This is an optimization exercise on Yosys and OpenROAD, whose aim is small area, not a production implementation.
RTL that was checked went through simulation tests only; none was proved equivalent to the original.
Some runs may be left out. An edit can pass the tests and still lose a function that they never use.
For runs 2 to 8, only the layout was checked, not whether the RTL still works.

==> flow/design.v <==
`timescale 1ps / 1ps
module sqrt
#(
    parameter integer D_W = 32
)
(
    input  wire                clk,
    input  wire                rst,
    input  wire                enable,
    input  wire                in_valid,
    input  wire [D_W-1:0]      qin,
    output wire                out_valid,
    output wire [(D_W>>1)-1:0] qout
);
localparam integer P = D_W >> 1;     
localparam integer W = D_W >> 1;     
integer p;
reg         [P-1:0]   in_v_r;
reg                   out_v_r;
reg         [W-1:0]   qout_r;
reg         [W-1:0]   root_r [P-1:0];
reg         [D_W+1:0] acc_r  [P-1:0];
reg         [D_W-1:0] x_r    [P-1:0];
reg  signed [D_W+1:0] test   [P-1:0];
assign out_valid = out_v_r;
assign qout      = qout_r;
always @(*) begin
    for (p = 0; p < P; p = p + 1) begin
        test[p] = acc_r[p] - {root_r[p], 2'b01};
    end
end
always @(posedge clk) begin
    if (rst) begin
        for (p = 0; p < P; p = p + 1) begin
            in_v_r[p] <= 0;
            acc_r[p]  <= 0;
            x_r[p]    <= 0;
            root_r[p] <= 0;
        end
        out_v_r <= 0;
        qout_r  <= 0;
    end else if (enable) begin
        in_v_r[0]          <= in_valid;
        {acc_r[0], x_r[0]} <= {{D_W{1'b0}}, qin, 2'b00};
        root_r[0]          <= 0;
        for (p = 1; p < P; p = p + 1) begin
            in_v_r[p]         <= in_v_r[p-1];
            acc_r[p][D_W+1:2] <= test[p-1][D_W+1] ? acc_r[p-1][D_W-1:0] : test[p-1][D_W-1:0];
            acc_r[p][1:0]     <= x_r[p-1][D_W-1:D_W-2];
            x_r[p]            <= x_r[p-1] << 2;
            root_r[p]         <= {root_r[p-1][W-2:0], ~test[p-1][D_W+1]};
        end
        out_v_r <= in_v_r[P-1];
        qout_r  <= {root_r[P-1][W-2:0], ~test[P-1][D_W+1]};
    end
end
endmodule
==> flow/run.sh <==
#!/bin/bash
# synth_recipe.tcl (not shown) runs the flow's synth.tcl, then flattens the netlist and writes it again
# the make line also repeats each setting of config.mk as NAME=value (left out here)
make -C /OpenROAD-flow-scripts/flow DESIGN_CONFIG=/design/flow/config.mk WORK_HOME=/design/flow/orfs CLKGATE_MAP_FILE= SYNTH_SCRIPT=/design/flow/synth_recipe.tcl finish
==> flow/config.mk <==
export PLATFORM = sky130hd
export DESIGN_NAME = sqrt
export DESIGN_NICKNAME = sqrt
export VERILOG_FILES = /design/flow/design.v
export SDC_FILE = /design/flow/constraint.sdc
export NUM_CORES = 4
export LEC_CHECK = 0
export CAP_MARGIN = 20
export CORE_MARGIN = 2
export CORE_UTILIZATION = 40
export SLEW_MARGIN = 20
==> flow/constraint.sdc <==
create_clock -name core_clock -period 5.0 [get_ports {clk}]
set_input_delay 1.0000 -clock core_clock [delete_from_list [all_inputs] [get_ports {clk}]]
set_output_delay 1.0000 -clock core_clock [all_outputs]
set_load 0.01 [all_outputs]
Figure 1. Sequential cells colored by netlist name (run 1).
Drawn at 1 px/um. Other sequential cells in the stronger gray, the rest of the logic in the fainter gray.
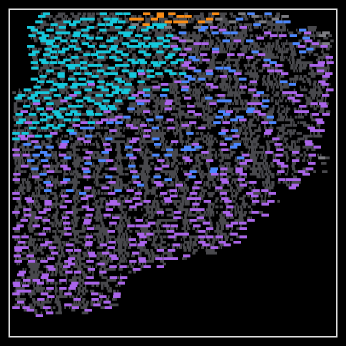
color	signal	flops
blue	`root_r`	120
purple	`acc_r`	455
orange	`in_v_r`	16
cyan	`x_r`	240
not colored	17

Figure 2. Signal wires by layer (run 1).
Drawn at 1 px/um.
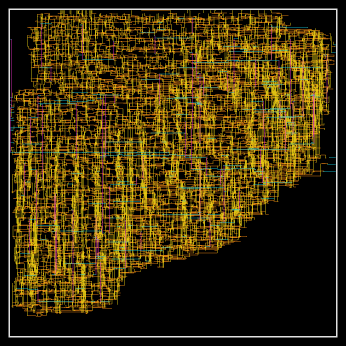
color	layer	wire length
magenta	metal 4	2,380 um
orange	metal 1	43.9 mm
yellow	metal 2	40.9 mm
cyan	metal 3	2,530 um

Figure 3. Logic cells by family (run 1).
Drawn at 1.5 px/um.
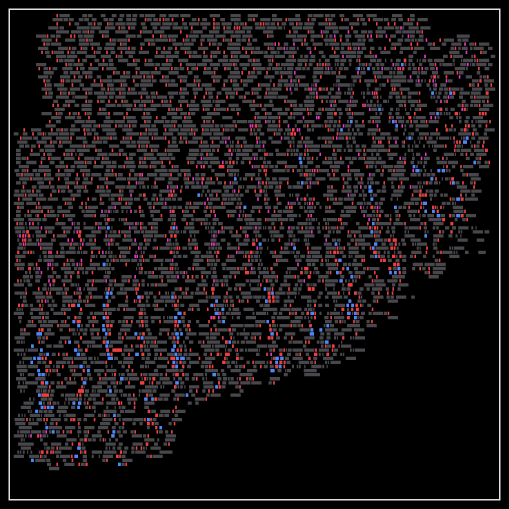
color	family	cells
red	NOR gates	1,143
magenta	inverters	181
blue	AND and OR gates	163

==> results.json, run 1 <==
{
  "cts_tree": "done",
  "grt_usage_pct": 16.4,
  "remaining_drc_errors": 0,
  "cts_resized": 0,
  "syn_avg_cell_area_sq_um": 8.70,
  "crit_chain": "or4_1 > nor4_2 > nand3b_1 > nor4_1 > xor2_1 > or4_1 > or4_1 > xor2_1 > a211oi_1",
  "cp_slowest_cell": "nor4_1",
  "yosysTopAreaCell": "dfxtp_1",
  "rows": 118,
  "syn_nets": 4942,
  "slew-limit-headroom_pct": 28.3,
  "synth_ff_type": "dfxtp_1",
  "coreArea_sq_mm": 0.103,
  "path_class": "reg -> reg",
  "fin_setup_tns_ps": 0,
  "hold_viol": 0,
  "cts_hold_buffers": 0,
  "synth.top_cell.area_share_pct": 40.9,
  "cts_max_level": 3,
  "synthArstFlopShare_pct": 0,
  "vias_per_cell": 5.12,
  "worstPathMaxFanout": 6,
  "grt_pass1_wl_um": 150000,
  "routabilityCongestion": 0.878,
  "wire_per_inst_um": 14.6,
  "clock.fmax_mhz": 268,
  "clockBufferDepth": 3,
  "cp-start-kind": "flop",
  "cts_setup_buffers": 0,
  "grt_max_degree": 200,
  "arrival_ps": 4310,
  "io_pins": 53,
  "max-cap-violations": 0,
  "cts-buffers-inserted": 93,
  "ys_seq_elements": 848,
  "synth_area_sq_mm": 0.0415,
  "cp.required_ps": 5580,
  "dp_hpwl_um": 60700,
  "start_util_pct": 40.2,
  "rsz0062_at_grt": "false",
  "antenna_found_initial": 0,
  "slowest_delay_ps": 690,
  "clock-skew-final_ps": 21.0,
  "fin_nets": 4861,
  "outcome": "finished clean",
  "diodes": 0,
  "root_buffer": "clkbuf_16",
  "num_vias": 31500,
  "synth_edf_count": 0,
  "clock_latency_ps": 670,
  "worst_pin_slew_ps": 1050,
  "design.die.area_sq_mm": 0.106,
  "chipHeight_um": 326,
  "period_share_pct": 74.6,
  "setup_viol": 0,
  "drive_gt1_share_pct": 5.27,
  "dr.pass1.iters": 5,
  "netlist_top_cells_area": "dfxtp_1 (41%), mux2i_1 (12%), nor2_1 (8.2%)",
  "yosys_warnings": 5,
  "fin_ws_ps": 1270,
  "grt_overflow": 0,
  "drtIter0Drc": 1722,
  "port-buffer-count": 52,
  "grt_pass1_vias": 29400,
  "path_clk_slew_ps": 60,
  "numClockSinks": 848,
  "finalCriticalPeriod_ps": 3730,
  "ys_types": 86
}
## run 1: state kept, by name, indices dropped and copies added (netlist names)
register / cells
acc_r: 455
x_r: 240
root_r: 120
in_v_r: 16
qout_r: 16
out_v_r: 1
## run 1: through the flow
step / hold WS, ps / cell area [sq um] / util (%) / cells
floorplan: 426 / 41500 / - / 4771
global placement: 437 / 43200 / 41.9 / 5975
detailed placement: 445 / 43200 / 41.9 / 5975
CTS: 460 / 46300 / 44.9 / 6147
global route: 477 / 46300 / 44.9 / 6147
finish: 454 / 46300 / 44.9 / 6147
## run 1: final timing paths
check,from,to,slack [ps],cells past startpoint
max,acc_r[4][13]$_SDFFE_PP0P_,acc_r[5][31]$_SDFFE_PP0P_,1270,9
min,qout_r[0]$_SDFFE_PP0P_,qout_r[0]$_SDFFE_PP0P_,450,2
max reg2reg,acc_r[4][13]$_SDFFE_PP0P_,acc_r[5][31]$_SDFFE_PP0P_,1270,9
min reg2reg,qout_r[0]$_SDFFE_PP0P_,qout_r[0]$_SDFFE_PP0P_,450,2
## run 1: layout by cell type (no fill, tap or decap), types with 15 or more instances in the layout
cell / netlist / final
clkbuf_16: 0 / 95
o21ai_0: 139 / 139
a21o_1: 27 / 27
a211oi_1: 269 / 269
and3_1: 16 / 16
xnor2_1: 191 / 188
or3_1: 65 / 65
clkdlybuf4s50_1: 0 / 50
buf_4: 1 / 32
or2_2: 20 / 20
clkbuf_8: 0 / 22
nand4_1: 39 / 39
nand2_1: 275 / 275
o211ai_1: 17 / 17
nand3_1: 57 / 57
ha_1: 135 / 135
nor2b_1: 40 / 40
nand3b_1: 15 / 15
or4_1: 34 / 34
nor4_1: 65 / 65
nor2_1: 906 / 904
nand2b_1: 37 / 36
a21oi_1: 127 / 127
mux2i_1: 483 / 483
nor3_1: 108 / 108
a311oi_1: 42 / 42
xor2_1: 146 / 145
clkbuf_1: 219 / 15
dfxtp_1: 848 / 848
inv_1: 181 / 180
o21a_1: 31 / 31
clkinv_2: 0 / 26
## run 1: cells by family after synthesis
group,Yosys count,synth area share [%]
AO/OA/AOI/OAI,764,12.6
XOR/XNOR,340,7.26
adder cells (fa/ha/maj),135,4.07
buffers and inverters,452,4.15
flip-flops,848,40.9
multiplexers,484,11.7
AND/OR/NAND/NOR,1748,19.3
## run 1: cells in the mapped netlist, drive strengths merged (36+ instances only)
cell type / instances
buf: 52
a211oi: 270
a21oi: 127
o21ai: 147
nand2: 276
nor4: 66
nor2: 906
xnor2: 193
or4: 36
xor2: 147
nand4: 41
clkbuf: 219
mux2i: 483
nor2b: 40
nand2b: 37
nand3: 57
dfxtp: 848
nor3: 109
ha: 135
or3: 65
a311oi: 42
inv: 181
## run 1: critical path: cells and delay by family, from the launching register on
kind / cells / cell delay (ps)
AO/OA/AOI/OAI: 1 / 210
XOR/XNOR: 2 / 310
flip-flops: 1 / 360
AND/OR/NAND/NOR: 6 / 2770
## run 1: metal layers
metal	global-route usage (%)	routed length, um	vias up	share of wire (%)
li1	-	-	16600	-
met1	22.0	43900	14400	49
met3	2.30	2530	148	2.8
met4	5.42	2380	0	2.7
met5	0	0	-	0
met2	27.1	40900	362	46
## run 1: final cells by class
class,instances,area (sq um)
Sequential cell,848,17000
Inverter,181,679
Timing Repair Buffer,95,991
Clock buffer,132,2740
Tap cell,1380,1730
Clock inverter,40,392
Multi-Input combinational cell,3471,22800
Fill cell,10100,56900
--- run 2 (changed files replaced; the others as in run 1) ---
==> flow/design.v <==
`timescale 1ps / 1ps
module sqrt
#(
    parameter integer D_W = 32
)
(
    input  wire                clk,
    input  wire                rst,
    input  wire                enable,
    input  wire                in_valid,
    input  wire [D_W-1:0]      qin,
    output wire                out_valid,
    output wire [(D_W>>1)-1:0] qout
);
reg [3:0] v;
always @(posedge clk) begin
    if (rst) v <= 4'd0;
    else if (enable) v <= {v[2:0], in_valid};
end
assign out_valid = v[3];
wire [3:0] a0 = qin[31:28];
wire [4:0] u0_1 = {1'b0, a0} - 5'd1;
wire [4:0] u0_2 = {1'b0, a0} - 5'd4;
wire [4:0] u0_3 = {1'b0, a0} - 5'd9;
wire c0_1 = ~u0_1[4];
wire c0_2 = ~u0_2[4];
wire c0_3 = ~u0_3[4];
wire [1:0] d0 = {c0_2, c0_3 | (c0_1 & ~c0_2)};
wire [1:0] q2 = d0;
wire [2:0] r2 = c0_3 ? u0_3[2:0] : c0_2 ? u0_2[2:0] : c0_1 ? u0_1[2:0] : a0[2:0];
wire [6:0] a2 = {r2, qin[27:24]};
wire [7:0] u2_1 = {1'b0, a2} - {2'b00, q2, 3'b001};
wire [7:0] u2_2 = {1'b0, a2} - {1'b0, q2, 4'b0100};
wire [7:0] u2_3 = {1'b0, a2} - {1'b0, q2, 4'b1001} - {2'b00, q2, 3'b000};
wire c2_1 = ~u2_1[7];
wire c2_2 = ~u2_2[7];
wire c2_3 = ~u2_3[7];
wire [1:0] d2 = {c2_2, c2_3 | (c2_1 & ~c2_2)};
wire [3:0] q4 = {q2, d2};
wire [4:0] r4 = c2_3 ? u2_3[4:0] : c2_2 ? u2_2[4:0] : c2_1 ? u2_1[4:0] : a2[4:0];
reg [3:0] q_s0;
reg [4:0] r_s0;
reg [23:0] x_s0;
always @(posedge clk) begin
    if (enable) begin
        q_s0 <= q4;
        r_s0 <= r4;
        x_s0 <= qin[23:0];
    end
end
wire [8:0] a4 = {r_s0, x_s0[23:20]};
wire [9:0] u4_1 = {1'b0, a4} - {2'b00, q_s0, 3'b001};
wire [9:0] u4_2 = {1'b0, a4} - {1'b0, q_s0, 4'b0100};
wire [9:0] u4_3 = {1'b0, a4} - {1'b0, q_s0, 4'b1001} - {2'b00, q_s0, 3'b000};
wire c4_1 = ~u4_1[9];
wire c4_2 = ~u4_2[9];
wire c4_3 = ~u4_3[9];
wire [1:0] d4 = {c4_2, c4_3 | (c4_1 & ~c4_2)};
wire [5:0] q6 = {q_s0, d4};
wire [6:0] r6 = c4_3 ? u4_3[6:0] : c4_2 ? u4_2[6:0] : c4_1 ? u4_1[6:0] : a4[6:0];
wire [10:0] a6 = {r6, x_s0[19:16]};
wire [11:0] u6_1 = {1'b0, a6} - {2'b00, q6, 3'b001};
wire [11:0] u6_2 = {1'b0, a6} - {1'b0, q6, 4'b0100};
wire [11:0] u6_3 = {1'b0, a6} - {1'b0, q6, 4'b1001} - {2'b00, q6, 3'b000};
wire c6_1 = ~u6_1[11];
wire c6_2 = ~u6_2[11];
wire c6_3 = ~u6_3[11];
wire [1:0] d6 = {c6_2, c6_3 | (c6_1 & ~c6_2)};
wire [7:0] q8 = {q6, d6};
wire [8:0] r8 = c6_3 ? u6_3[8:0] : c6_2 ? u6_2[8:0] : c6_1 ? u6_1[8:0] : a6[8:0];
reg [7:0] q_s1;
reg [8:0] r_s1;
reg [15:0] x_s1;
always @(posedge clk) begin
    if (enable) begin
        q_s1 <= q8;
        r_s1 <= r8;
        x_s1 <= x_s0[15:0];
    end
end
wire [12:0] a8 = {r_s1, x_s1[15:12]};
wire [13:0] u8_1 = {1'b0, a8} - {2'b00, q_s1, 3'b001};
wire [13:0] u8_2 = {1'b0, a8} - {1'b0, q_s1, 4'b0100};
wire [13:0] u8_3 = {1'b0, a8} - {1'b0, q_s1, 4'b1001} - {2'b00, q_s1, 3'b000};
wire c8_1 = ~u8_1[13];
wire c8_2 = ~u8_2[13];
wire c8_3 = ~u8_3[13];
wire [1:0] d8 = {c8_2, c8_3 | (c8_1 & ~c8_2)};
wire [9:0] q10 = {q_s1, d8};
wire [10:0] r10 = c8_3 ? u8_3[10:0] : c8_2 ? u8_2[10:0] : c8_1 ? u8_1[10:0] : a8[10:0];
wire [14:0] a10 = {r10, x_s1[11:8]};
wire [15:0] u10_1 = {1'b0, a10} - {2'b00, q10, 3'b001};
wire [15:0] u10_2 = {1'b0, a10} - {1'b0, q10, 4'b0100};
wire [15:0] u10_3 = {1'b0, a10} - {1'b0, q10, 4'b1001} - {2'b00, q10, 3'b000};
wire c10_1 = ~u10_1[15];
wire c10_2 = ~u10_2[15];
wire c10_3 = ~u10_3[15];
wire [1:0] d10 = {c10_2, c10_3 | (c10_1 & ~c10_2)};
wire [11:0] q12 = {q10, d10};
wire [12:0] r12 = c10_3 ? u10_3[12:0] : c10_2 ? u10_2[12:0] : c10_1 ? u10_1[12:0] : a10[12:0];
reg [11:0] q_s2;
reg [12:0] r_s2;
reg [7:0] x_s2;
always @(posedge clk) begin
    if (enable) begin
        q_s2 <= q12;
        r_s2 <= r12;
        x_s2 <= x_s1[7:0];
    end
end
wire [16:0] a12 = {r_s2, x_s2[7:4]};
wire [17:0] u12_1 = {1'b0, a12} - {2'b00, q_s2, 3'b001};
wire [17:0] u12_2 = {1'b0, a12} - {1'b0, q_s2, 4'b0100};
wire [17:0] u12_3 = {1'b0, a12} - {1'b0, q_s2, 4'b1001} - {2'b00, q_s2, 3'b000};
wire c12_1 = ~u12_1[17];
wire c12_2 = ~u12_2[17];
wire c12_3 = ~u12_3[17];
wire [1:0] d12 = {c12_2, c12_3 | (c12_1 & ~c12_2)};
wire [13:0] q14 = {q_s2, d12};
wire [14:0] r14 = c12_3 ? u12_3[14:0] : c12_2 ? u12_2[14:0] : c12_1 ? u12_1[14:0] : a12[14:0];
reg [13:0] q_s3;
reg [14:0] r_s3;
reg [3:0] x_s3;
always @(posedge clk) begin
    if (enable) begin
        q_s3 <= q14;
        r_s3 <= r14;
        x_s3 <= x_s2[3:0];
    end
end
wire [18:0] a14 = {r_s3, x_s3[3:0]};
wire [19:0] u14_1 = {1'b0, a14} - {2'b00, q_s3, 3'b001};
wire [19:0] u14_2 = {1'b0, a14} - {1'b0, q_s3, 4'b0100};
wire [19:0] u14_3 = {1'b0, a14} - {1'b0, q_s3, 4'b1001} - {2'b00, q_s3, 3'b000};
wire c14_1 = ~u14_1[19];
wire c14_2 = ~u14_2[19];
wire c14_3 = ~u14_3[19];
wire [1:0] d14 = {c14_2, c14_3 | (c14_1 & ~c14_2)};
wire [15:0] q16 = {q_s3, d14};
assign qout = q16;
endmodule
Figure 4. Sequential cells colored by netlist name (run 2).
Drawn at 2 px/um. Other sequential cells in the stronger gray, the rest of the logic in the fainter gray.
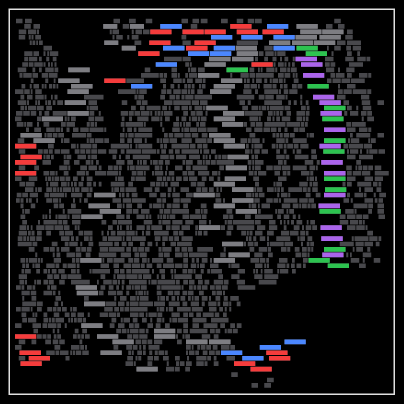
color	signal	flops
red	`x_s0`	24
blue	`x_s1`	16
purple	`r_s3`	15
green	`q_s3`	14

Figure 5. Logic cells by family (run 2).
Drawn at 2 px/um.
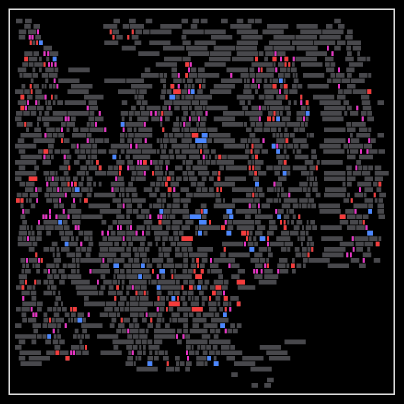
color	family	cells
blue	AND and OR gates	45
red	NOR gates	134
magenta	inverters	165

==> results.json, run 2 <==
{
  "outcome": "complete, but fails checks",
  "violations": "negative setup slack",
  "fillers": 3082,
  "synth.top_cell.area_share_pct": 28.1,
  "cp-start-kind": "flop",
  "syn_nets": 1743,
  "yosysTopAreaCell": "edfxtp_1",
  "grt_max_degree": 73,
  "cts_max_level": 4,
  "dp_hpwl_um": 27900,
  "vias_per_cell": 5.34,
  "cp.required_ps": 5180,
  "r2r-end": "r_s2[4]$_DFFE_PP_",
  "slew-limit-headroom_pct": 31.0,
  "clock_latency_ps": 440,
  "num_vias": 11600,
  "chipHeight_um": 192,
  "fin_cells": 2181,
  "finalCriticalPeriod_ps": 5020,
  "setup_viol": 3,
  "ys_seq_elements": 136,
  "start_util_pct": 40.7,
  "hold_viol": 0,
  "synth_area_sq_mm": 0.0141,
  "rr_worst_depth": 21,
  "io_pins": 53,
  "cts_hold_buffers": 0,
  "yosys_warnings": 1,
  "grt_pass1_vias": 11600,
  "reg2reg_slack_ps": -20,
  "design.die.area_sq_mm": 0.0368,
  "largest_reg_flops": 24,
  "fin_nets": 2007,
  "port-buffer-count": 52,
  "dr.pass1.iters": 5,
  "syn_avg_cell_area_sq_um": 9.74,
  "cts-buffers-inserted": 17,
  "diodes": 0,
  "routabilityCongestion": 0.945,
  "min_path_type": "reg -> reg",
  "die_w_um": 192,
  "worstPathMaxFanout": 6,
  "drtIter0Drc": 531,
  "syn_inst": 1449,
  "rsz0062_at_grt": "true",
  "regArea_sq_mm": 0.00404,
  "ys_types": 93,
  "arrival_ps": 5190,
  "layout_common_cells": "buf_4 (199), ha_1 (195), inv_1 (150), edfxtp_1 (132), xnor2_1 (88)",
  "root_buffer": "clkbuf_16",
  "synth.most_common_cell": "ha_1",
  "drive_gt1_share_pct": 22.1,
  "drtAntennaViolNets": 0,
  "whs_path_depth": 0,
  "clock.fmax_mhz": 199,
  "coreArea_sq_mm": 0.0346,
  "fin_ws_ps": -16.5,
  "path_clk_slew_ps": 70,
  "wire_per_inst_um": 16.3,
  "reg_top3": "x_s0 x24, x_s1 x16, r_s3 x15",
  "clock-skew-final_ps": 12.7,
  "cts_tree": "done",
  "rows": 68,
  "synth_ff_type": "edfxtp_1",
  "multiInputGateArea_sq_mm": 0.00996,
  "grt_usage_pct": 19.4,
  "worstHoldStart": "x_s2[3]$_DFFE_PP_",
  "synthArstFlopShare_pct": 0,
  "path_class": "reg -> reg",
  "clockBufferDepth": 2,
  "numClockSinks": 136,
  "yosys-top-cells-count": "ha_1 (210), inv_1 (160), edfxtp_1 (132)",
  "top_register": "x_s0",
  "fin_setup_tns_ps": -33.7,
  "slew_viol_final": 0,
  "antenna_found_initial": 0,
  "end_kind": "flop",
  "dp_slack_ps": -253,
  "timing.rr.start": "q_s1[1]$_DFFE_PP_",
  "remaining_drc_errors": 0,
  "placed_cells": 2120,
  "period_share_pct": 100,
  "worstHoldEndpoint": "x_s3[3]$_DFFE_PP_",
  "whs_ps": 416,
  "worst_pin_slew_ps": 1030,
  "yosysSeqAreaShare_pct": 28.7,
  "netlist_top_cells_area": "edfxtp_1 (28%), ha_1 (19%), fa_1 (6.8%)",
  "grt_overflow": 0,
  "max-cap-violations": 0,
  "synth_edf_count": 132,
  "wl_um": 35500,
  "area_delta_synth_final_pct": 27.9,
  "layout.cells.most_common": "buf_4",
  "grt_pass1_wl_um": 56900
}
Figure 6. Signal wires by layer (run 2).
Drawn at 2 px/um.
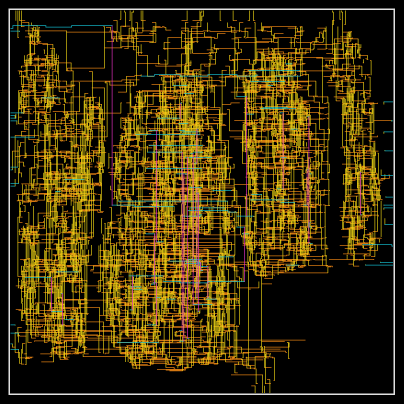
color	layer	wire length
magenta	metal 4	966 um
orange	metal 1	15,700 um
cyan	metal 3	966 um
yellow	metal 2	17,900 um

[run 2: changes by cell type in the layout (fill, tap and decap cells not counted), moves of 93 or more]
| cell | delta |
|---|---|
| buf_4 | +167 |
| xnor2_1 | -100 |
| dfxtp_1 | -844 |
| o21ai_0 | -93 |
| edfxtp_1 | +132 |
| xor2_1 | -119 |
| nand2_1 | -197 |
| mux2i_1 | -449 |
| nor2_1 | -830 |
| a211oi_1 | -260 |
[run 2: how the worst max path moves through the flow]
stage	cells past startpoint	from	slack, ps	to
6_report	21	q_s1[1]$_DFFE_PP_	-20	r_s2[4]$_DFFE_PP_
5_1_grt	21	q_s0[3]$_DFFE_PP_	-160	r_s1[2]$_DFFE_PP_
4_1_cts	24	r_s1[6]$_DFFE_PP_	4	r_s2[2]$_DFFE_PP_
3_5_place_dp	22	q_s1[2]$_DFFE_PP_	-250	r_s2[11]$_DFFE_PP_
3_3_place_gp	23	q_s1[5]$_DFFE_PP_	-150	r_s2[11]$_DFFE_PP_
2_1_floorplan	19	q_s0[2]$_DFFE_PP_	8	r_s1[2]$_DFFE_PP_
[run 2: layout make-up]
type	instances	share of cell area [%]
multi-input cells	1127	55.2
well taps	455	3.16
clock inverters	15	1.22
flip-flops and latches	136	22.4
clock buffers	17	2.36
repair buffers	266	12.2
inverters	165	3.43
[run 2: cell families (layout without fill, tap and decap cells)]
kind of cell / count (synthesis) / count (layout) / share of synthesized area [%]
XOR/XNOR: 115 / 115 / 7.14
adder cells (fa/ha/maj): 258 / 258 / 25.4
flip-flops: 136 / 136 / 28.7
AND/OR/NAND/NOR: 317 / 318 / 11.3
buffers and inverters: 187 / 463 / 5.19
multiplexers: 39 / 39 / 2.80
AO/OA/AOI/OAI: 397 / 397 / 19.5
[run 2: per-layer routing]
layer	wire (um)	up-vias	track usage (%)
met5	0	-	0
met4	965	0	6.45
met3	966	49	2.48
met2	17900	187	35.2
met1	15700	5591	23.8
li1	-	5821	-
[run 2: worst max-delay path, cell delays in order (launching register included)]
cell      delay, ps
edfxtp_1        400
inv_2           140
fa_1            470
ha_4            270
o21ai_4         180
a21oi_4          60
o311ai_4        340
a21o_2          270
nand2b_4         90
mux2i_4         230
buf_4           170
ha_4            190
or2_4           240
a21oi_4         200
o31ai_4         100
a21o_1          190
a21o_1          190
and3_4          200
and4bb_4        430
buf_6           130
mux2i_1         170
o21ai_1         110
[run 2: through the flow]
step / instance area (sq um) / utilization [%]
after floorplan: 14100 / -
after detailed placement: 16500 / 47.6
after CTS: 17400 / 50.1
final: 18000 / 52.1
after global routing: 18000 / 52.1
after global placement: 16500 / 47.6
[run 2: what timing repair did]
item,in CTS,in global routing
pin swaps,20,46
buffers inserted,7,21
setup endpoints to repair,13,24
resized for setup,32,102
cloned,1,2
## Run 3: files that changed since run 2, shown whole
==> flow/design.v <==
`timescale 1ps / 1ps
module sqrt
#(
    parameter integer D_W = 32
)
(
    input  wire                clk,
    input  wire                rst,
    input  wire                enable,
    input  wire                in_valid,
    input  wire [D_W-1:0]      qin,
    output wire                out_valid,
    output wire [(D_W>>1)-1:0] qout
);
reg [3:0] v;
always @(posedge clk) begin
    if (rst) v <= 4'd0;
    else if (enable) v <= {v[2:0], in_valid};
end
assign out_valid = v[3];
wire [3:0] a0 = qin[31:28];
wire [4:0] u0_1 = {1'b0, a0} - 5'd1;
wire [4:0] u0_2 = {1'b0, a0} - 5'd4;
wire [4:0] u0_3 = {1'b0, a0} - 5'd9;
wire c0_1 = ~u0_1[4];
wire c0_2 = ~u0_2[4];
wire c0_3 = ~u0_3[4];
wire [1:0] d0 = {c0_2, c0_3 | (c0_1 & ~c0_2)};
wire [1:0] q2 = d0;
wire [2:0] r2 = c0_3 ? u0_3[2:0] : c0_2 ? u0_2[2:0] : c0_1 ? u0_1[2:0] : a0[2:0];
wire [6:0] a2 = {r2, qin[27:24]};
wire [7:0] u2_1 = {1'b0, a2} - {2'b00, q2, 3'b001};
wire [7:0] u2_2 = {1'b0, a2} - {1'b0, q2, 4'b0100};
wire [7:0] u2_3 = {1'b0, a2} - {1'b0, q2, 4'b1001} - {2'b00, q2, 3'b000};
wire c2_1 = ~u2_1[7];
wire c2_2 = ~u2_2[7];
wire c2_3 = ~u2_3[7];
wire [1:0] d2 = {c2_2, c2_3 | (c2_1 & ~c2_2)};
wire [3:0] q4 = {q2, d2};
wire [4:0] r4 = c2_3 ? u2_3[4:0] : c2_2 ? u2_2[4:0] : c2_1 ? u2_1[4:0] : a2[4:0];
wire [6:0] a4 = {r4, qin[23:22]};
wire [7:0] t4 = {1'b0, a4} - {2'b00, q4, 2'b01};
wire ge4 = ~t4[7];
wire [4:0] q5 = {q4, ge4};
wire [5:0] r5 = ge4 ? t4[5:0] : a4[5:0];
reg [4:0] q_s0;
reg [5:0] r_s0;
reg [21:0] x_s0;
always @(posedge clk) begin
    if (enable) begin
        q_s0 <= q5;
        r_s0 <= r5;
        x_s0 <= qin[21:0];
    end
end
wire [9:0] a5 = {r_s0, x_s0[21:18]};
wire [10:0] u5_1 = {1'b0, a5} - {2'b00, q_s0, 3'b001};
wire [10:0] u5_2 = {1'b0, a5} - {1'b0, q_s0, 4'b0100};
wire [10:0] u5_3 = {1'b0, a5} - {1'b0, q_s0, 4'b1001} - {2'b00, q_s0, 3'b000};
wire c5_1 = ~u5_1[10];
wire c5_2 = ~u5_2[10];
wire c5_3 = ~u5_3[10];
wire [1:0] d5 = {c5_2, c5_3 | (c5_1 & ~c5_2)};
wire [6:0] q7 = {q_s0, d5};
wire [7:0] r7 = c5_3 ? u5_3[7:0] : c5_2 ? u5_2[7:0] : c5_1 ? u5_1[7:0] : a5[7:0];
wire [9:0] a7 = {r7, x_s0[17:16]};
wire [10:0] t7 = {1'b0, a7} - {2'b00, q7, 2'b01};
wire ge7 = ~t7[10];
wire [7:0] q8 = {q7, ge7};
wire [8:0] r8 = ge7 ? t7[8:0] : a7[8:0];
reg [7:0] q_s1;
reg [8:0] r_s1;
reg [15:0] x_s1;
always @(posedge clk) begin
    if (enable) begin
        q_s1 <= q8;
        r_s1 <= r8;
        x_s1 <= x_s0[15:0];
    end
end
wire [12:0] a8 = {r_s1, x_s1[15:12]};
wire [13:0] u8_1 = {1'b0, a8} - {2'b00, q_s1, 3'b001};
wire [13:0] u8_2 = {1'b0, a8} - {1'b0, q_s1, 4'b0100};
wire [13:0] u8_3 = {1'b0, a8} - {1'b0, q_s1, 4'b1001} - {2'b00, q_s1, 3'b000};
wire c8_1 = ~u8_1[13];
wire c8_2 = ~u8_2[13];
wire c8_3 = ~u8_3[13];
wire [1:0] d8 = {c8_2, c8_3 | (c8_1 & ~c8_2)};
wire [9:0] q10 = {q_s1, d8};
wire [10:0] r10 = c8_3 ? u8_3[10:0] : c8_2 ? u8_2[10:0] : c8_1 ? u8_1[10:0] : a8[10:0];
wire [12:0] a10 = {r10, x_s1[11:10]};
wire [13:0] t10 = {1'b0, a10} - {2'b00, q10, 2'b01};
wire ge10 = ~t10[13];
wire [10:0] q11 = {q10, ge10};
wire [11:0] r11 = ge10 ? t10[11:0] : a10[11:0];
reg [10:0] q_s2;
reg [11:0] r_s2;
reg [9:0] x_s2;
always @(posedge clk) begin
    if (enable) begin
        q_s2 <= q11;
        r_s2 <= r11;
        x_s2 <= x_s1[9:0];
    end
end
wire [15:0] a11 = {r_s2, x_s2[9:6]};
wire [16:0] u11_1 = {1'b0, a11} - {2'b00, q_s2, 3'b001};
wire [16:0] u11_2 = {1'b0, a11} - {1'b0, q_s2, 4'b0100};
wire [16:0] u11_3 = {1'b0, a11} - {1'b0, q_s2, 4'b1001} - {2'b00, q_s2, 3'b000};
wire c11_1 = ~u11_1[16];
wire c11_2 = ~u11_2[16];
wire c11_3 = ~u11_3[16];
wire [1:0] d11 = {c11_2, c11_3 | (c11_1 & ~c11_2)};
wire [12:0] q13 = {q_s2, d11};
wire [13:0] r13 = c11_3 ? u11_3[13:0] : c11_2 ? u11_2[13:0] : c11_1 ? u11_1[13:0] : a11[13:0];
wire [15:0] a13 = {r13, x_s2[5:4]};
wire [16:0] t13 = {1'b0, a13} - {2'b00, q13, 2'b01};
wire ge13 = ~t13[16];
wire [13:0] q14 = {q13, ge13};
wire [14:0] r14 = ge13 ? t13[14:0] : a13[14:0];
reg [13:0] q_s3;
reg [14:0] r_s3;
reg [3:0] x_s3;
always @(posedge clk) begin
    if (enable) begin
        q_s3 <= q14;
        r_s3 <= r14;
        x_s3 <= x_s2[3:0];
    end
end
wire [18:0] a14 = {r_s3, x_s3[3:0]};
wire [19:0] u14_1 = {1'b0, a14} - {2'b00, q_s3, 3'b001};
wire [19:0] u14_2 = {1'b0, a14} - {1'b0, q_s3, 4'b0100};
wire [19:0] u14_3 = {1'b0, a14} - {1'b0, q_s3, 4'b1001} - {2'b00, q_s3, 3'b000};
wire c14_1 = ~u14_1[19];
wire c14_2 = ~u14_2[19];
wire c14_3 = ~u14_3[19];
wire [1:0] d14 = {c14_2, c14_3 | (c14_1 & ~c14_2)};
wire [15:0] q16 = {q_s3, d14};
assign qout = q16;
endmodule
Figure 7. Sequential cells colored by netlist name (run 3).
Drawn at 2 px/um. Other sequential cells in the stronger gray, the rest of the logic in the fainter gray.
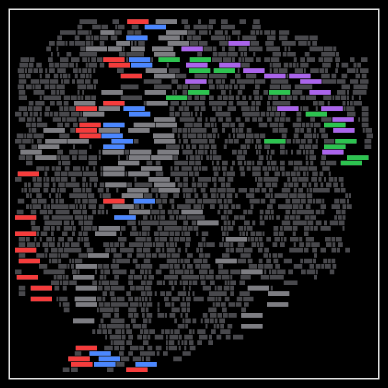
color	signal	flops
green	`q_s3`	14
red	`x_s0`	22
blue	`x_s1`	16
purple	`r_s3`	15

Figure 8. The whole layout, all layers (run 3).
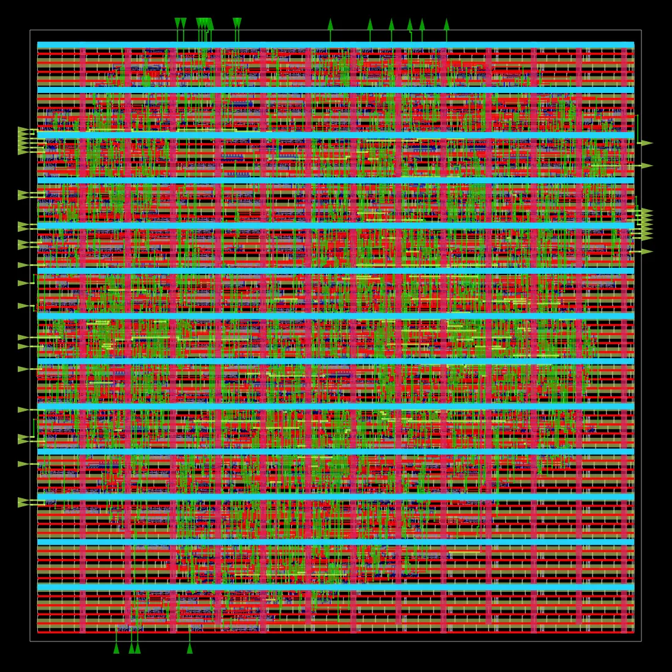
final wirelength: 32,900 um
utilization after layout: 54.5%

==> results.json, run 3 <==
{
  "numClockSinks": 136,
  "dr_wl_met2_um": 16400,
  "design.die.area_sq_mm": 0.0338,
  "top_register": "x_s0",
  "rows": 65,
  "hold_viol": 0,
  "num_vias": 10800,
  "path_clk_slew_ps": 60,
  "yosysTopAreaCell": "edfxtp_1",
  "syn_inst": 1284,
  "violations": "negative setup slack",
  "grt_pass1_vias": 10700,
  "synthMuxAreaShare_pct": 5.26,
  "outcome": "complete, but fails checks",
  "drive_gt1_share_pct": 29.0,
  "wire_per_inst_um": 16.2,
  "antenna_found_initial": 0,
  "synth.most_common_cell": "ha_1",
  "synth_edf_count": 132,
  "whs_ps": 418,
  "chipHeight_um": 184,
  "cts_tree": "done",
  "netlist_top_cells_area": "edfxtp_1 (31%), ha_1 (18%), fa_1 (5.3%)",
  "max-cap-violations": 0,
  "cts-buffers-inserted": 17,
  "root_buffer": "clkbuf_16",
  "layout_common_cells": "buf_4 (286), ha_1 (169), edfxtp_1 (132), inv_1 (97), nor2_1 (74)",
  "start_util_pct": 40.8,
  "clock.fmax_mhz": 196,
  "cts_hold_buffers": 0,
  "port-buffer-count": 52,
  "arrival_ps": 5280,
  "setup_viol": 8,
  "grt_usage_pct": 19.7,
  "synth_ff_type": "edfxtp_1",
  "area_delta_synth_final_pct": 33.4,
  "die_w_um": 184,
  "cp-start-kind": "flop",
  "remaining_drc_errors": 0,
  "worstPathMaxFanout": 7,
  "ys_seq_elements": 136,
  "reg_top3": "x_s0 x22, x_s1 x16, r_s3 x15",
  "synth_area_sq_mm": 0.0130,
  "clock-skew-final_ps": 12.5,
  "rsz0062_at_grt": "true",
  "syn_nets": 1540,
  "drtAntennaViolNets": 0,
  "yosys_warnings": 1,
  "ys_types": 82,
  "path_class": "reg -> reg",
  "clockBufferDepth": 2,
  "clock_latency_ps": 430,
  "synth-xor-area-share_pct": 7.17,
  "end_kind": "flop",
  "yosys.area_share.simple_pct": 11.2,
  "cts_max_level": 4,
  "io_pins": 53,
  "fin_ws_ps": -113,
  "dp_hpwl_um": 26200,
  "min_path_type": "reg -> reg",
  "slew-limit-headroom_pct": 31.8
}
Figure 9. The clock network (run 3).
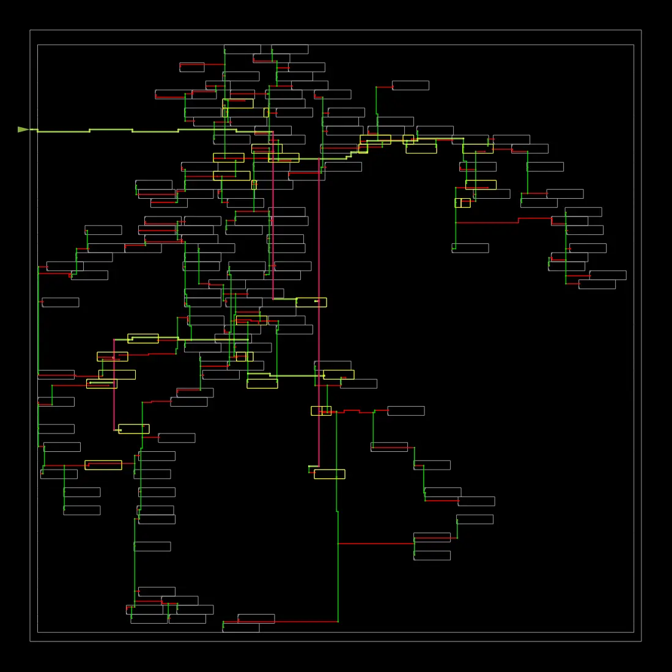
FFs & Latches: 136

==> run 3: cell count changes in the layout (fill, tap and decap cells not counted), sizes merged, moves of 9 or more <==
cell	before	now
a21o	35	22
ha	210	186
inv	175	119
xor2	27	37
a211oi	11	20
a21oi	108	81
buf	214	296
fa	48	34
nand2	82	59
mux2	4	35
mux2i	35	25
xnor2	88	69
==> run 3: worst paths after layout <==
check | start | to | slack (ps) | cells after the start
max reg2reg | q_s2[5]$_DFFE_PP_ | r_s3[8]$_DFFE_PP_ | -110 | 21
min reg2reg | x_s2[2]$_DFFE_PP_ | x_s3[2]$_DFFE_PP_ | 420 | 0
max | q_s2[5]$_DFFE_PP_ | r_s3[8]$_DFFE_PP_ | -110 | 21
min | x_s2[2]$_DFFE_PP_ | x_s3[2]$_DFFE_PP_ | 420 | 0
==> run 3: kinds of logic after synthesis <==
kind of cell               after synthesis
AOI/OAI and AO/OA                      337
and+or+nand+nor                        281
adders and majority gates              220
buffers and inverters                  144
DFF                                    136
xor gates and xnor gates               106
muxes                                   60
==> run 3: layer usage <==
layer,GRT usage (%),vias up
met1,25.6,5129
met2,35.0,179
met3,2.24,26
li1,-,5456
met5,0,-
met4,4.35,0
==> run 3: cell type report <==
class	count	area [sq um]	share of cell area, %
inverter	117	442	2.56
tap	402	503	2.91
sequential	136	4040	23.4
timing repair buffer	348	2820	16.3
clock buffer	19	433	2.50
clock inverter	12	151	0.876
multi-input combinational	1004	8890	51.5
==> run 3: repair_timing <==
item                       4_1_cts  5_1_grt
buffers inserted                15       30
setup endpoints to repair       32       44
pin swaps                       18       31
cloned                           1        0
resized for setup               35      101
==> run 3: metrics by stage <==
stage,area [sq um],worst slack (ps),setup TNS (ps)
2_1_floorplan,13000,-137,-819
3_3_place_gp,15800,-436,-5060
3_5_place_dp,15800,-494,-7950
4_1_cts,16600,-196,-2450
5_1_grt,17300,-232,-3650
6_report,17300,-113,-566
==> run 3: worst max-delay path, stage by stage (launching register included) <==
cell and delay (ps):
edfxtp_1 470, inv_2 150, fa_1 440, ha_1 320, a21oi_1 230, o21ai_2 140
a31oi_4 180, o21a_4 190, a21boi_4 200, inv_2 70, mux2i_4 210, ha_4 230
or2_4 230, o311a_4 140, o21ai_4 170, a21oi_2 80, o21a_1 200, a41o_1 230
nor4b_4 340, buf_4 180, clkbuf_16 160, mux2_4 290
==> run 4, diff against run 3 <==
--- a/flow/design.v
+++ b/flow/design.v
@@ -28,16 +28,16 @@
 wire [1:0] d0 = {c0_2, c0_3 | (c0_1 & ~c0_2)};
 wire [1:0] q2 = d0;
 wire [2:0] r2 = c0_3 ? u0_3[2:0] : c0_2 ? u0_2[2:0] : c0_1 ? u0_1[2:0] : a0[2:0];
-wire [6:0] a2 = {r2, qin[27:24]};
-wire [7:0] u2_1 = {1'b0, a2} - {2'b00, q2, 3'b001};
-wire [7:0] u2_2 = {1'b0, a2} - {1'b0, q2, 4'b0100};
-wire [7:0] u2_3 = {1'b0, a2} - {1'b0, q2, 4'b1001} - {2'b00, q2, 3'b000};
-wire c2_1 = ~u2_1[7];
-wire c2_2 = ~u2_2[7];
-wire c2_3 = ~u2_3[7];
-wire [1:0] d2 = {c2_2, c2_3 | (c2_1 & ~c2_2)};
-wire [3:0] q4 = {q2, d2};
-wire [4:0] r4 = c2_3 ? u2_3[4:0] : c2_2 ? u2_2[4:0] : c2_1 ? u2_1[4:0] : a2[4:0];
+wire [4:0] a2 = {r2, qin[27:26]};
+wire [5:0] t2 = {1'b0, a2} - {2'b00, q2, 2'b01};
+wire ge2 = ~t2[5];
+wire [2:0] q3 = {q2, ge2};
+wire [3:0] r3 = ge2 ? t2[3:0] : a2[3:0];
+wire [5:0] a3 = {r3, qin[25:24]};
+wire [6:0] t3 = {1'b0, a3} - {2'b00, q3, 2'b01};
+wire ge3 = ~t3[6];
+wire [3:0] q4 = {q3, ge3};
+wire [4:0] r4 = ge3 ? t3[4:0] : a3[4:0];
 wire [6:0] a4 = {r4, qin[23:22]};
 wire [7:0] t4 = {1'b0, a4} - {2'b00, q4, 2'b01};
 wire ge4 = ~t4[7];
Figure 10. The whole layout, all layers (run 4).
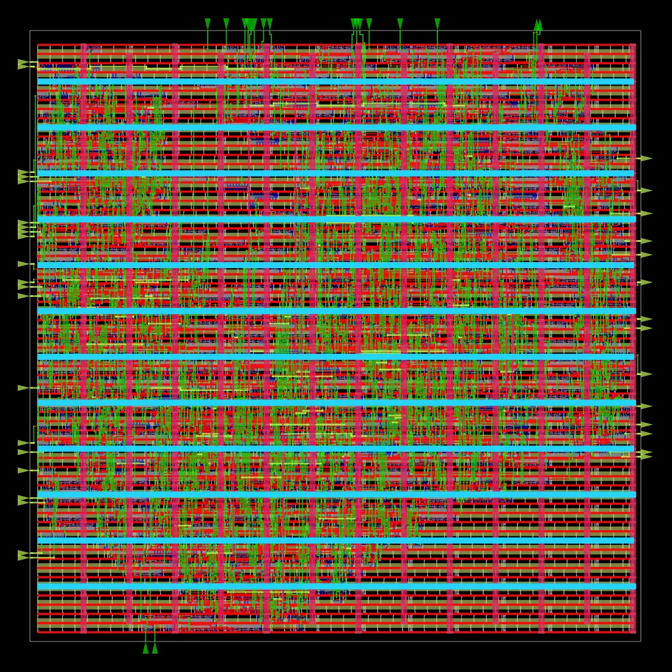
Cell Rows: 64
utilization after layout: 55.8%
Die Height: 181 um
I/O pins: 53
DIE AREA: 0.0328 sq mm

Figure 11. Signal wires by layer (run 4).
Drawn at 2 px/um.
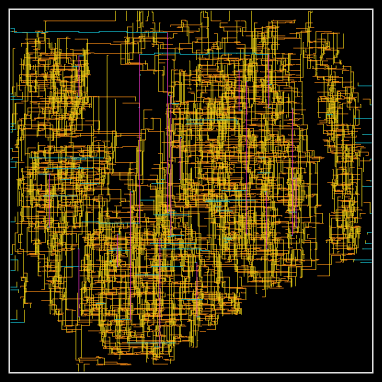
color	layer	wire length
orange	metal 1	14,100 um
cyan	metal 3	730 um
yellow	metal 2	15,600 um
magenta	metal 4	746 um

==> results.json, run 4 <==
{
  "area_delta_synth_final_pct": 36.9,
  "cp_slowest_cell": "fa_1",
  "port-buffer-count": 52,
  "vias_per_cell": 5.18,
  "clock_latency_ps": 430,
  "yosysSeqAreaShare_pct": 32.3,
  "min_path_type": "reg -> reg",
  "cp_num_buf_inv": 4,
  "yosys-top-cells-count": "ha_1 (180), edfxtp_1 (132), inv_1 (106)",
  "yosys_warnings": 1,
  "slew-limit-headroom_pct": 51.8,
  "grt_overflow": 0,
  "multiInputGateArea_sq_mm": 0.00850,
  "root_buffer": "clkbuf_16",
  "slowest_delay_ps": 590,
  "period_share_pct": 105,
  "syn_nets": 1499,
  "regArea_sq_mm": 0.00404,
  "fin_ws_ps": -266,
  "crit_top_cell": "ha_4",
  "max-cap-violations": 0,
  "rsz0062_at_grt": "true",
  "violations": "negative setup slack",
  "setup_viol": 16,
  "diodes": 0,
  "cts_tree": "done",
  "coreArea_sq_mm": 0.0307,
  "path_clk_slew_ps": 60,
  "grt_max_degree": 76,
  "cp.required_ps": 5180,
  "cp-start-kind": "flop",
  "slew_viol_final": 0,
  "path_class": "reg -> reg",
  "cts_hold_buffers": 0,
  "end_kind": "flop",
  "die_w_um": 181,
  "final_area_sq_mm": 0.0172,
  "netlist_top_cells_area": "edfxtp_1 (32%), ha_1 (18%), fa_1 (5.4%)",
  "layout_common_cells": "buf_4 (322), ha_1 (169), edfxtp_1 (132), inv_1 (91), nor2_1 (82)",
  "drtIter0Drc": 413,
  "yosysTopAreaCell": "edfxtp_1",
  "layout.cells.most_common": "buf_4",
  "fillers": 2699,
  "wire_per_inst_um": 15.3,
  "syn_inst": 1249,
  "num_vias": 10600,
  "synth_area_sq_mm": 0.0125,
  "worst_pin_slew_ps": 723,
  "remaining_drc_errors": 0,
  "grt_pass1_vias": 10500,
  "antenna_found_initial": 0,
  "place_area_sq_mm": 0.0158,
  "drive_gt1_share_pct": 31.1,
  "cts_max_level": 4,
  "grt_pass1_wl_um": 50600,
  "worstPathMaxFanout": 7,
  "drtAntennaViolNets": 0,
  "fin_nets": 1881,
  "clock-skew-final_ps": 11.0,
  "reg_top3": "x_s0 x22, x_s1 x16, r_s3 x15",
  "synth_ff_type": "edfxtp_1",
  "wl_um": 31200,
  "synth.most_common_cell": "ha_1",
  "crit_chain": "inv_2 > fa_1 > ha_4 > and3_4 > a221oi_4 > a21oi_2 > a41oi_2 > a31oi_4 > buf_6 > nor2_4 > a21oi_4 > xnor2_2 > ha_4 > or3_4 > o211ai_1 > buf_4 > a311oi_2 > o21ai_1 > nand2b_1 > a211oi_2 > o311ai_4 > clkbuf_16 > mux2_2",
  "outcome": "complete, but fails checks",
  "synthArstFlopShare_pct": 0,
  "arrival_ps": 5440,
  "hold_viol": 0,
  "routabilityCongestion": 0.910,
  "clockBufferDepth": 2,
  "cp_top_family": "compound AO/OA/AOI/OAI gates",
  "finalCriticalPeriod_ps": 5270,
  "ys_seq_elements": 136,
  "largest_reg_flops": 22,
  "dr.pass1.iters": 4,
  "top_register": "x_s0",
  "grt_usage_pct": 19.0,
  "syn_avg_cell_area_sq_um": 10.0,
  "clock.fmax_mhz": 190,
  "synth.top_cell.area_share_pct": 31.6,
  "ys_types": 75,
  "synth_edf_count": 132,
  "dp_hpwl_um": 24800,
  "start_util_pct": 40.8
}
Figure 12. The clock network (run 4).
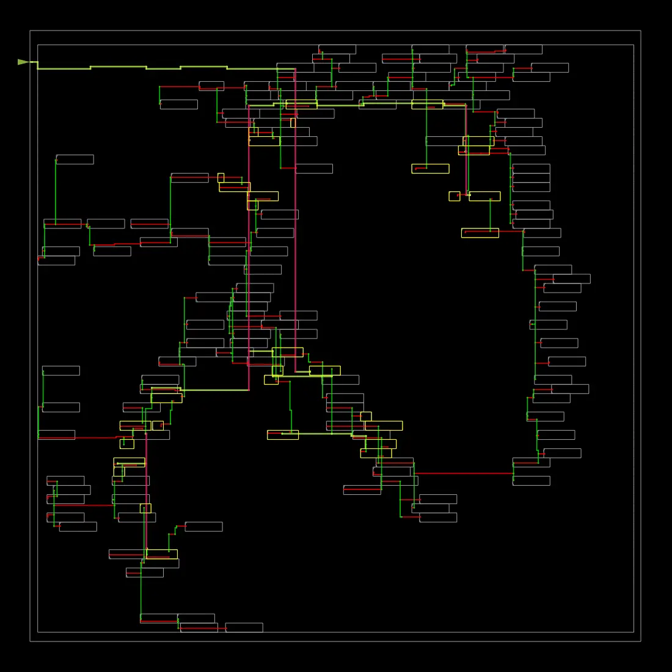
clock sinks: 136
number of buffers created by CTS: 17

[run 4: cell count changes after synthesis, moves of 5 or more]
cell,delta
ha_1,-6
nor3_1,-7
mux2i_1,-9
mux2_1,-7
a21oi_1,+5
a31oi_1,+6
inv_1,-11
a22o_1,+5
nor2_1,+8
or2_2,+8
a41o_1,-5
nand2_1,+6
o21a_1,-5
[run 4: per-layer routing]
metal / vias to the layer above / track usage, % / wire (um) / share of wire [%]
met4: 0 / 6.63 / 745 / 2.4
met3: 40 / 2.50 / 729 / 2.3
met1: 4981 / 23.9 / 14100 / 45
li1: 5386 / - / - / -
met5: - / 0 / 0 / 0
met2: 150 / 33.5 / 15600 / 50
[run 4: cell families (layout without fill, tap and decap cells)]
logic type | count (synthesis) | after routing | synth area share [%]
AOI/OAI and AO/OA | 335 | 335 | 17.9
and+or+nand+nor | 287 | 288 | 11.1
adders and majority gates | 214 | 214 | 23.4
DFF | 136 | 136 | 32.3
buffers and inverters | 131 | 525 | 4.18
xor gates and xnor gates | 101 | 101 | 7.06
muxes | 45 | 45 | 4.09
[run 4: final cells by class]
cell class | count | area share [%]
Multi-Input combinational cell | 983 | 49.5
Inverter | 108 | 2.46
Tap cell | 396 | 2.89
Timing Repair Buffer | 385 | 18.0
Clock inverter | 15 | 1.11
Clock buffer | 17 | 2.48
Sequential cell | 136 | 23.6
[run 4: worst register-to-register path: stages, from the launching register on]
cell,delay [ps]
edfxtp_1,380
inv_2,80
fa_1,590
ha_4,230
and3_4,190
a221oi_4,270
a21oi_2,120
a41oi_2,270
a31oi_4,200
buf_6,180
nor2_4,110
a21oi_4,40
xnor2_2,160
ha_4,180
or3_4,380
o211ai_1,200
buf_4,160
a311oi_2,100
o21ai_1,140
nand2b_1,90
a211oi_2,270
o311ai_4,210
clkbuf_16,210
mux2_2,270
[run 4: path summary, 6_finish.rpt]
check | startpoint | end | slack (ps) | cells past startpoint
max | q_s2[3]$_DFFE_PP_ | r_s3[3]$_DFFE_PP_ | -270 | 23
min | x_s0[3]$_DFFE_PP_ | x_s1[3]$_DFFE_PP_ | 420 | 0
max reg2reg | q_s2[3]$_DFFE_PP_ | r_s3[3]$_DFFE_PP_ | -270 | 23
min reg2reg | x_s0[3]$_DFFE_PP_ | x_s1[3]$_DFFE_PP_ | 420 | 0
[run 4: per-stage QoR]
step	hold slack (ps)	setup WS, ps	std cells	utilization (%)	TNS [ps]
after floorplan	400	-18.7	1249	-	-18.7
after global placement	401	-532	1974	51.4	-10480
after detailed placement	405	-735	1974	51.4	-13300
after CTS	418	-395	2020	54.5	-5840
after global routing	424	-527	2040	55.8	-8180
final	418	-266	2040	55.8	-3940
[run 4: what timing repair did]
item / 4_1_cts / 5_1_grt
gates resized for setup: 50 / 66
buffers inserted: 13 / 18
endpoints found under the setup margin: 44 / 46
gates cloned: 1 / 2
pin swaps: 24 / 40
hold endpoints to repair: 0 / 0
==> run 5, diff against run 4 <==
--- a/flow/design.v
+++ b/flow/design.v
@@ -28,16 +28,16 @@
 wire [1:0] d0 = {c0_2, c0_3 | (c0_1 & ~c0_2)};
 wire [1:0] q2 = d0;
 wire [2:0] r2 = c0_3 ? u0_3[2:0] : c0_2 ? u0_2[2:0] : c0_1 ? u0_1[2:0] : a0[2:0];
-wire [4:0] a2 = {r2, qin[27:26]};
-wire [5:0] t2 = {1'b0, a2} - {2'b00, q2, 2'b01};
-wire ge2 = ~t2[5];
-wire [2:0] q3 = {q2, ge2};
-wire [3:0] r3 = ge2 ? t2[3:0] : a2[3:0];
-wire [5:0] a3 = {r3, qin[25:24]};
-wire [6:0] t3 = {1'b0, a3} - {2'b00, q3, 2'b01};
-wire ge3 = ~t3[6];
-wire [3:0] q4 = {q3, ge3};
-wire [4:0] r4 = ge3 ? t3[4:0] : a3[4:0];
+wire [6:0] a2 = {r2, qin[27:24]};
+wire [7:0] u2_1 = {1'b0, a2} - {2'b00, q2, 3'b001};
+wire [7:0] u2_2 = {1'b0, a2} - {1'b0, q2, 4'b0100};
+wire [7:0] u2_3 = {1'b0, a2} - {1'b0, q2, 4'b1001} - {2'b00, q2, 3'b000};
+wire c2_1 = ~u2_1[7];
+wire c2_2 = ~u2_2[7];
+wire c2_3 = ~u2_3[7];
+wire [1:0] d2 = {c2_2, c2_3 | (c2_1 & ~c2_2)};
+wire [3:0] q4 = {q2, d2};
+wire [4:0] r4 = c2_3 ? u2_3[4:0] : c2_2 ? u2_2[4:0] : c2_1 ? u2_1[4:0] : a2[4:0];
 wire [6:0] a4 = {r4, qin[23:22]};
 wire [7:0] t4 = {1'b0, a4} - {2'b00, q4, 2'b01};
 wire ge4 = ~t4[7];
==> flow/flow/run.sh (new file) <==
#!/bin/bash
# Own layout flow: the standard ORFS flow with two changes.
#  1. Synthesis is synth_recipe.tcl (the standard synthesis) except that its
#     ABC pass uses flow/area.abc, an area-oriented mapping script (dch +
#     map -a, then ABC's usual timing-driven buffering and sizing), instead of
#     ORFS's abc_speed.script.  Registers are not touched by ABC.
#  2. The port buffers are the smallest buffer cell (buf_1).
# Every tool's output goes to run.log here; ORFS's per-step logs stay under
# orfs/logs/.
set -euo pipefail
cd "$(dirname "$0")/.."
work=$(pwd)
cat > my_synth.tcl <<EOT
proc abc {args} {
  set i [lsearch -exact \$args -script]
  if {\$i >= 0} { lset args [expr {\$i + 1}] $work/flow/area.abc }
  yosys abc {*}\$args
}
source $work/synth_recipe.tcl
EOT
bash standard.sh SYNTH_SCRIPT=$work/my_synth.tcl \
  BUFFER_PORTS_ARGS="-buffer_cell sky130_fd_sc_hd__buf_1" finish > run.log 2>&1
==> flow/flow/area.abc (new file) <==
strash
dch
map -a
topo
stime -c
buffer -c
upsize -c
dnsize -c
==> flow/standard.sh (new file) <==
#!/bin/bash
# synth_recipe.tcl (not shown) runs the flow's synth.tcl, then flattens the netlist and writes it again
# the make line also repeats each setting of config.mk as NAME=value (left out here)
make -C /OpenROAD-flow-scripts/flow DESIGN_CONFIG=/design/flow/config.mk WORK_HOME=/design/flow/orfs CLKGATE_MAP_FILE= SYNTH_SCRIPT=/design/flow/synth_recipe.tcl "${@:-finish}"
--- a/flow/config.mk
+++ b/flow/config.mk
@@ -8,4 +8,5 @@
 export CAP_MARGIN = 20
 export CORE_MARGIN = 2
 export CORE_UTILIZATION = 40
+export CTS_BUF_LIST = sky130_fd_sc_hd__clkbuf_8
 export SLEW_MARGIN = 20
removed: flow/run.sh
Figure 13. Sequential cells colored by netlist name (run 5).
Drawn at 2 px/um. Other sequential cells in the stronger gray, the rest of the logic in the fainter gray.
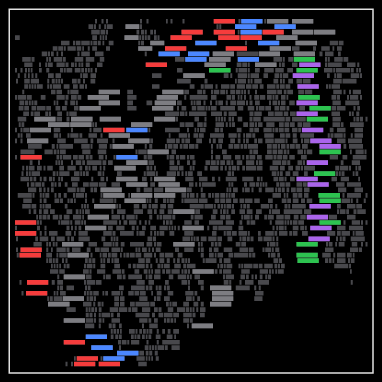
color	signal	flops
blue	`x_s1`	16
red	`x_s0`	22
purple	`r_s3`	15
green	`q_s3`	14
not colored	69

Figure 14. Signal wires by layer (run 5).
Drawn at 2 px/um.
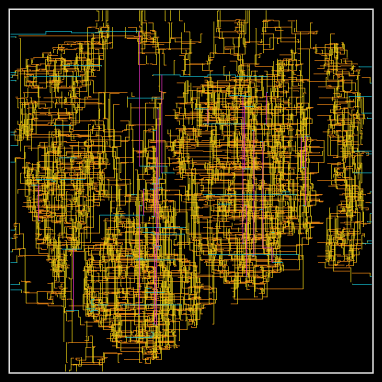
color	layer	wire length
cyan	metal 3	733 um
yellow	metal 2	14,800 um
magenta	metal 4	794 um
orange	metal 1	13,300 um

==> results.json, run 5 <==
{
  "min_path_type": "reg -> reg",
  "dp_hpwl_um": 23800,
  "die_w_um": 181,
  "period_share_pct": 105,
  "layout.cells.most_common": "buf_4",
  "cp.required_ps": 5220,
  "rsz0062_at_grt": "true",
  "reg2reg_slack_ps": -230,
  "finalCriticalPeriod_ps": 5230,
  "yosysSeqAreaShare_pct": 32.2,
  "dr.pass1.iters": 5,
  "top_register": "x_s0",
  "yosys_warnings": 1,
  "setup_viol": 16,
  "fin_ws_ps": -234,
  "cts_tree": "done",
  "yosysTopAreaCell": "edfxtp_1",
  "path_clk_slew_ps": 100,
  "wire_per_inst_um": 14.2,
  "ys_types": 68,
  "synth_ff_type": "edfxtp_1",
  "slew-limit-headroom_pct": 35.5,
  "drtAntennaViolNets": 0,
  "chipHeight_um": 181,
  "wl_um": 29600,
  "syn_inst": 1413,
  "max-cap-violations": 0,
  "path_class": "reg -> reg",
  "grt_pass1_wl_um": 48700,
  "synthMuxAreaShare_pct": 0,
  "antenna_found_initial": 0,
  "placed_cells": 2024,
  "r2r-end": "r_s3[9]$_DFFE_PP_",
  "largest_reg_flops": 22,
  "clock.fmax_mhz": 191,
  "fin_nets": 1935,
  "synth.most_common_cell": "inv_1",
  "numClockSinks": 136,
  "start_util_pct": 40.8,
  "rr_worst_depth": 31,
  "grt_max_degree": 73,
  "clock-skew-final_ps": 22.0,
  "yosys.area_share.simple_pct": 12.9,
  "grt_pass1_vias": 10400,
  "clockBufferDepth": 2,
  "cts_hold_buffers": 0,
  "cp.depth": 31,
  "reg_top3": "x_s0 x22, x_s1 x16, r_s3 x15",
  "fin_setup_tns_ps": -3420,
  "drtIter0Drc": 424,
  "place_area_sq_mm": 0.0145,
  "io_pins": 53,
  "area_delta_synth_final_pct": 23.7,
  "synth-compound-area-share_pct": 17.1,
  "netlist_top_cells_area": "edfxtp_1 (32%), ha_1 (19%), inv_1 (6.4%)",
  "grt_usage_pct": 18.2,
  "ys_seq_elements": 136,
  "synth_fa_ha_area_share_pct": 24.0,
  "dp_slack_ps": -314,
  "syn_avg_cell_area_sq_um": 8.88,
  "end_kind": "flop",
  "slowest_delay_ps": 450,
  "fillers": 2921,
  "root_buffer": "clkbuf_8",
  "timing.rr.start": "q_s2[1]$_DFFE_PP_",
  "hold_viol": 0,
  "cp_top_family": "compound AO/OA/AOI/OAI gates",
  "cts_max_level": 4,
  "rows": 64,
  "grt_overflow": 0,
  "synthArstFlopShare_pct": 0,
  "worstPathMaxFanout": 7,
  "remaining_drc_errors": 0,
  "outcome": "complete, but fails checks",
  "num_vias": 10600,
  "violations": "negative setup slack",
  "cts-buffers-inserted": 17,
  "port-buffer-count": 52,
  "synth-xor-area-share_pct": 6.01,
  "clock_latency_ps": 460,
  "cp-startpoint": "q_s2[1]$_DFFE_PP_",
  "synth_edf_count": 132,
  "syn_nets": 1669,
  "coreArea_sq_mm": 0.0307
}
Figure 15. The whole layout, all layers (run 5).
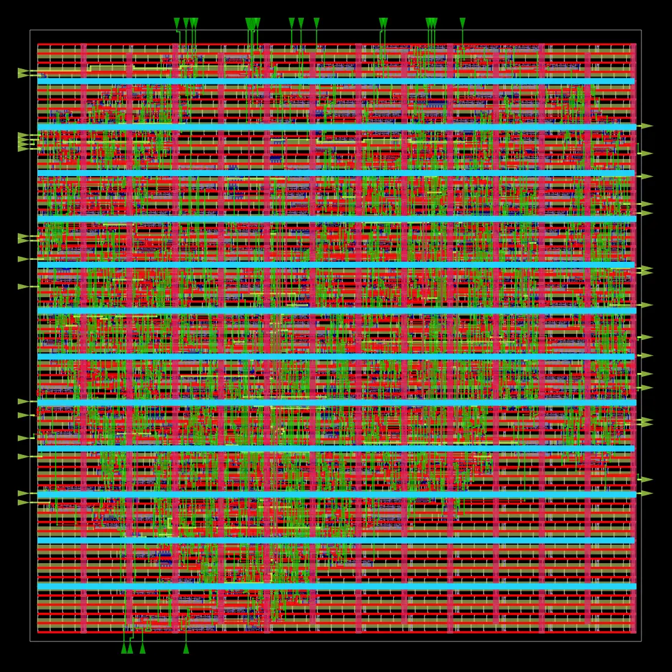
utilization after layout: 50.4%
DIE AREA: 0.0328 sq mm
Cell Count, Final, Fillers Out: 2,088

## run 5: cell count changes in the layout (fill, tap and decap cells not counted), sizes merged, moves of 22 or more
cell	before	now
buf	333	260
inv	115	235
clkdlybuf4s50	49	0
a21oi	88	164
nand2b	26	0
a21o	26	4
mux2	29	0
nand2	64	152
xor2	36	63
o21ai	71	99
nor2	86	143
xnor2	65	23
## run 5: worst min path at each step
stage                           start                end  slack (ps)  cells past startpoint
floorplan           x_s0[0]$_DFFE_PP_  x_s1[0]$_DFFE_PP_         400                      0
global placement    x_s0[0]$_DFFE_PP_  x_s1[0]$_DFFE_PP_         400                      0
detailed placement  x_s2[3]$_DFFE_PP_  x_s3[3]$_DFFE_PP_         400                      0
CTS                 x_s0[2]$_DFFE_PP_  x_s1[2]$_DFFE_PP_         420                      0
global route        x_s1[6]$_DFFE_PP_  x_s2[6]$_DFFE_PP_         430                      0
finish              x_s0[2]$_DFFE_PP_  x_s1[2]$_DFFE_PP_         420                      0
## run 5: timing repair
action / CTS / global route
cloned: 3 / 1
pin swaps: 8 / 18
setup endpoints to repair: 27 / 45
setup buffers: 18 / 11
resized for setup: 25 / 60
## run 5: final cells by class
| cell class | instances | area [sq um] | area share [%] |
|---|---|---|---|
| Tap cell | 396 | 495 | 3.19 |
| Sequential cell | 136 | 4040 | 26.1 |
| Multi-Input combinational cell | 1034 | 7850 | 50.6 |
| Timing Repair inverter | 1 | 6.26 | 0.0403 |
| Inverter | 228 | 877 | 5.65 |
| Clock buffer | 17 | 234 | 1.51 |
| Clock inverter | 15 | 196 | 1.27 |
| Timing Repair Buffer | 261 | 1810 | 11.7 |
## run 5: per-layer routing
layer	part of all wire, %	GRT usage [%]
met5	0	0
met4	2.7	6.34
met3	2.5	2.24
met2	50	32.8
met1	45	22.5
## run 5: per-stage QoR
step	util [%]	hold slack, ps
2_1_floorplan	-	400
3_3_place_gp	47.2	401
3_5_place_dp	47.2	405
4_1_cts	49.5	417
5_1_grt	50.4	428
6_report	50.4	419
## run 5: cells by family after synthesis
family / count (synthesis)
fa+ha+maj: 220
compound gates: 354
buf+inv: 245
xor+xnor: 86
simple gates: 372
flops: 136
==> run 6: a larger rewrite; changed files in full <==
==> flow/design.v <==
`timescale 1ps / 1ps
module sqrt
#(
    parameter integer D_W = 32
)
(
    input  wire                clk,
    input  wire                rst,
    input  wire                enable,
    input  wire                in_valid,
    input  wire [D_W-1:0]      qin,
    output wire                out_valid,
    output wire [(D_W>>1)-1:0] qout
);
reg [3:0] v;
always @(posedge clk) begin
    if (rst) v <= 4'd0;
    else if (enable) v <= {v[2:0], in_valid};
end
assign out_valid = v[3];
wire [1:0] a0 = qin[31:30];
wire [1:0] t0 = a0 - 2'd1;
wire ge0 = a0 != 2'd0;
wire [0:0] q1 = ge0;
wire [1:0] r1 = ge0 ? t0[1:0] : a0[1:0];
wire [3:0] a1 = {r1, qin[29:28]};
wire [4:0] t1 = {1'b0, a1} - {2'b00, q1, 2'b01};
wire ge1 = ~t1[4];
wire [1:0] q2 = {q1, ge1};
wire [2:0] r2 = ge1 ? t1[2:0] : a1[2:0];
wire [4:0] a2 = {r2, qin[27:26]};
wire [5:0] t2 = {1'b0, a2} - {2'b00, q2, 2'b01};
wire ge2 = ~t2[5];
wire [2:0] q3 = {q2, ge2};
wire [3:0] r3 = ge2 ? t2[3:0] : a2[3:0];
wire [5:0] a3 = {r3, qin[25:24]};
wire [6:0] t3 = {1'b0, a3} - {2'b00, q3, 2'b01};
wire ge3 = ~t3[6];
wire [3:0] q4 = {q3, ge3};
wire [4:0] r4 = ge3 ? t3[4:0] : a3[4:0];
wire [6:0] a4 = {r4, qin[23:22]};
wire [7:0] t4 = {1'b0, a4} - {2'b00, q4, 2'b01};
wire ge4 = ~t4[7];
wire [4:0] q5 = {q4, ge4};
wire [5:0] r5 = ge4 ? t4[5:0] : a4[5:0];
reg [4:0] q_s0;
reg [5:0] r_s0;
reg [21:0] x_s0;
always @(posedge clk) begin
    if (enable) begin
        q_s0 <= q5;
        r_s0 <= r5;
        x_s0 <= qin[21:0];
    end
end
wire [7:0] a5 = {r_s0, x_s0[21:20]};
wire [8:0] t5 = {1'b0, a5} - {2'b00, q_s0, 2'b01};
wire ge5 = ~t5[8];
wire [5:0] q6 = {q_s0, ge5};
wire [6:0] r6 = ge5 ? t5[6:0] : a5[6:0];
wire [8:0] a6 = {r6, x_s0[19:18]};
wire [9:0] t6 = {1'b0, a6} - {2'b00, q6, 2'b01};
wire ge6 = ~t6[9];
wire [6:0] q7 = {q6, ge6};
wire [7:0] r7 = ge6 ? t6[7:0] : a6[7:0];
wire [9:0] a7 = {r7, x_s0[17:16]};
wire [10:0] t7 = {1'b0, a7} - {2'b00, q7, 2'b01};
wire ge7 = ~t7[10];
wire [7:0] q8 = {q7, ge7};
wire [8:0] r8 = ge7 ? t7[8:0] : a7[8:0];
reg [7:0] q_s1;
reg [8:0] r_s1;
reg [15:0] x_s1;
always @(posedge clk) begin
    if (enable) begin
        q_s1 <= q8;
        r_s1 <= r8;
        x_s1 <= x_s0[15:0];
    end
end
wire [10:0] a8 = {r_s1, x_s1[15:14]};
wire [11:0] t8 = {1'b0, a8} - {2'b00, q_s1, 2'b01};
wire ge8 = ~t8[11];
wire [8:0] q9 = {q_s1, ge8};
wire [9:0] r9 = ge8 ? t8[9:0] : a8[9:0];
wire [11:0] a9 = {r9, x_s1[13:12]};
wire [12:0] t9 = {1'b0, a9} - {2'b00, q9, 2'b01};
wire ge9 = ~t9[12];
wire [9:0] q10 = {q9, ge9};
wire [10:0] r10 = ge9 ? t9[10:0] : a9[10:0];
wire [12:0] a10 = {r10, x_s1[11:10]};
wire [13:0] t10 = {1'b0, a10} - {2'b00, q10, 2'b01};
wire ge10 = ~t10[13];
wire [10:0] q11 = {q10, ge10};
wire [11:0] r11 = ge10 ? t10[11:0] : a10[11:0];
reg [10:0] q_s2;
reg [11:0] r_s2;
reg [9:0] x_s2;
always @(posedge clk) begin
    if (enable) begin
        q_s2 <= q11;
        r_s2 <= r11;
        x_s2 <= x_s1[9:0];
    end
end
wire [13:0] a11 = {r_s2, x_s2[9:8]};
wire [14:0] t11 = {1'b0, a11} - {2'b00, q_s2, 2'b01};
wire ge11 = ~t11[14];
wire [11:0] q12 = {q_s2, ge11};
wire [12:0] r12 = ge11 ? t11[12:0] : a11[12:0];
wire [14:0] a12 = {r12, x_s2[7:6]};
wire [15:0] t12 = {1'b0, a12} - {2'b00, q12, 2'b01};
wire ge12 = ~t12[15];
wire [12:0] q13 = {q12, ge12};
wire [13:0] r13 = ge12 ? t12[13:0] : a12[13:0];
wire [15:0] a13 = {r13, x_s2[5:4]};
wire [16:0] t13 = {1'b0, a13} - {2'b00, q13, 2'b01};
wire ge13 = ~t13[16];
wire [13:0] q14 = {q13, ge13};
wire [14:0] r14 = ge13 ? t13[14:0] : a13[14:0];
reg [13:0] q_s3;
reg [14:0] r_s3;
reg [3:0] x_s3;
always @(posedge clk) begin
    if (enable) begin
        q_s3 <= q14;
        r_s3 <= r14;
        x_s3 <= x_s2[3:0];
    end
end
wire [18:0] a14 = {r_s3, x_s3[3:0]};
wire [19:0] u14_1 = {1'b0, a14} - {2'b00, q_s3, 3'b001};
wire [19:0] u14_2 = {1'b0, a14} - {1'b0, q_s3, 4'b0100};
wire [19:0] u14_3 = {1'b0, a14} - {1'b0, q_s3, 4'b1001} - {2'b00, q_s3, 3'b000};
wire c14_1 = ~u14_1[19];
wire c14_2 = ~u14_2[19];
wire c14_3 = ~u14_3[19];
wire [1:0] d14 = {c14_2, c14_3 | (c14_1 & ~c14_2)};
wire [15:0] q16 = {q_s3, d14};
assign qout = q16;
endmodule
Figure 16. Logic cells by family (run 6).
Drawn at 3 px/um.
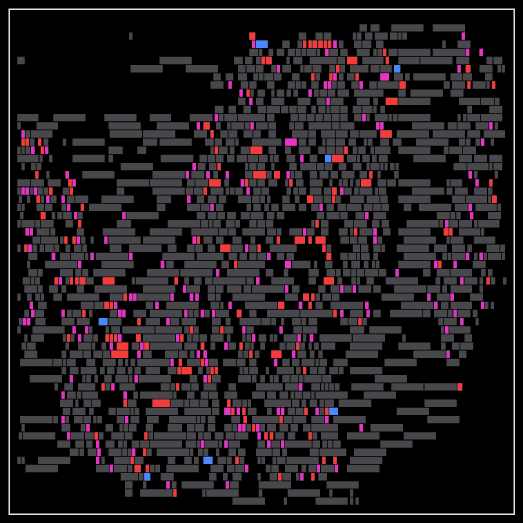
color	family	cells
red	NOR gates	145
blue	AND and OR gates	7
magenta	inverters	176

Figure 17. Wires at chosen ports, followed through buffers (run 6).
Drawn at 2 px/um.
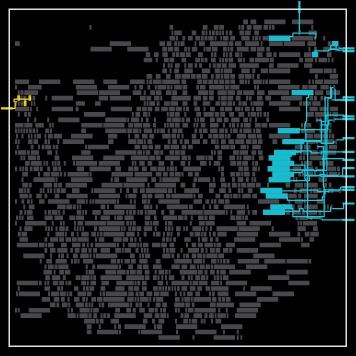
color	port	bits	direction	edge	end cells	buffers	wire
cyan	`qout`	16	output	15 right, 1 top	16	16	663 um
yellow	`rst`	1	input	left	3	1	18.5 um

==> results.json, run 6 <==
{
  "routabilityCongestion": 0.889,
  "area_delta_synth_final_pct": 33.0,
  "yosysTopAreaCell": "edfxtp_1",
  "layout.cells.most_common": "buf_4",
  "port-buffer-count": 52,
  "synth_ff_type": "edfxtp_1",
  "multiInputGateArea_sq_mm": 0.00664,
  "io_pins": 53,
  "synth.top_cell.area_share_pct": 36.9,
  "yosys-top-cells-count": "inv_1 (171), ha_1 (146), a21oi_1 (133)",
  "synth_area_sq_mm": 0.0107,
  "worst_pin_slew_ps": 1040,
  "largest_reg_flops": 22,
  "remaining_drc_errors": 0,
  "syn_nets": 1378,
  "fin_nets": 1672,
  "drtAntennaViolNets": 0,
  "rsz0062_at_grt": "true",
  "end_kind": "flop",
  "netlist_top_cells_area": "edfxtp_1 (37%), ha_1 (17%), a21oi_1 (6.2%)",
  "whs_ps": 422,
  "root_buffer": "clkbuf_8",
  "yosysSeqAreaShare_pct": 37.7,
  "slew_viol_final": 0,
  "grt_usage_pct": 18.9,
  "fin_cells": 1825,
  "fin_ws_ps": -149,
  "reg_top3": "x_s0 x22, x_s1 x16, r_s3 x15",
  "cp-start-kind": "flop",
  "cp_slowest_cell": "or4_4",
  "antenna_found_initial": 0,
  "vias_per_cell": 5.01,
  "synth.most_common_cell": "inv_1",
  "wl_um": 26700,
  "whs_path_depth": 0,
  "outcome": "complete, but fails checks",
  "min_path_type": "reg -> reg",
  "path_class": "reg -> reg",
  "num_vias": 9137,
  "ys_seq_elements": 136,
  "placed_cells": 1743,
  "slew-limit-headroom_pct": 30.9,
  "arrival_ps": 5380,
  "slowest_delay_ps": 460,
  "synth_edf_count": 132,
  "numClockSinks": 136,
  "yosys_warnings": 1,
  "coreArea_sq_mm": 0.0262,
  "grt_pass1_wl_um": 42700,
  "violations": "negative setup slack",
  "cts-buffers-inserted": 17,
  "finalCriticalPeriod_ps": 5150,
  "setup_viol": 15,
  "cts_tree": "done",
  "grt_pass1_vias": 8855,
  "worstPathMaxFanout": 7,
  "drtIter0Drc": 571,
  "grt_overflow": 0,
  "regArea_sq_mm": 0.00404,
  "wire_per_inst_um": 14.6,
  "rr_worst_depth": 30,
  "ys_types": 62,
  "cp.required_ps": 5230,
  "fillers": 2365,
  "chipHeight_um": 168,
  "path_clk_slew_ps": 100,
  "dr.pass1.iters": 5,
  "clockBufferDepth": 2,
  "drive_gt1_share_pct": 29.7,
  "grt_max_degree": 74,
  "diodes": 0,
  "cts_max_level": 4,
  "top_register": "x_s0",
  "synthArstFlopShare_pct": 0,
  "syn_avg_cell_area_sq_um": 9.07,
  "period_share_pct": 103,
  "design.die.area_sq_mm": 0.0282,
  "max-cap-violations": 0,
  "cts_hold_buffers": 0,
  "rows": 59,
  "clock.fmax_mhz": 194,
  "dp_hpwl_um": 20500,
  "syn_inst": 1183,
  "layout_common_cells": "buf_4 (229), inv_1 (154), edfxtp_1 (132), ha_1 (127), nand2_1 (119)",
  "die_w_um": 168,
  "hold_viol": 0,
  "start_util_pct": 41.0,
  "crit_top_cell": "a21oi_2"
}
Figure 18. The clock network (run 6).
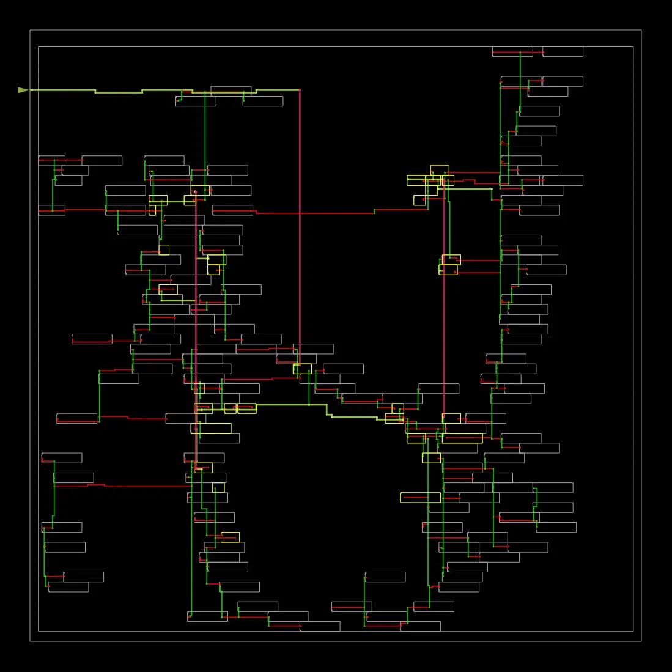
clkbuf count: 17
clk_skew: 23.6 ps
Clock Latency Late Sink: 460 ps

## run 6: changes by cell type after synthesis, moves of 10 or more
cell      previous run  this run
nor3_1              30        20
inv_1              215       171
ha_1               186       146
nand2_1            147       123
fa_1                34        13
o21ai_0             77        87
a21oi_1            159       133
a221oi_1            13         1
nor2_1             135       113
## run 6: critical path, delay by kind of cell, from the launching register on
family                     cells  cell delay [ps]
AOI/OAI and AO/OA             10             1260
xor gates and xnor gates       1              190
adders and majority gates      3              860
buffers and inverters          5              570
DFF                            1              430
and+or+nand+nor               11             1610
## run 6: timing repair
item / in CTS / in global routing
gates resized for setup: 64 / 126
setup endpoints to repair: 34 / 45
setup buffers: 16 / 34
gates cloned: 1 / 1
pin swaps: 24 / 42
## run 6: worst paths after layout
kind,from,to,slack (ps)
worst max-delay path,r_s2[1]$_DFFE_PP_,r_s3[12]$_DFFE_PP_,-150
worst min-delay path,x_s1[6]$_DFFE_PP_,x_s2[6]$_DFFE_PP_,420
worst max register to register,r_s2[1]$_DFFE_PP_,r_s3[12]$_DFFE_PP_,-150
worst min register to register,x_s1[6]$_DFFE_PP_,x_s2[6]$_DFFE_PP_,420
## run 6: final cells by class
| class | count | area share [%] |
|---|---|---|
| clock buffers | 17 | 1.64 |
| flip-flops and latches | 136 | 28.3 |
| well taps | 335 | 2.94 |
| multi-input cells | 855 | 46.5 |
| clock inverters | 15 | 1.34 |
| repair buffers | 291 | 14.5 |
| inverters | 176 | 4.75 |
## run 6: cells by family (layout without fill, tap and decap cells)
family                     after synthesis  count (layout)  synth area share [%]
muxes                                    3               3                 0.280
and+or+nand+nor                        308             308                  12.5
AOI/OAI and AO/OA                      297             297                  15.9
DFF                                    136             136                  37.7
adders and majority gates              159             159                  19.4
xor gates and xnor gates                88              88                  7.18
buffers and inverters                  192             499                  6.98
## run 6: per-stage QoR
| step | cell area [sq um] | worst slack [ps] | setup TNS [ps] | utilization (%) |
|---|---|---|---|---|
| after floorplan | 10800 | 1.06 | 0 | - |
| final | 14300 | -149 | -1290 | 54.5 |
| after global routing | 14300 | -447 | -7060 | 54.5 |
| after detailed placement | 12700 | -282 | -5970 | 48.6 |
| after global placement | 12700 | -245 | -1970 | 48.6 |
| after CTS | 13600 | -96.1 | -455 | 51.7 |
## run 6: metal layers
metal	track usage (%)	vias up	share of wire, %
met5	0	-	0
met4	5.18	0	1.6
li1	-	4692	-
met1	24.0	4271	45
met2	33.9	147	50
met3	2.35	27	2.8
==> run 7, diff against run 6 <==
--- a/flow/design.v
+++ b/flow/design.v
@@ -113,29 +113,29 @@
 wire ge12 = ~t12[15];
 wire [12:0] q13 = {q12, ge12};
 wire [13:0] r13 = ge12 ? t12[13:0] : a12[13:0];
-wire [15:0] a13 = {r13, x_s2[5:4]};
-wire [16:0] t13 = {1'b0, a13} - {2'b00, q13, 2'b01};
-wire ge13 = ~t13[16];
-wire [13:0] q14 = {q13, ge13};
-wire [14:0] r14 = ge13 ? t13[14:0] : a13[14:0];
-reg [13:0] q_s3;
-reg [14:0] r_s3;
-reg [3:0] x_s3;
+reg [12:0] q_s3;
+reg [13:0] r_s3;
+reg [5:0] x_s3;
 always @(posedge clk) begin
     if (enable) begin
-        q_s3 <= q14;
-        r_s3 <= r14;
-        x_s3 <= x_s2[3:0];
+        q_s3 <= q13;
+        r_s3 <= r13;
+        x_s3 <= x_s2[5:0];
     end
 end
-wire [18:0] a14 = {r_s3, x_s3[3:0]};
-wire [19:0] u14_1 = {1'b0, a14} - {2'b00, q_s3, 3'b001};
-wire [19:0] u14_2 = {1'b0, a14} - {1'b0, q_s3, 4'b0100};
-wire [19:0] u14_3 = {1'b0, a14} - {1'b0, q_s3, 4'b1001} - {2'b00, q_s3, 3'b000};
-wire c14_1 = ~u14_1[19];
-wire c14_2 = ~u14_2[19];
-wire c14_3 = ~u14_3[19];
-wire [1:0] d14 = {c14_2, c14_3 | (c14_1 & ~c14_2)};
-wire [15:0] q16 = {q_s3, d14};
+wire [17:0] a13 = {r_s3, x_s3[5:2]};
+wire [18:0] u13_1 = {1'b0, a13} - {2'b00, q_s3, 3'b001};
+wire [18:0] u13_2 = {1'b0, a13} - {1'b0, q_s3, 4'b0100};
+wire [18:0] u13_3 = {1'b0, a13} - {1'b0, q_s3, 4'b1001} - {2'b00, q_s3, 3'b000};
+wire c13_1 = ~u13_1[18];
+wire c13_2 = ~u13_2[18];
+wire c13_3 = ~u13_3[18];
+wire [1:0] d13 = {c13_2, c13_3 | (c13_1 & ~c13_2)};
+wire [14:0] q15 = {q_s3, d13};
+wire [15:0] r15 = c13_3 ? u13_3[15:0] : c13_2 ? u13_2[15:0] : c13_1 ? u13_1[15:0] : a13[15:0];
+wire [17:0] a15 = {r15, x_s3[1:0]};
+wire [18:0] t15 = {1'b0, a15} - {2'b00, q15, 2'b01};
+wire ge15 = ~t15[18];
+wire [15:0] q16 = {q15, ge15};
 assign qout = q16;
 endmodule
Figure 19. Wires at chosen ports, followed through buffers (run 7).
Drawn at 2 px/um.
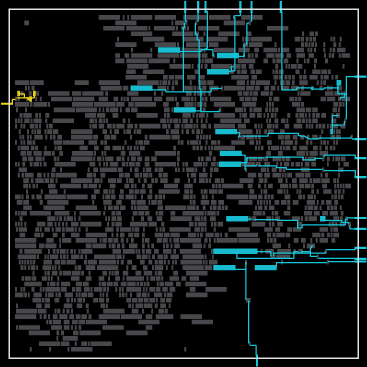
color	port	bits	direction	edge	end cells	buffers	wire
yellow	`rst`	1	input	left	3	1	22.3 um
cyan	`qout`	16	output	9 right, 6 top, 1 bottom	16	29	886 um

Figure 20. The whole layout, all layers (run 7).
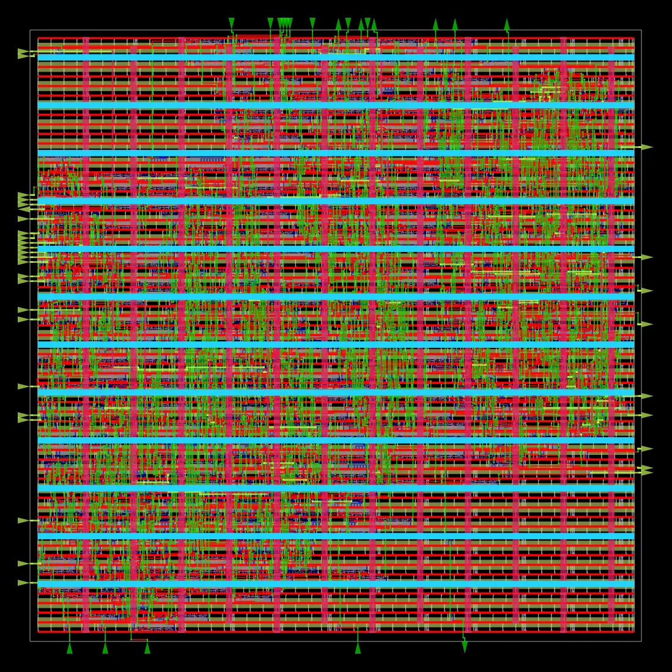
final wirelength: 26,700 um
Die Height: 174 um
DIE AREA: 0.0302 sq mm
utilization after layout: 49.8%

==> results.json, run 7 <==
{
  "outcome": "complete, but fails checks",
  "violations": "negative setup slack",
  "synth_area_sq_mm": 0.0115,
  "layout.cells.most_common": "inv_1",
  "remaining_drc_errors": 0,
  "period_share_pct": 111,
  "grt_pass1_vias": 9476,
  "yosys-top-cells-count": "inv_1 (192), a21oi_1 (162), ha_1 (148)",
  "multiInputGateArea_sq_mm": 0.00699,
  "grt_use_met2_pct": 32.5,
  "diodes": 0,
  "area_delta_synth_final_pct": 23.5,
  "synth.most_common_cell": "inv_1",
  "ys_seq_elements": 136,
  "grt_overflow": 0,
  "dr.pass1.iters": 5,
  "fin_nets": 1745,
  "cp.required_ps": 4000,
  "syn_avg_cell_area_sq_um": 8.70,
  "yosysTopAreaCell": "edfxtp_1",
  "arrival_ps": 4560,
  "path_class": "reg -> out",
  "synth_edf_count": 132,
  "worstPathMaxFanout": 4,
  "cts_max_level": 4,
  "wire_per_inst_um": 13.7,
  "regArea_sq_mm": 0.00404,
  "clock.fmax_mhz": 180,
  "fin_ws_ps": -561,
  "gr-max-usage-layer": "met2",
  "top_register": "x_s0",
  "rsz0062_at_grt": "true",
  "netlist_top_cells_area": "edfxtp_1 (34%), ha_1 (16%), xor2_1 (7.1%)",
  "grt_use_met3_pct": 2.43,
  "timing.rr.start": "r_s1[0]$_DFFE_PP_",
  "largest_reg_flops": 22,
  "drtAntennaViolNets": 0,
  "clock-skew-final_ps": 14.2,
  "crit_end": "qout[0]",
  "whs_ps": 412,
  "syn_inst": 1324,
  "cp-start-kind": "flop",
  "setup_viol": 1,
  "path_clk_slew_ps": 80,
  "start_util_pct": 40.3,
  "layout_common_cells": "inv_1 (188), buf_4 (171), nand2_1 (142), ha_1 (139), a21oi_1 (136)",
  "root_buffer": "clkbuf_8",
  "synth.top_cell.area_share_pct": 34.4,
  "yosysSeqAreaShare_pct": 35.1,
  "slew-limit-headroom_pct": 44.2,
  "worst_pin_slew_ps": 837,
  "drive_gt1_share_pct": 20.8,
  "num_vias": 9592,
  "met1_usage_pct": 21.3,
  "synthArstFlopShare_pct": 0,
  "yosys_warnings": 1,
  "ys_types": 64,
  "cts_tree": "done",
  "finalCriticalPeriod_ps": 5560,
  "dp_slack_ps": -372,
  "cts-buffers-inserted": 17,
  "coreArea_sq_mm": 0.0285,
  "fillers": 2741,
  "syn_nets": 1520,
  "place_area_sq_mm": 0.0133,
  "grt_pass1_wl_um": 43700,
  "rr_worst_depth": 24,
  "hold_viol": 0,
  "die_w_um": 174,
  "max-cap-violations": 0,
  "antenna_found_initial": 0,
  "end_kind": "output port",
  "dp_hpwl_um": 21500,
  "cp-startpoint": "r_s3[1]$_DFFE_PP_",
  "drtIter0Drc": 526,
  "numClockSinks": 136,
  "routabilityCongestion": 0.872,
  "grt_max_degree": 83,
  "io_pins": 53,
  "synth_ff_type": "edfxtp_1",
  "rows": 62,
  "reg_top3": "x_s0 x22, x_s1 x16, r_s3 x14",
  "clockBufferDepth": 2,
  "final_area_sq_mm": 0.0142,
  "min_path_type": "reg -> reg",
  "r2r-end": "r_s2[0]$_DFFE_PP_",
  "slew_viol_final": 0,
  "cts_hold_buffers": 0,
  "grt_usage_pct": 17.8,
  "port-buffer-count": 52,
  "vias_per_cell": 4.93,
  "reg2reg_slack_ps": 260,
  "clock_latency_ps": 460
}
Figure 21. Sequential cells colored by netlist name (run 7).
Drawn at 2 px/um. Other sequential cells in the stronger gray, the rest of the logic in the fainter gray.
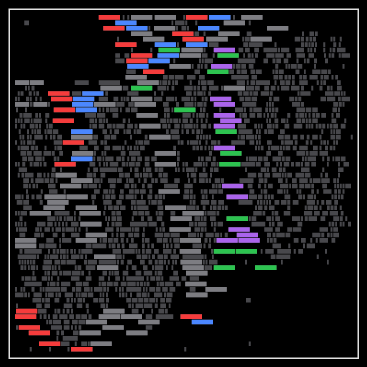
color	signal	flops
green	`q_s3`	13
red	`x_s0`	22
purple	`r_s3`	14
blue	`x_s1`	16
not colored	71

[run 7: worst min path at each step]
stage          slack (ps)                  to                from  cells after the start
2_1_floorplan         400   x_s1[0]$_DFFE_PP_   x_s0[0]$_DFFE_PP_                      0
3_3_place_gp          400   x_s2[1]$_DFFE_PP_   x_s1[1]$_DFFE_PP_                      0
3_5_place_dp          400  x_s1[11]$_DFFE_PP_  x_s0[11]$_DFFE_PP_                      0
4_1_cts               410   x_s1[8]$_DFFE_PP_   x_s0[8]$_DFFE_PP_                      0
5_1_grt               420   x_s3[0]$_DFFE_PP_   x_s2[0]$_DFFE_PP_                      0
6_report              410   x_s1[8]$_DFFE_PP_   x_s0[8]$_DFFE_PP_                      0
[run 7: cells by family after synthesis]
family,count (synthesis),share of synthesized area [%]
AOI/OAI and AO/OA,346,17.3
xor gates and xnor gates,107,8.27
adders and majority gates,160,18.2
buffers and inverters,222,7.47
DFF,136,35.1
muxes,5,0.435
and+or+nand+nor,348,13.2
[run 7: cell type report]
type                    instances  area share (%)
flip-flops and latches        136            28.4
repair buffers                226            10.8
well taps                     384            3.38
clock inverters                14            1.05
multi-input cells             966            49.2
repair inverters                1          0.0528
clock buffers                  18            1.74
inverters                     201            5.38
[run 7: critical path, stage by stage, from the launching register on]
cell	delay (ps)
edfxtp_1	450
buf_4	160
buf_4	140
fa_1	440
ha_1	360
a21oi_1	150
o21ai_0	140
nand2_1	100
o211ai_1	80
nand2_1	70
nand3_1	80
buf_4	170
o21ai_0	150
nand2_1	90
xor2_1	150
ha_1	300
nand3_1	70
nor2_1	140
a21oi_2	80
o221ai_2	170
nand4_1	150
a21oi_2	160
o21ai_1	90
nand3b_1	90
buf_2	130
[run 7: per-stage QoR]
| step | std cells | TNS [ps] |
|---|---|---|
| after floorplan | 1324 | 0 |
| after global placement | 1901 | -378 |
| after detailed placement | 1901 | -838 |
| after CTS | 1935 | -537 |
| after global routing | 1946 | -980 |
| final | 1946 | -561 |
[run 7: timing repair]
action / 4_1_cts / 5_1_grt
pin swaps: 5 / 33
buffers inserted: 2 / 10
hold endpoints to repair: 0 / 0
gates resized for setup: 19 / 73
setup endpoints to repair: 13 / 35
gates cloned: 0 / 1
[run 7: metal layers]
layer / routed length, um / share of wire (%) / vias to the layer above
li1: - / - / 5013
met1: 11800 / 44 / 4402
met2: 13800 / 52 / 144
met3: 607 / 2.3 / 33
met4: 497 / 1.9 / 0
met5: 0 / 0 / -
==> run 8: a larger rewrite; changed files in full <==
==> flow/design.v <==
`timescale 1ps / 1ps
module sqrt
#(
    parameter integer D_W = 32
)
(
    input  wire                clk,
    input  wire                rst,
    input  wire                enable,
    input  wire                in_valid,
    input  wire [D_W-1:0]      qin,
    output wire                out_valid,
    output wire [(D_W>>1)-1:0] qout
);
reg [4:0] v;
always @(posedge clk) begin
    if (rst) v <= 5'd0;
    else if (enable) v <= {v[3:0], in_valid};
end
assign out_valid = v[4];
wire [1:0] a0 = qin[31:30];
wire [1:0] t0 = a0 - 2'd1;
wire ge0 = a0 != 2'd0;
wire [0:0] q1 = ge0;
wire [1:0] r1 = ge0 ? t0[1:0] : a0[1:0];
wire [3:0] a1 = {r1, qin[29:28]};
wire [4:0] t1 = {1'b0, a1} - {2'b00, q1, 2'b01};
wire ge1 = ~t1[4];
wire [1:0] q2 = {q1, ge1};
wire [2:0] r2 = ge1 ? t1[2:0] : a1[2:0];
wire [4:0] a2 = {r2, qin[27:26]};
wire [5:0] t2 = {1'b0, a2} - {2'b00, q2, 2'b01};
wire ge2 = ~t2[5];
wire [2:0] q3 = {q2, ge2};
wire [3:0] r3 = ge2 ? t2[3:0] : a2[3:0];
wire [5:0] a3 = {r3, qin[25:24]};
wire [6:0] t3 = {1'b0, a3} - {2'b00, q3, 2'b01};
wire ge3 = ~t3[6];
wire [3:0] q4 = {q3, ge3};
wire [4:0] r4 = ge3 ? t3[4:0] : a3[4:0];
wire [6:0] a4 = {r4, qin[23:22]};
wire [7:0] t4 = {1'b0, a4} - {2'b00, q4, 2'b01};
wire ge4 = ~t4[7];
wire [4:0] q5 = {q4, ge4};
wire [5:0] r5 = ge4 ? t4[5:0] : a4[5:0];
reg [4:0] q_s0;
reg [5:0] r_s0;
reg [21:0] x_s0;
always @(posedge clk) begin
    if (enable) begin
        q_s0 <= q5;
        r_s0 <= r5;
        x_s0 <= qin[21:0];
    end
end
wire [7:0] a5 = {r_s0, x_s0[21:20]};
wire [8:0] t5 = {1'b0, a5} - {2'b00, q_s0, 2'b01};
wire ge5 = ~t5[8];
wire [5:0] q6 = {q_s0, ge5};
wire [6:0] r6 = ge5 ? t5[6:0] : a5[6:0];
wire [8:0] a6 = {r6, x_s0[19:18]};
wire [9:0] t6 = {1'b0, a6} - {2'b00, q6, 2'b01};
wire ge6 = ~t6[9];
wire [6:0] q7 = {q6, ge6};
wire [7:0] r7 = ge6 ? t6[7:0] : a6[7:0];
reg [6:0] q_s1;
reg [7:0] r_s1;
reg [17:0] x_s1;
always @(posedge clk) begin
    if (enable) begin
        q_s1 <= q7;
        r_s1 <= r7;
        x_s1 <= x_s0[17:0];
    end
end
wire [9:0] a7 = {r_s1, x_s1[17:16]};
wire [10:0] t7 = {1'b0, a7} - {2'b00, q_s1, 2'b01};
wire ge7 = ~t7[10];
wire [7:0] q8 = {q_s1, ge7};
wire [8:0] r8 = ge7 ? t7[8:0] : a7[8:0];
wire [10:0] a8 = {r8, x_s1[15:14]};
wire [11:0] t8 = {1'b0, a8} - {2'b00, q8, 2'b01};
wire ge8 = ~t8[11];
wire [8:0] q9 = {q8, ge8};
wire [9:0] r9 = ge8 ? t8[9:0] : a8[9:0];
wire [11:0] a9 = {r9, x_s1[13:12]};
wire [12:0] t9 = {1'b0, a9} - {2'b00, q9, 2'b01};
wire ge9 = ~t9[12];
wire [9:0] q10 = {q9, ge9};
wire [10:0] r10 = ge9 ? t9[10:0] : a9[10:0];
reg [9:0] q_s2;
reg [10:0] r_s2;
reg [11:0] x_s2;
always @(posedge clk) begin
    if (enable) begin
        q_s2 <= q10;
        r_s2 <= r10;
        x_s2 <= x_s1[11:0];
    end
end
wire [12:0] a10 = {r_s2, x_s2[11:10]};
wire [13:0] t10 = {1'b0, a10} - {2'b00, q_s2, 2'b01};
wire ge10 = ~t10[13];
wire [10:0] q11 = {q_s2, ge10};
wire [11:0] r11 = ge10 ? t10[11:0] : a10[11:0];
wire [13:0] a11 = {r11, x_s2[9:8]};
wire [14:0] t11 = {1'b0, a11} - {2'b00, q11, 2'b01};
wire ge11 = ~t11[14];
wire [11:0] q12 = {q11, ge11};
wire [12:0] r12 = ge11 ? t11[12:0] : a11[12:0];
reg [11:0] q_s3;
reg [12:0] r_s3;
reg [7:0] x_s3;
always @(posedge clk) begin
    if (enable) begin
        q_s3 <= q12;
        r_s3 <= r12;
        x_s3 <= x_s2[7:0];
    end
end
wire [14:0] a12 = {r_s3, x_s3[7:6]};
wire [15:0] t12 = {1'b0, a12} - {2'b00, q_s3, 2'b01};
wire ge12 = ~t12[15];
wire [12:0] q13 = {q_s3, ge12};
wire [13:0] r13 = ge12 ? t12[13:0] : a12[13:0];
wire [15:0] a13 = {r13, x_s3[5:4]};
wire [16:0] t13 = {1'b0, a13} - {2'b00, q13, 2'b01};
wire ge13 = ~t13[16];
wire [13:0] q14 = {q13, ge13};
wire [14:0] r14 = ge13 ? t13[14:0] : a13[14:0];
reg [13:0] q_s4;
reg [14:0] r_s4;
reg [3:0] x_s4;
always @(posedge clk) begin
    if (enable) begin
        q_s4 <= q14;
        r_s4 <= r14;
        x_s4 <= x_s3[3:0];
    end
end
wire [18:0] a14 = {r_s4, x_s4[3:0]};
wire [19:0] u14_1 = {1'b0, a14} - {2'b00, q_s4, 3'b001};
wire [19:0] u14_2 = {1'b0, a14} - {1'b0, q_s4, 4'b0100};
wire [19:0] u14_3 = {1'b0, a14} - {1'b0, q_s4, 4'b1001} - {2'b00, q_s4, 3'b000};
wire c14_1 = ~u14_1[19];
wire c14_2 = ~u14_2[19];
wire c14_3 = ~u14_3[19];
wire [1:0] d14 = {c14_2, c14_3 | (c14_1 & ~c14_2)};
wire [15:0] q16 = {q_s4, d14};
assign qout = q16;
endmodule
==> flow/config.mk <==
export PLATFORM = sky130hd
export DESIGN_NAME = sqrt
export DESIGN_NICKNAME = sqrt
export VERILOG_FILES = /design/flow/design.v
export SDC_FILE = /design/flow/constraint.sdc
export NUM_CORES = 4
export LEC_CHECK = 0
export CAP_MARGIN = 20
export CORE_MARGIN = 2
export CORE_UTILIZATION = 40
export CTS_BUF_LIST = sky130_fd_sc_hd__clkbuf_8
export GPL_TIMING_DRIVEN = 0
export SLEW_MARGIN = 20
Figure 22. Logic cells by family (run 8).
Drawn at 3 px/um.
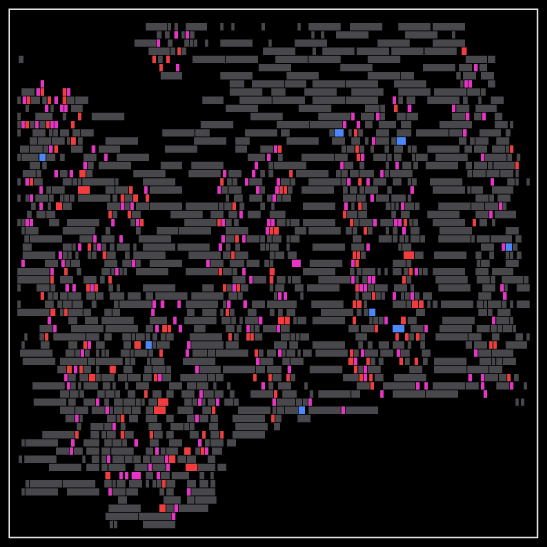
color	family	cells
magenta	inverters	190
red	NOR gates	136
blue	AND and OR gates	8

Figure 23. Signal wires by layer (run 8).
Drawn at 2 px/um.
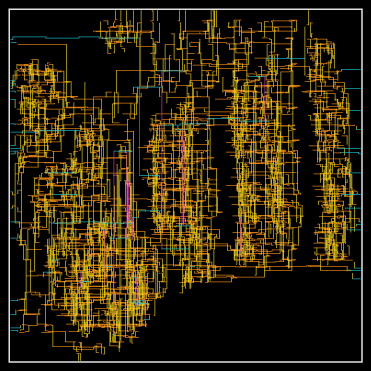
color	layer	wire length
cyan	metal 3	546 um
orange	metal 1	9,970 um
yellow	metal 2	11,000 um
magenta	metal 4	641 um

==> results.json, run 8 <==
{
  "end_kind": "flop",
  "min_path_type": "reg -> reg",
  "die_w_um": 176,
  "grt_usage_pct": 14.6,
  "yosys-top-cells-count": "inv_1 (182), edfxtp_1 (165), ha_1 (146)",
  "placed_cells": 1627,
  "ys_types": 64,
  "cp_top_family": "simple AND/OR/NAND/NOR gates",
  "place_area_sq_mm": 0.0126,
  "outcome": "finished clean",
  "reg_top3": "x_s0 x22, x_s1 x18, r_s4 x15",
  "grt_pass1_vias": 7889,
  "synth_area_sq_mm": 0.0118,
  "remaining_drc_errors": 0,
  "clockBufferDepth": 2,
  "cts_tree": "done",
  "wire_per_inst_um": 13.1,
  "routabilityCongestion": 0.904,
  "fin_nets": 1495,
  "num_vias": 8244,
  "dp_slack_ps": -859,
  "cp-startpoint": "q_s1[3]$_DFFE_PP_",
  "period_share_pct": 97.2,
  "grt_pass1_wl_um": 36500,
  "drive_gt1_share_pct": 15.2,
  "cp-start-kind": "flop",
  "finalCriticalPeriod_ps": 4860,
  "layout.cells.most_common": "inv_1",
  "vias_per_cell": 4.86,
  "largest_reg_flops": 22,
  "drtIter0Drc": 277,
  "top_register": "x_s0",
  "cp.required_ps": 5310,
  "path_clk_slew_ps": 90,
  "arrival_ps": 5170,
  "ys_seq_elements": 170,
  "wl_um": 22200,
  "yosysSeqAreaShare_pct": 42.9,
  "fin_cells": 1696,
  "design.die.area_sq_mm": 0.0308,
  "netlist_top_cells_area": "edfxtp_1 (42%), ha_1 (16%), inv_1 (5.8%)",
  "syn_inst": 1186,
  "port-buffer-count": 52,
  "max-cap-violations": 0,
  "path_class": "reg -> reg",
  "final_area_sq_mm": 0.0136,
  "yosysTopAreaCell": "edfxtp_1",
  "timing.rr.start": "q_s1[3]$_DFFE_PP_",
  "cts-buffers-inserted": 17,
  "synth_ff_type": "edfxtp_1",
  "io_pins": 53,
  "crit_end": "r_s2[0]$_DFFE_PP_",
  "cp_num_buf_inv": 8,
  "slowest_delay_ps": 430,
  "hold_viol": 0,
  "start_util_pct": 40.8,
  "yosys_warnings": 1,
  "root_buffer": "clkbuf_8",
  "synth_edf_count": 165,
  "slew_viol_final": 0,
  "layout_common_cells": "inv_1 (171), edfxtp_1 (165), ha_1 (143), a21oi_1 (111), nor2_1 (107)",
  "worst_pin_slew_ps": 729,
  "grt_max_degree": 33,
  "cp_slowest_cell": "edfxtp_1",
  "clock_latency_ps": 470,
  "fin_ws_ps": 140,
  "drtAntennaViolNets": 0,
  "numClockSinks": 170,
  "dp_hpwl_um": 17400,
  "r2r-end": "r_s2[0]$_DFFE_PP_",
  "cts_max_level": 4,
  "clock-skew-final_ps": 15.1,
  "syn_avg_cell_area_sq_um": 9.93,
  "cp.depth": 29,
  "clock.fmax_mhz": 206,
  "chipHeight_um": 176,
  "slew-limit-headroom_pct": 50.9,
  "area_delta_synth_final_pct": 15.1,
  "rr_worst_depth": 29,
  "coreArea_sq_mm": 0.0289,
  "rows": 62,
  "rsz0062_at_grt": "true",
  "synth.most_common_cell": "inv_1",
  "syn_nets": 1381,
  "grt_overflow": 0,
  "setup_viol": 0,
  "diodes": 0,
  "antenna_found_initial": 0,
  "worstPathMaxFanout": 8,
  "synthArstFlopShare_pct": 0,
  "synth.top_cell.area_share_pct": 42.1,
  "reg2reg_slack_ps": 140,
  "dr.pass1.iters": 5
}
Figure 24. Sequential cells colored by netlist name (run 8).
Drawn at 2 px/um. Other sequential cells in the stronger gray, the rest of the logic in the fainter gray.
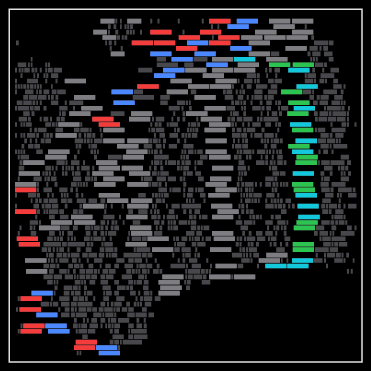
color	signal	flops
red	`x_s0`	22
blue	`x_s1`	18
green	`r_s4`	15
cyan	`q_s4`	14
not colored	101

==> run 8: cell count changes in the layout (fill, tap and decap cells not counted), sizes merged, moves of 18 or more <==
cell | previous run | this run
o21ai | 111 | 79
a21oi | 168 | 136
edfxtp | 132 | 165
nand2 | 153 | 109
xor2 | 94 | 76
buf | 225 | 101
==> run 8: what timing repair did <==
action,in CTS,in global routing
buffers inserted,6,30
endpoints found under the setup margin,12,40
resized for setup,21,69
pin swaps,6,23
hold buffers,0,0
cloned,0,2
==> run 8: through the flow <==
step                utilization [%]  setup TNS (ps)  hold slack, ps
floorplan                         -               0             400
CTS                            45.2               0             425
detailed placement             43.5           -9970             405
finish                         47.0               0             423
global route                   47.0           -1000             425
global placement               43.2         -471960             401
==> run 8: metal layers <==
layer | wire length [um] | track usage [%] | share of wire [%] | vias to the layer above
met5 | 0 | 0 | 0 | -
met4 | 641 | 5.51 | 2.9 | 0
li1 | - | - | - | 4339
met2 | 11000 | 25.5 | 50 | 102
met3 | 546 | 2.55 | 2.5 | 42
met1 | 9970 | 17.9 | 45 | 3761
==> run 8: cell families after synthesis <==
family	count (synthesis)	share of synthesized area, %
AOI/OAI and AO/OA	279	14.7
xor gates and xnor gates	90	6.82
adders and majority gates	159	17.7
buffers and inverters	204	6.84
DFF	170	42.9
muxes	5	0.425
and+or+nand+nor	279	10.6
==> run 8: worst min path at each step <==
stage	from	to	slack [ps]	cells after the start
finish	x_s0[14]$_DFFE_PP_	x_s1[14]$_DFFE_PP_	420	0
detailed placement	x_s0[13]$_DFFE_PP_	x_s1[13]$_DFFE_PP_	400	0
CTS	x_s1[8]$_DFFE_PP_	x_s2[8]$_DFFE_PP_	420	0
global placement	x_s2[2]$_DFFE_PP_	x_s3[2]$_DFFE_PP_	400	0
floorplan	x_s0[0]$_DFFE_PP_	x_s1[0]$_DFFE_PP_	400	0
global route	x_s0[14]$_DFFE_PP_	x_s1[14]$_DFFE_PP_	420	0
==> run 8: layout make-up <==
class | instances | area, sq um
Clock buffer | 17 | 234
Fill cell | 2705 | 15300
Inverter | 190 | 723
Timing Repair Buffer | 94 | 599
Clock inverter | 14 | 161
Buffer | 14 | 120
Multi-Input combinational cell | 813 | 6190
Tap cell | 384 | 480
Sequential cell | 170 | 5050
==> run 8: worst reg2reg max path: cells and delay by family (launching register included) <==
family,cells,cell delay [ps]
adders and majority gates,3,840
and+or+nand+nor,10,1030
buffers and inverters,8,950
xor gates and xnor gates,2,420
DFF,1,430
AOI/OAI and AO/OA,6,1030
==> run 9, diff against run 8 <==
--- a/flow/design.v
+++ b/flow/design.v
@@ -38,25 +38,25 @@
 wire ge3 = ~t3[6];
 wire [3:0] q4 = {q3, ge3};
 wire [4:0] r4 = ge3 ? t3[4:0] : a3[4:0];
-wire [6:0] a4 = {r4, qin[23:22]};
-wire [7:0] t4 = {1'b0, a4} - {2'b00, q4, 2'b01};
-wire ge4 = ~t4[7];
-wire [4:0] q5 = {q4, ge4};
-wire [5:0] r5 = ge4 ? t4[5:0] : a4[5:0];
-reg [4:0] q_s0;
-reg [5:0] r_s0;
-reg [21:0] x_s0;
+reg [3:0] q_s0;
+reg [4:0] r_s0;
+reg [23:0] x_s0;
 always @(posedge clk) begin
     if (enable) begin
-        q_s0 <= q5;
-        r_s0 <= r5;
-        x_s0 <= qin[21:0];
+        q_s0 <= q4;
+        r_s0 <= r4;
+        x_s0 <= qin[23:0];
     end
 end
-wire [7:0] a5 = {r_s0, x_s0[21:20]};
-wire [8:0] t5 = {1'b0, a5} - {2'b00, q_s0, 2'b01};
+wire [6:0] a4 = {r_s0, x_s0[23:22]};
+wire [7:0] t4 = {1'b0, a4} - {2'b00, q_s0, 2'b01};
+wire ge4 = ~t4[7];
+wire [4:0] q5 = {q_s0, ge4};
+wire [5:0] r5 = ge4 ? t4[5:0] : a4[5:0];
+wire [7:0] a5 = {r5, x_s0[21:20]};
+wire [8:0] t5 = {1'b0, a5} - {2'b00, q5, 2'b01};
 wire ge5 = ~t5[8];
-wire [5:0] q6 = {q_s0, ge5};
+wire [5:0] q6 = {q5, ge5};
 wire [6:0] r6 = ge5 ? t5[6:0] : a5[6:0];
 wire [8:0] a6 = {r6, x_s0[19:18]};
 wire [9:0] t6 = {1'b0, a6} - {2'b00, q6, 2'b01};
Figure 25. Logic cells by family (run 9).
Drawn at 3 px/um.
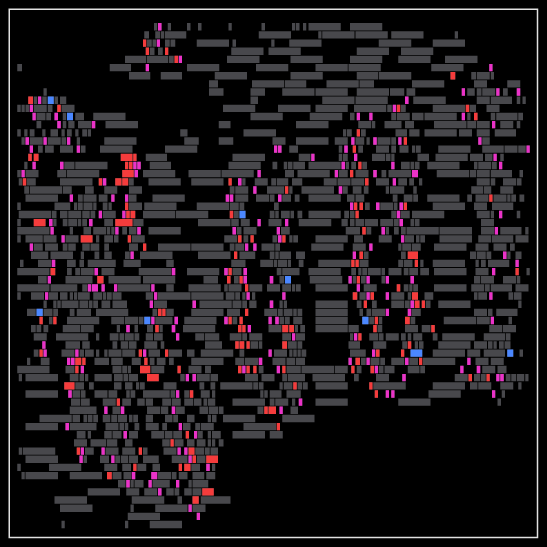
color	family	cells
magenta	inverters	188
blue	AND and OR gates	9
red	NOR gates	134

Figure 26. Wires at chosen ports, followed through buffers (run 9).
Drawn at 2 px/um.
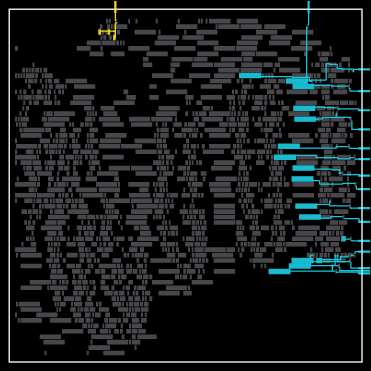
color	port	bits	direction	edge	end cells	buffers	wire
yellow	`rst`	1	input	top	3	1	21.9 um
cyan	`qout`	16	output	15 right, 1 top	16	17	473 um

==> results.json, run 9 <==
{
  "outcome": "finished clean",
  "finalCriticalPeriod_ps": 4760,
  "cp-start-kind": "flop",
  "cp.depth": 31,
  "coreArea_sq_mm": 0.0289,
  "max-cap-violations": 0,
  "drtIter0Drc": 291,
  "top_register": "x_s0",
  "arrival_ps": 5050,
  "synth_fa_ha_area_share_pct": 17.7,
  "path_clk_slew_ps": 100,
  "placed_cells": 1631,
  "fin_nets": 1499,
  "vias_per_cell": 4.88,
  "rsz0062_at_grt": "true",
  "min_path_type": "reg -> reg",
  "grt_max_degree": 36,
  "netlist_top_cells_area": "edfxtp_1 (42%), ha_1 (16%), inv_1 (5.6%)",
  "largest_reg_flops": 24,
  "clock_latency_ps": 470,
  "diodes": 0,
  "synthArstFlopShare_pct": 0,
  "cts_max_level": 4,
  "dr.pass1.iters": 7,
  "synth-compound-area-share_pct": 14.8,
  "crit_end": "r_s2[1]$_DFFE_PP_",
  "routabilityCongestion": 0.865,
  "worst_pin_slew_ps": 601,
  "timing.rr.start": "q_s1[3]$_DFFE_PP_",
  "chipHeight_um": 176,
  "io_pins": 53,
  "slew_viol_final": 0,
  "cp_slowest_cell": "edfxtp_1",
  "place_area_sq_mm": 0.0126,
  "layout.cells.most_common": "inv_1",
  "hold_viol": 0,
  "regArea_sq_mm": 0.00505,
  "yosys-top-cells-count": "inv_1 (175), edfxtp_1 (165), ha_1 (146)",
  "slowest_delay_ps": 430,
  "crit_top_cell": "inv_2",
  "syn_inst": 1190,
  "ys_types": 63,
  "cp_num_buf_inv": 8,
  "root_buffer": "clkbuf_8",
  "layout_common_cells": "inv_1 (166), edfxtp_1 (165), ha_1 (142), nand2_1 (113), a21oi_1 (107)",
  "drive_gt1_share_pct": 14.7,
  "fin_cells": 1701,
  "cp-startpoint": "q_s1[3]$_DFFE_PP_",
  "yosys.area_share.simple_pct": 10.7,
  "die_w_um": 176,
  "synth_top_family_by_area": "adder cells",
  "clock-skew-final_ps": 16.1,
  "wire_per_inst_um": 12.9,
  "period_share_pct": 95.2,
  "setup_viol": 0,
  "syn_nets": 1385,
  "antenna_found_initial": 0,
  "numClockSinks": 170,
  "multiInputGateArea_sq_mm": 0.00617,
  "cts_hold_buffers": 0,
  "grt_pass1_vias": 7975,
  "reg2reg_slack_ps": 240,
  "synth-xor-area-share_pct": 6.80,
  "design.die.area_sq_mm": 0.0308,
  "clockBufferDepth": 2,
  "ys_seq_elements": 170,
  "area_delta_synth_final_pct": 14.8,
  "syn_avg_cell_area_sq_um": 9.90,
  "grt_overflow": 0,
  "synth_ff_type": "edfxtp_1",
  "remaining_drc_errors": 0,
  "cts-buffers-inserted": 17,
  "synthMuxAreaShare_pct": 0.340,
  "yosysSeqAreaShare_pct": 42.9,
  "cp.required_ps": 5290,
  "synth.top_cell.area_share_pct": 42.1,
  "yosys_warnings": 1,
  "worstPathMaxFanout": 10,
  "dp_hpwl_um": 17400,
  "r2r-end": "r_s2[1]$_DFFE_PP_",
  "rows": 62,
  "cts_tree": "done",
  "fillers": 2739,
  "rr_worst_depth": 31,
  "yosysTopAreaCell": "edfxtp_1",
  "clock.fmax_mhz": 210,
  "num_vias": 8308,
  "fin_ws_ps": 239,
  "wl_um": 21900,
  "cp_top_family": "compound AO/OA/AOI/OAI gates"
}
Figure 27. Signal wires by layer (run 9).
Drawn at 2 px/um.
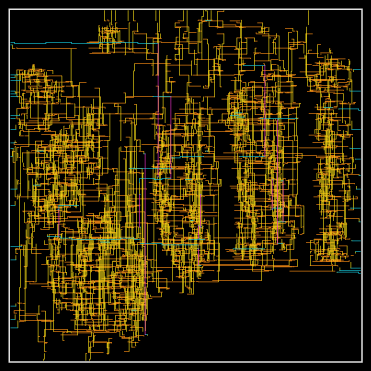
color	layer	wire length
yellow	metal 2	11,200 um
magenta	metal 4	401 um
cyan	metal 3	486 um
orange	metal 1	9,810 um

-- run 9: cell count changes in the layout (fill, tap and decap cells not counted), moves of 5 or more --
cell | before | now
a21oi_2 | 22 | 15
o21ai_0 | 44 | 51
o21ai_1 | 22 | 34
inv_1 | 171 | 166
nor2_1 | 107 | 100
o21ai_2 | 13 | 8
nand2_1 | 96 | 113
-- run 9: how the worst min path moves through the flow --
stage                                  start  slack (ps)                 end  cells after the start
final                     x_s0[14]$_DFFE_PP_         420  x_s1[14]$_DFFE_PP_                      0
after global routing       x_s1[1]$_DFFE_PP_         430   x_s2[1]$_DFFE_PP_                      0
after CTS                  x_s2[5]$_DFFE_PP_         420   x_s3[5]$_DFFE_PP_                      0
after detailed placement   x_s0[3]$_DFFE_PP_         400   x_s1[3]$_DFFE_PP_                      0
after global placement    x_s0[12]$_DFFE_PP_         400  x_s1[12]$_DFFE_PP_                      0
after floorplan            x_s0[0]$_DFFE_PP_         400   x_s1[0]$_DFFE_PP_                      0
-- run 9: layout make-up --
type | instances | share of cell area [%]
Inverter | 188 | 5.28
Timing Repair Buffer | 95 | 4.49
Clock buffer | 17 | 1.73
Tap cell | 384 | 3.55
Multi-Input combinational cell | 819 | 45.6
Buffer | 13 | 0.944
Clock inverter | 15 | 1.01
Sequential cell | 170 | 37.4
-- run 9: cells by family after synthesis --
logic type,Yosys count
simple gates,285
compound gates,282
buf+inv,202
flops,170
fa+ha+maj,159
xor+xnor,88
mux,4
-- run 9: layer usage --
metal | GRT usage (%) | wire length (um) | vias up
met5 | 0 | 0 | -
met4 | 4.72 | 401 | 0
met3 | 2.55 | 485 | 26
met2 | 26.3 | 11200 | 102
met1 | 17.9 | 9810 | 3828
li1 | - | - | 4352
-- run 9: repair_timing --
action	CTS	global route
buffers inserted	8	29
resized for setup	29	57
pin swaps	6	30
setup endpoints to repair	21	28
hold endpoints to repair	0	0
gates cloned	0	2
-- run 9: per-stage QoR --
step,TNS [ps],utilization [%],hold WS [ps]
after floorplan,0,-,400
after global placement,-487890,43.2,401
after detailed placement,-14530,43.5,405
after CTS,0,45.3,421
after global routing,-241,46.8,430
final,0,46.8,423

==> screenshots <==
Logic cells by family.
picture 1
Drawn at 2 px/um.
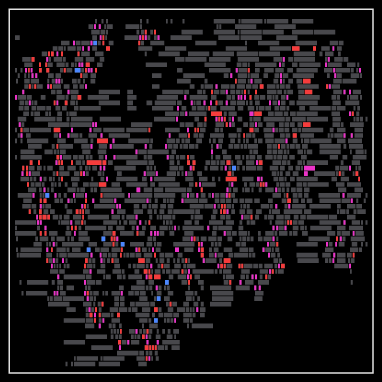
picture 2
Drawn at 2 px/um.
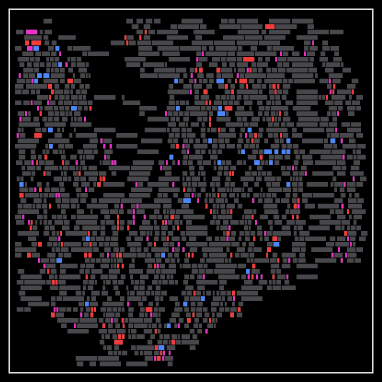
picture 3
Drawn at 2 px/um.
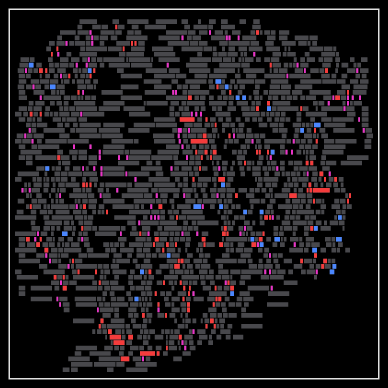
picture 4
Drawn at 3 px/um.
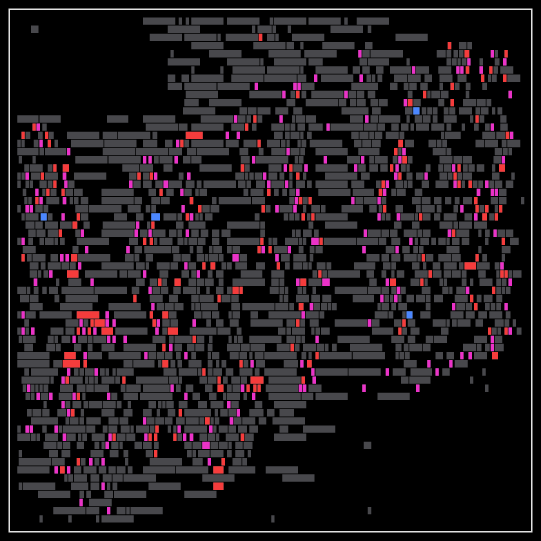
Picture 2 is run 4.
Picture 3 is run 3.
Picture 4 is run 7.
Picture 1 is run 5.


==> layout pictures side by side <==
The clock network.
image #1
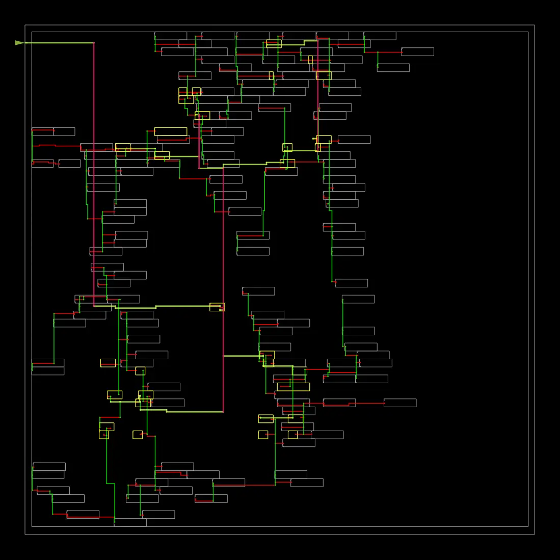
image #2
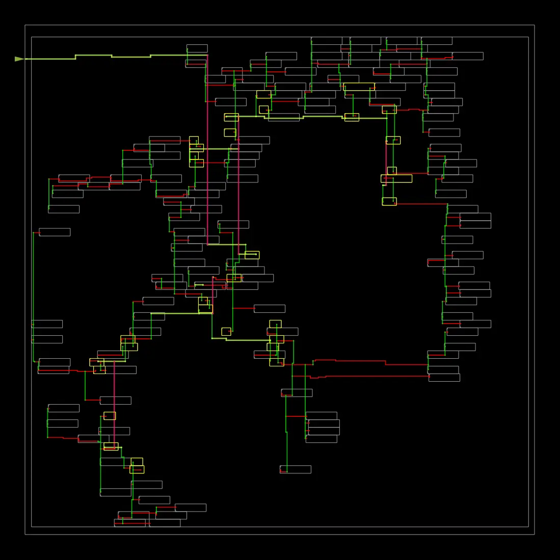
image #3
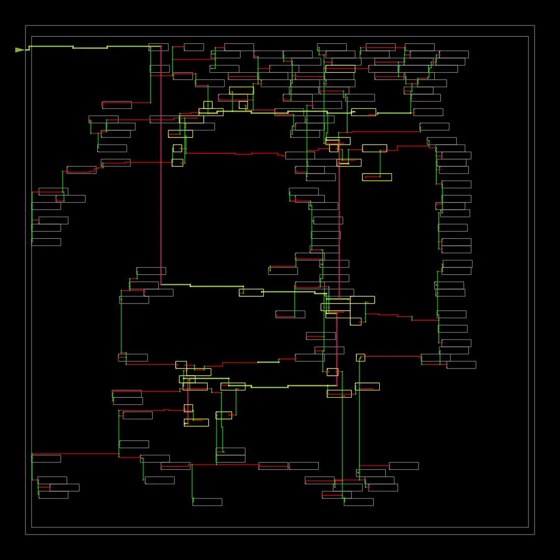
image #4
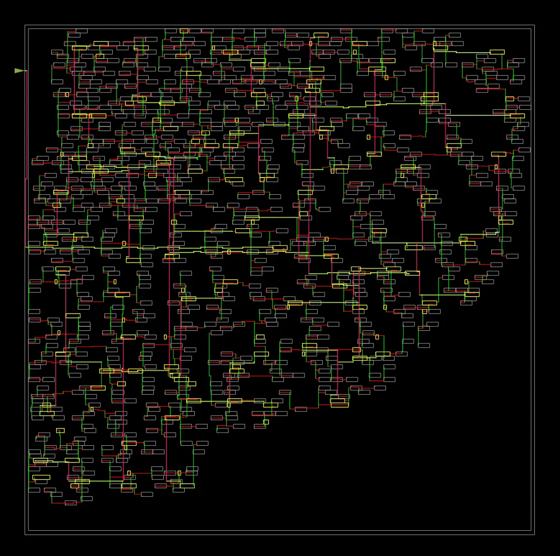
run 5: image #2
run 1: image #4
run 2: image #3
run 7: image #1
- most clock buffers: image #4
- most sequential cells: image #4

-- port drivers added, routing unchanged --
No port has a modelled driver above. Below, the same layouts with a new extraction and two added sets of constraints.
Step 1 sets driving cells, clkbuf_16 on the clock port and buf_2 on the other inputs (assumed; they add their load-dependent delay and slew).
Step 2, shift: input delay + t, output delay - t, t = (earliest + latest rising clock arrival at the registers) / 2. This alone moves slack from input paths to output paths.
Slacks: ideal ports / drivers / drivers and shift; pairs: ideal ports / drivers.
run	t, ns	slack for setup (ns)	worst register clock-pin slew, ns
run 1	0.718	1.272 / 1.272 / 1.272	0.06 / 0.06
run 2	0.479	-0.017 / -0.017 / -0.017	0.07 / 0.07
run 3	0.466	-0.113 / -0.113 / -0.113	0.07 / 0.07
run 4	0.474	-0.266 / -0.266 / -0.266	0.07 / 0.07
run 5	0.489	-0.234 / -0.234 / -0.234	0.10 / 0.10
run 6	0.492	-0.149 / -0.149 / -0.149	0.10 / 0.10
run 7	0.497	-0.561 / -0.605 / -0.108	0.09 / 0.09
run 8	0.502	0.140 / 0.140 / -0.124	0.09 / 0.09
run 9	0.502	0.239 / 0.239 / 0.239	0.10 / 0.10
With both steps, setup timing fails in run 8, where it was met with ideal ports. For run 8, which loses most, drivers alone change the setup slack by 0.000 ns; drivers and shift together by -0.264 ns.
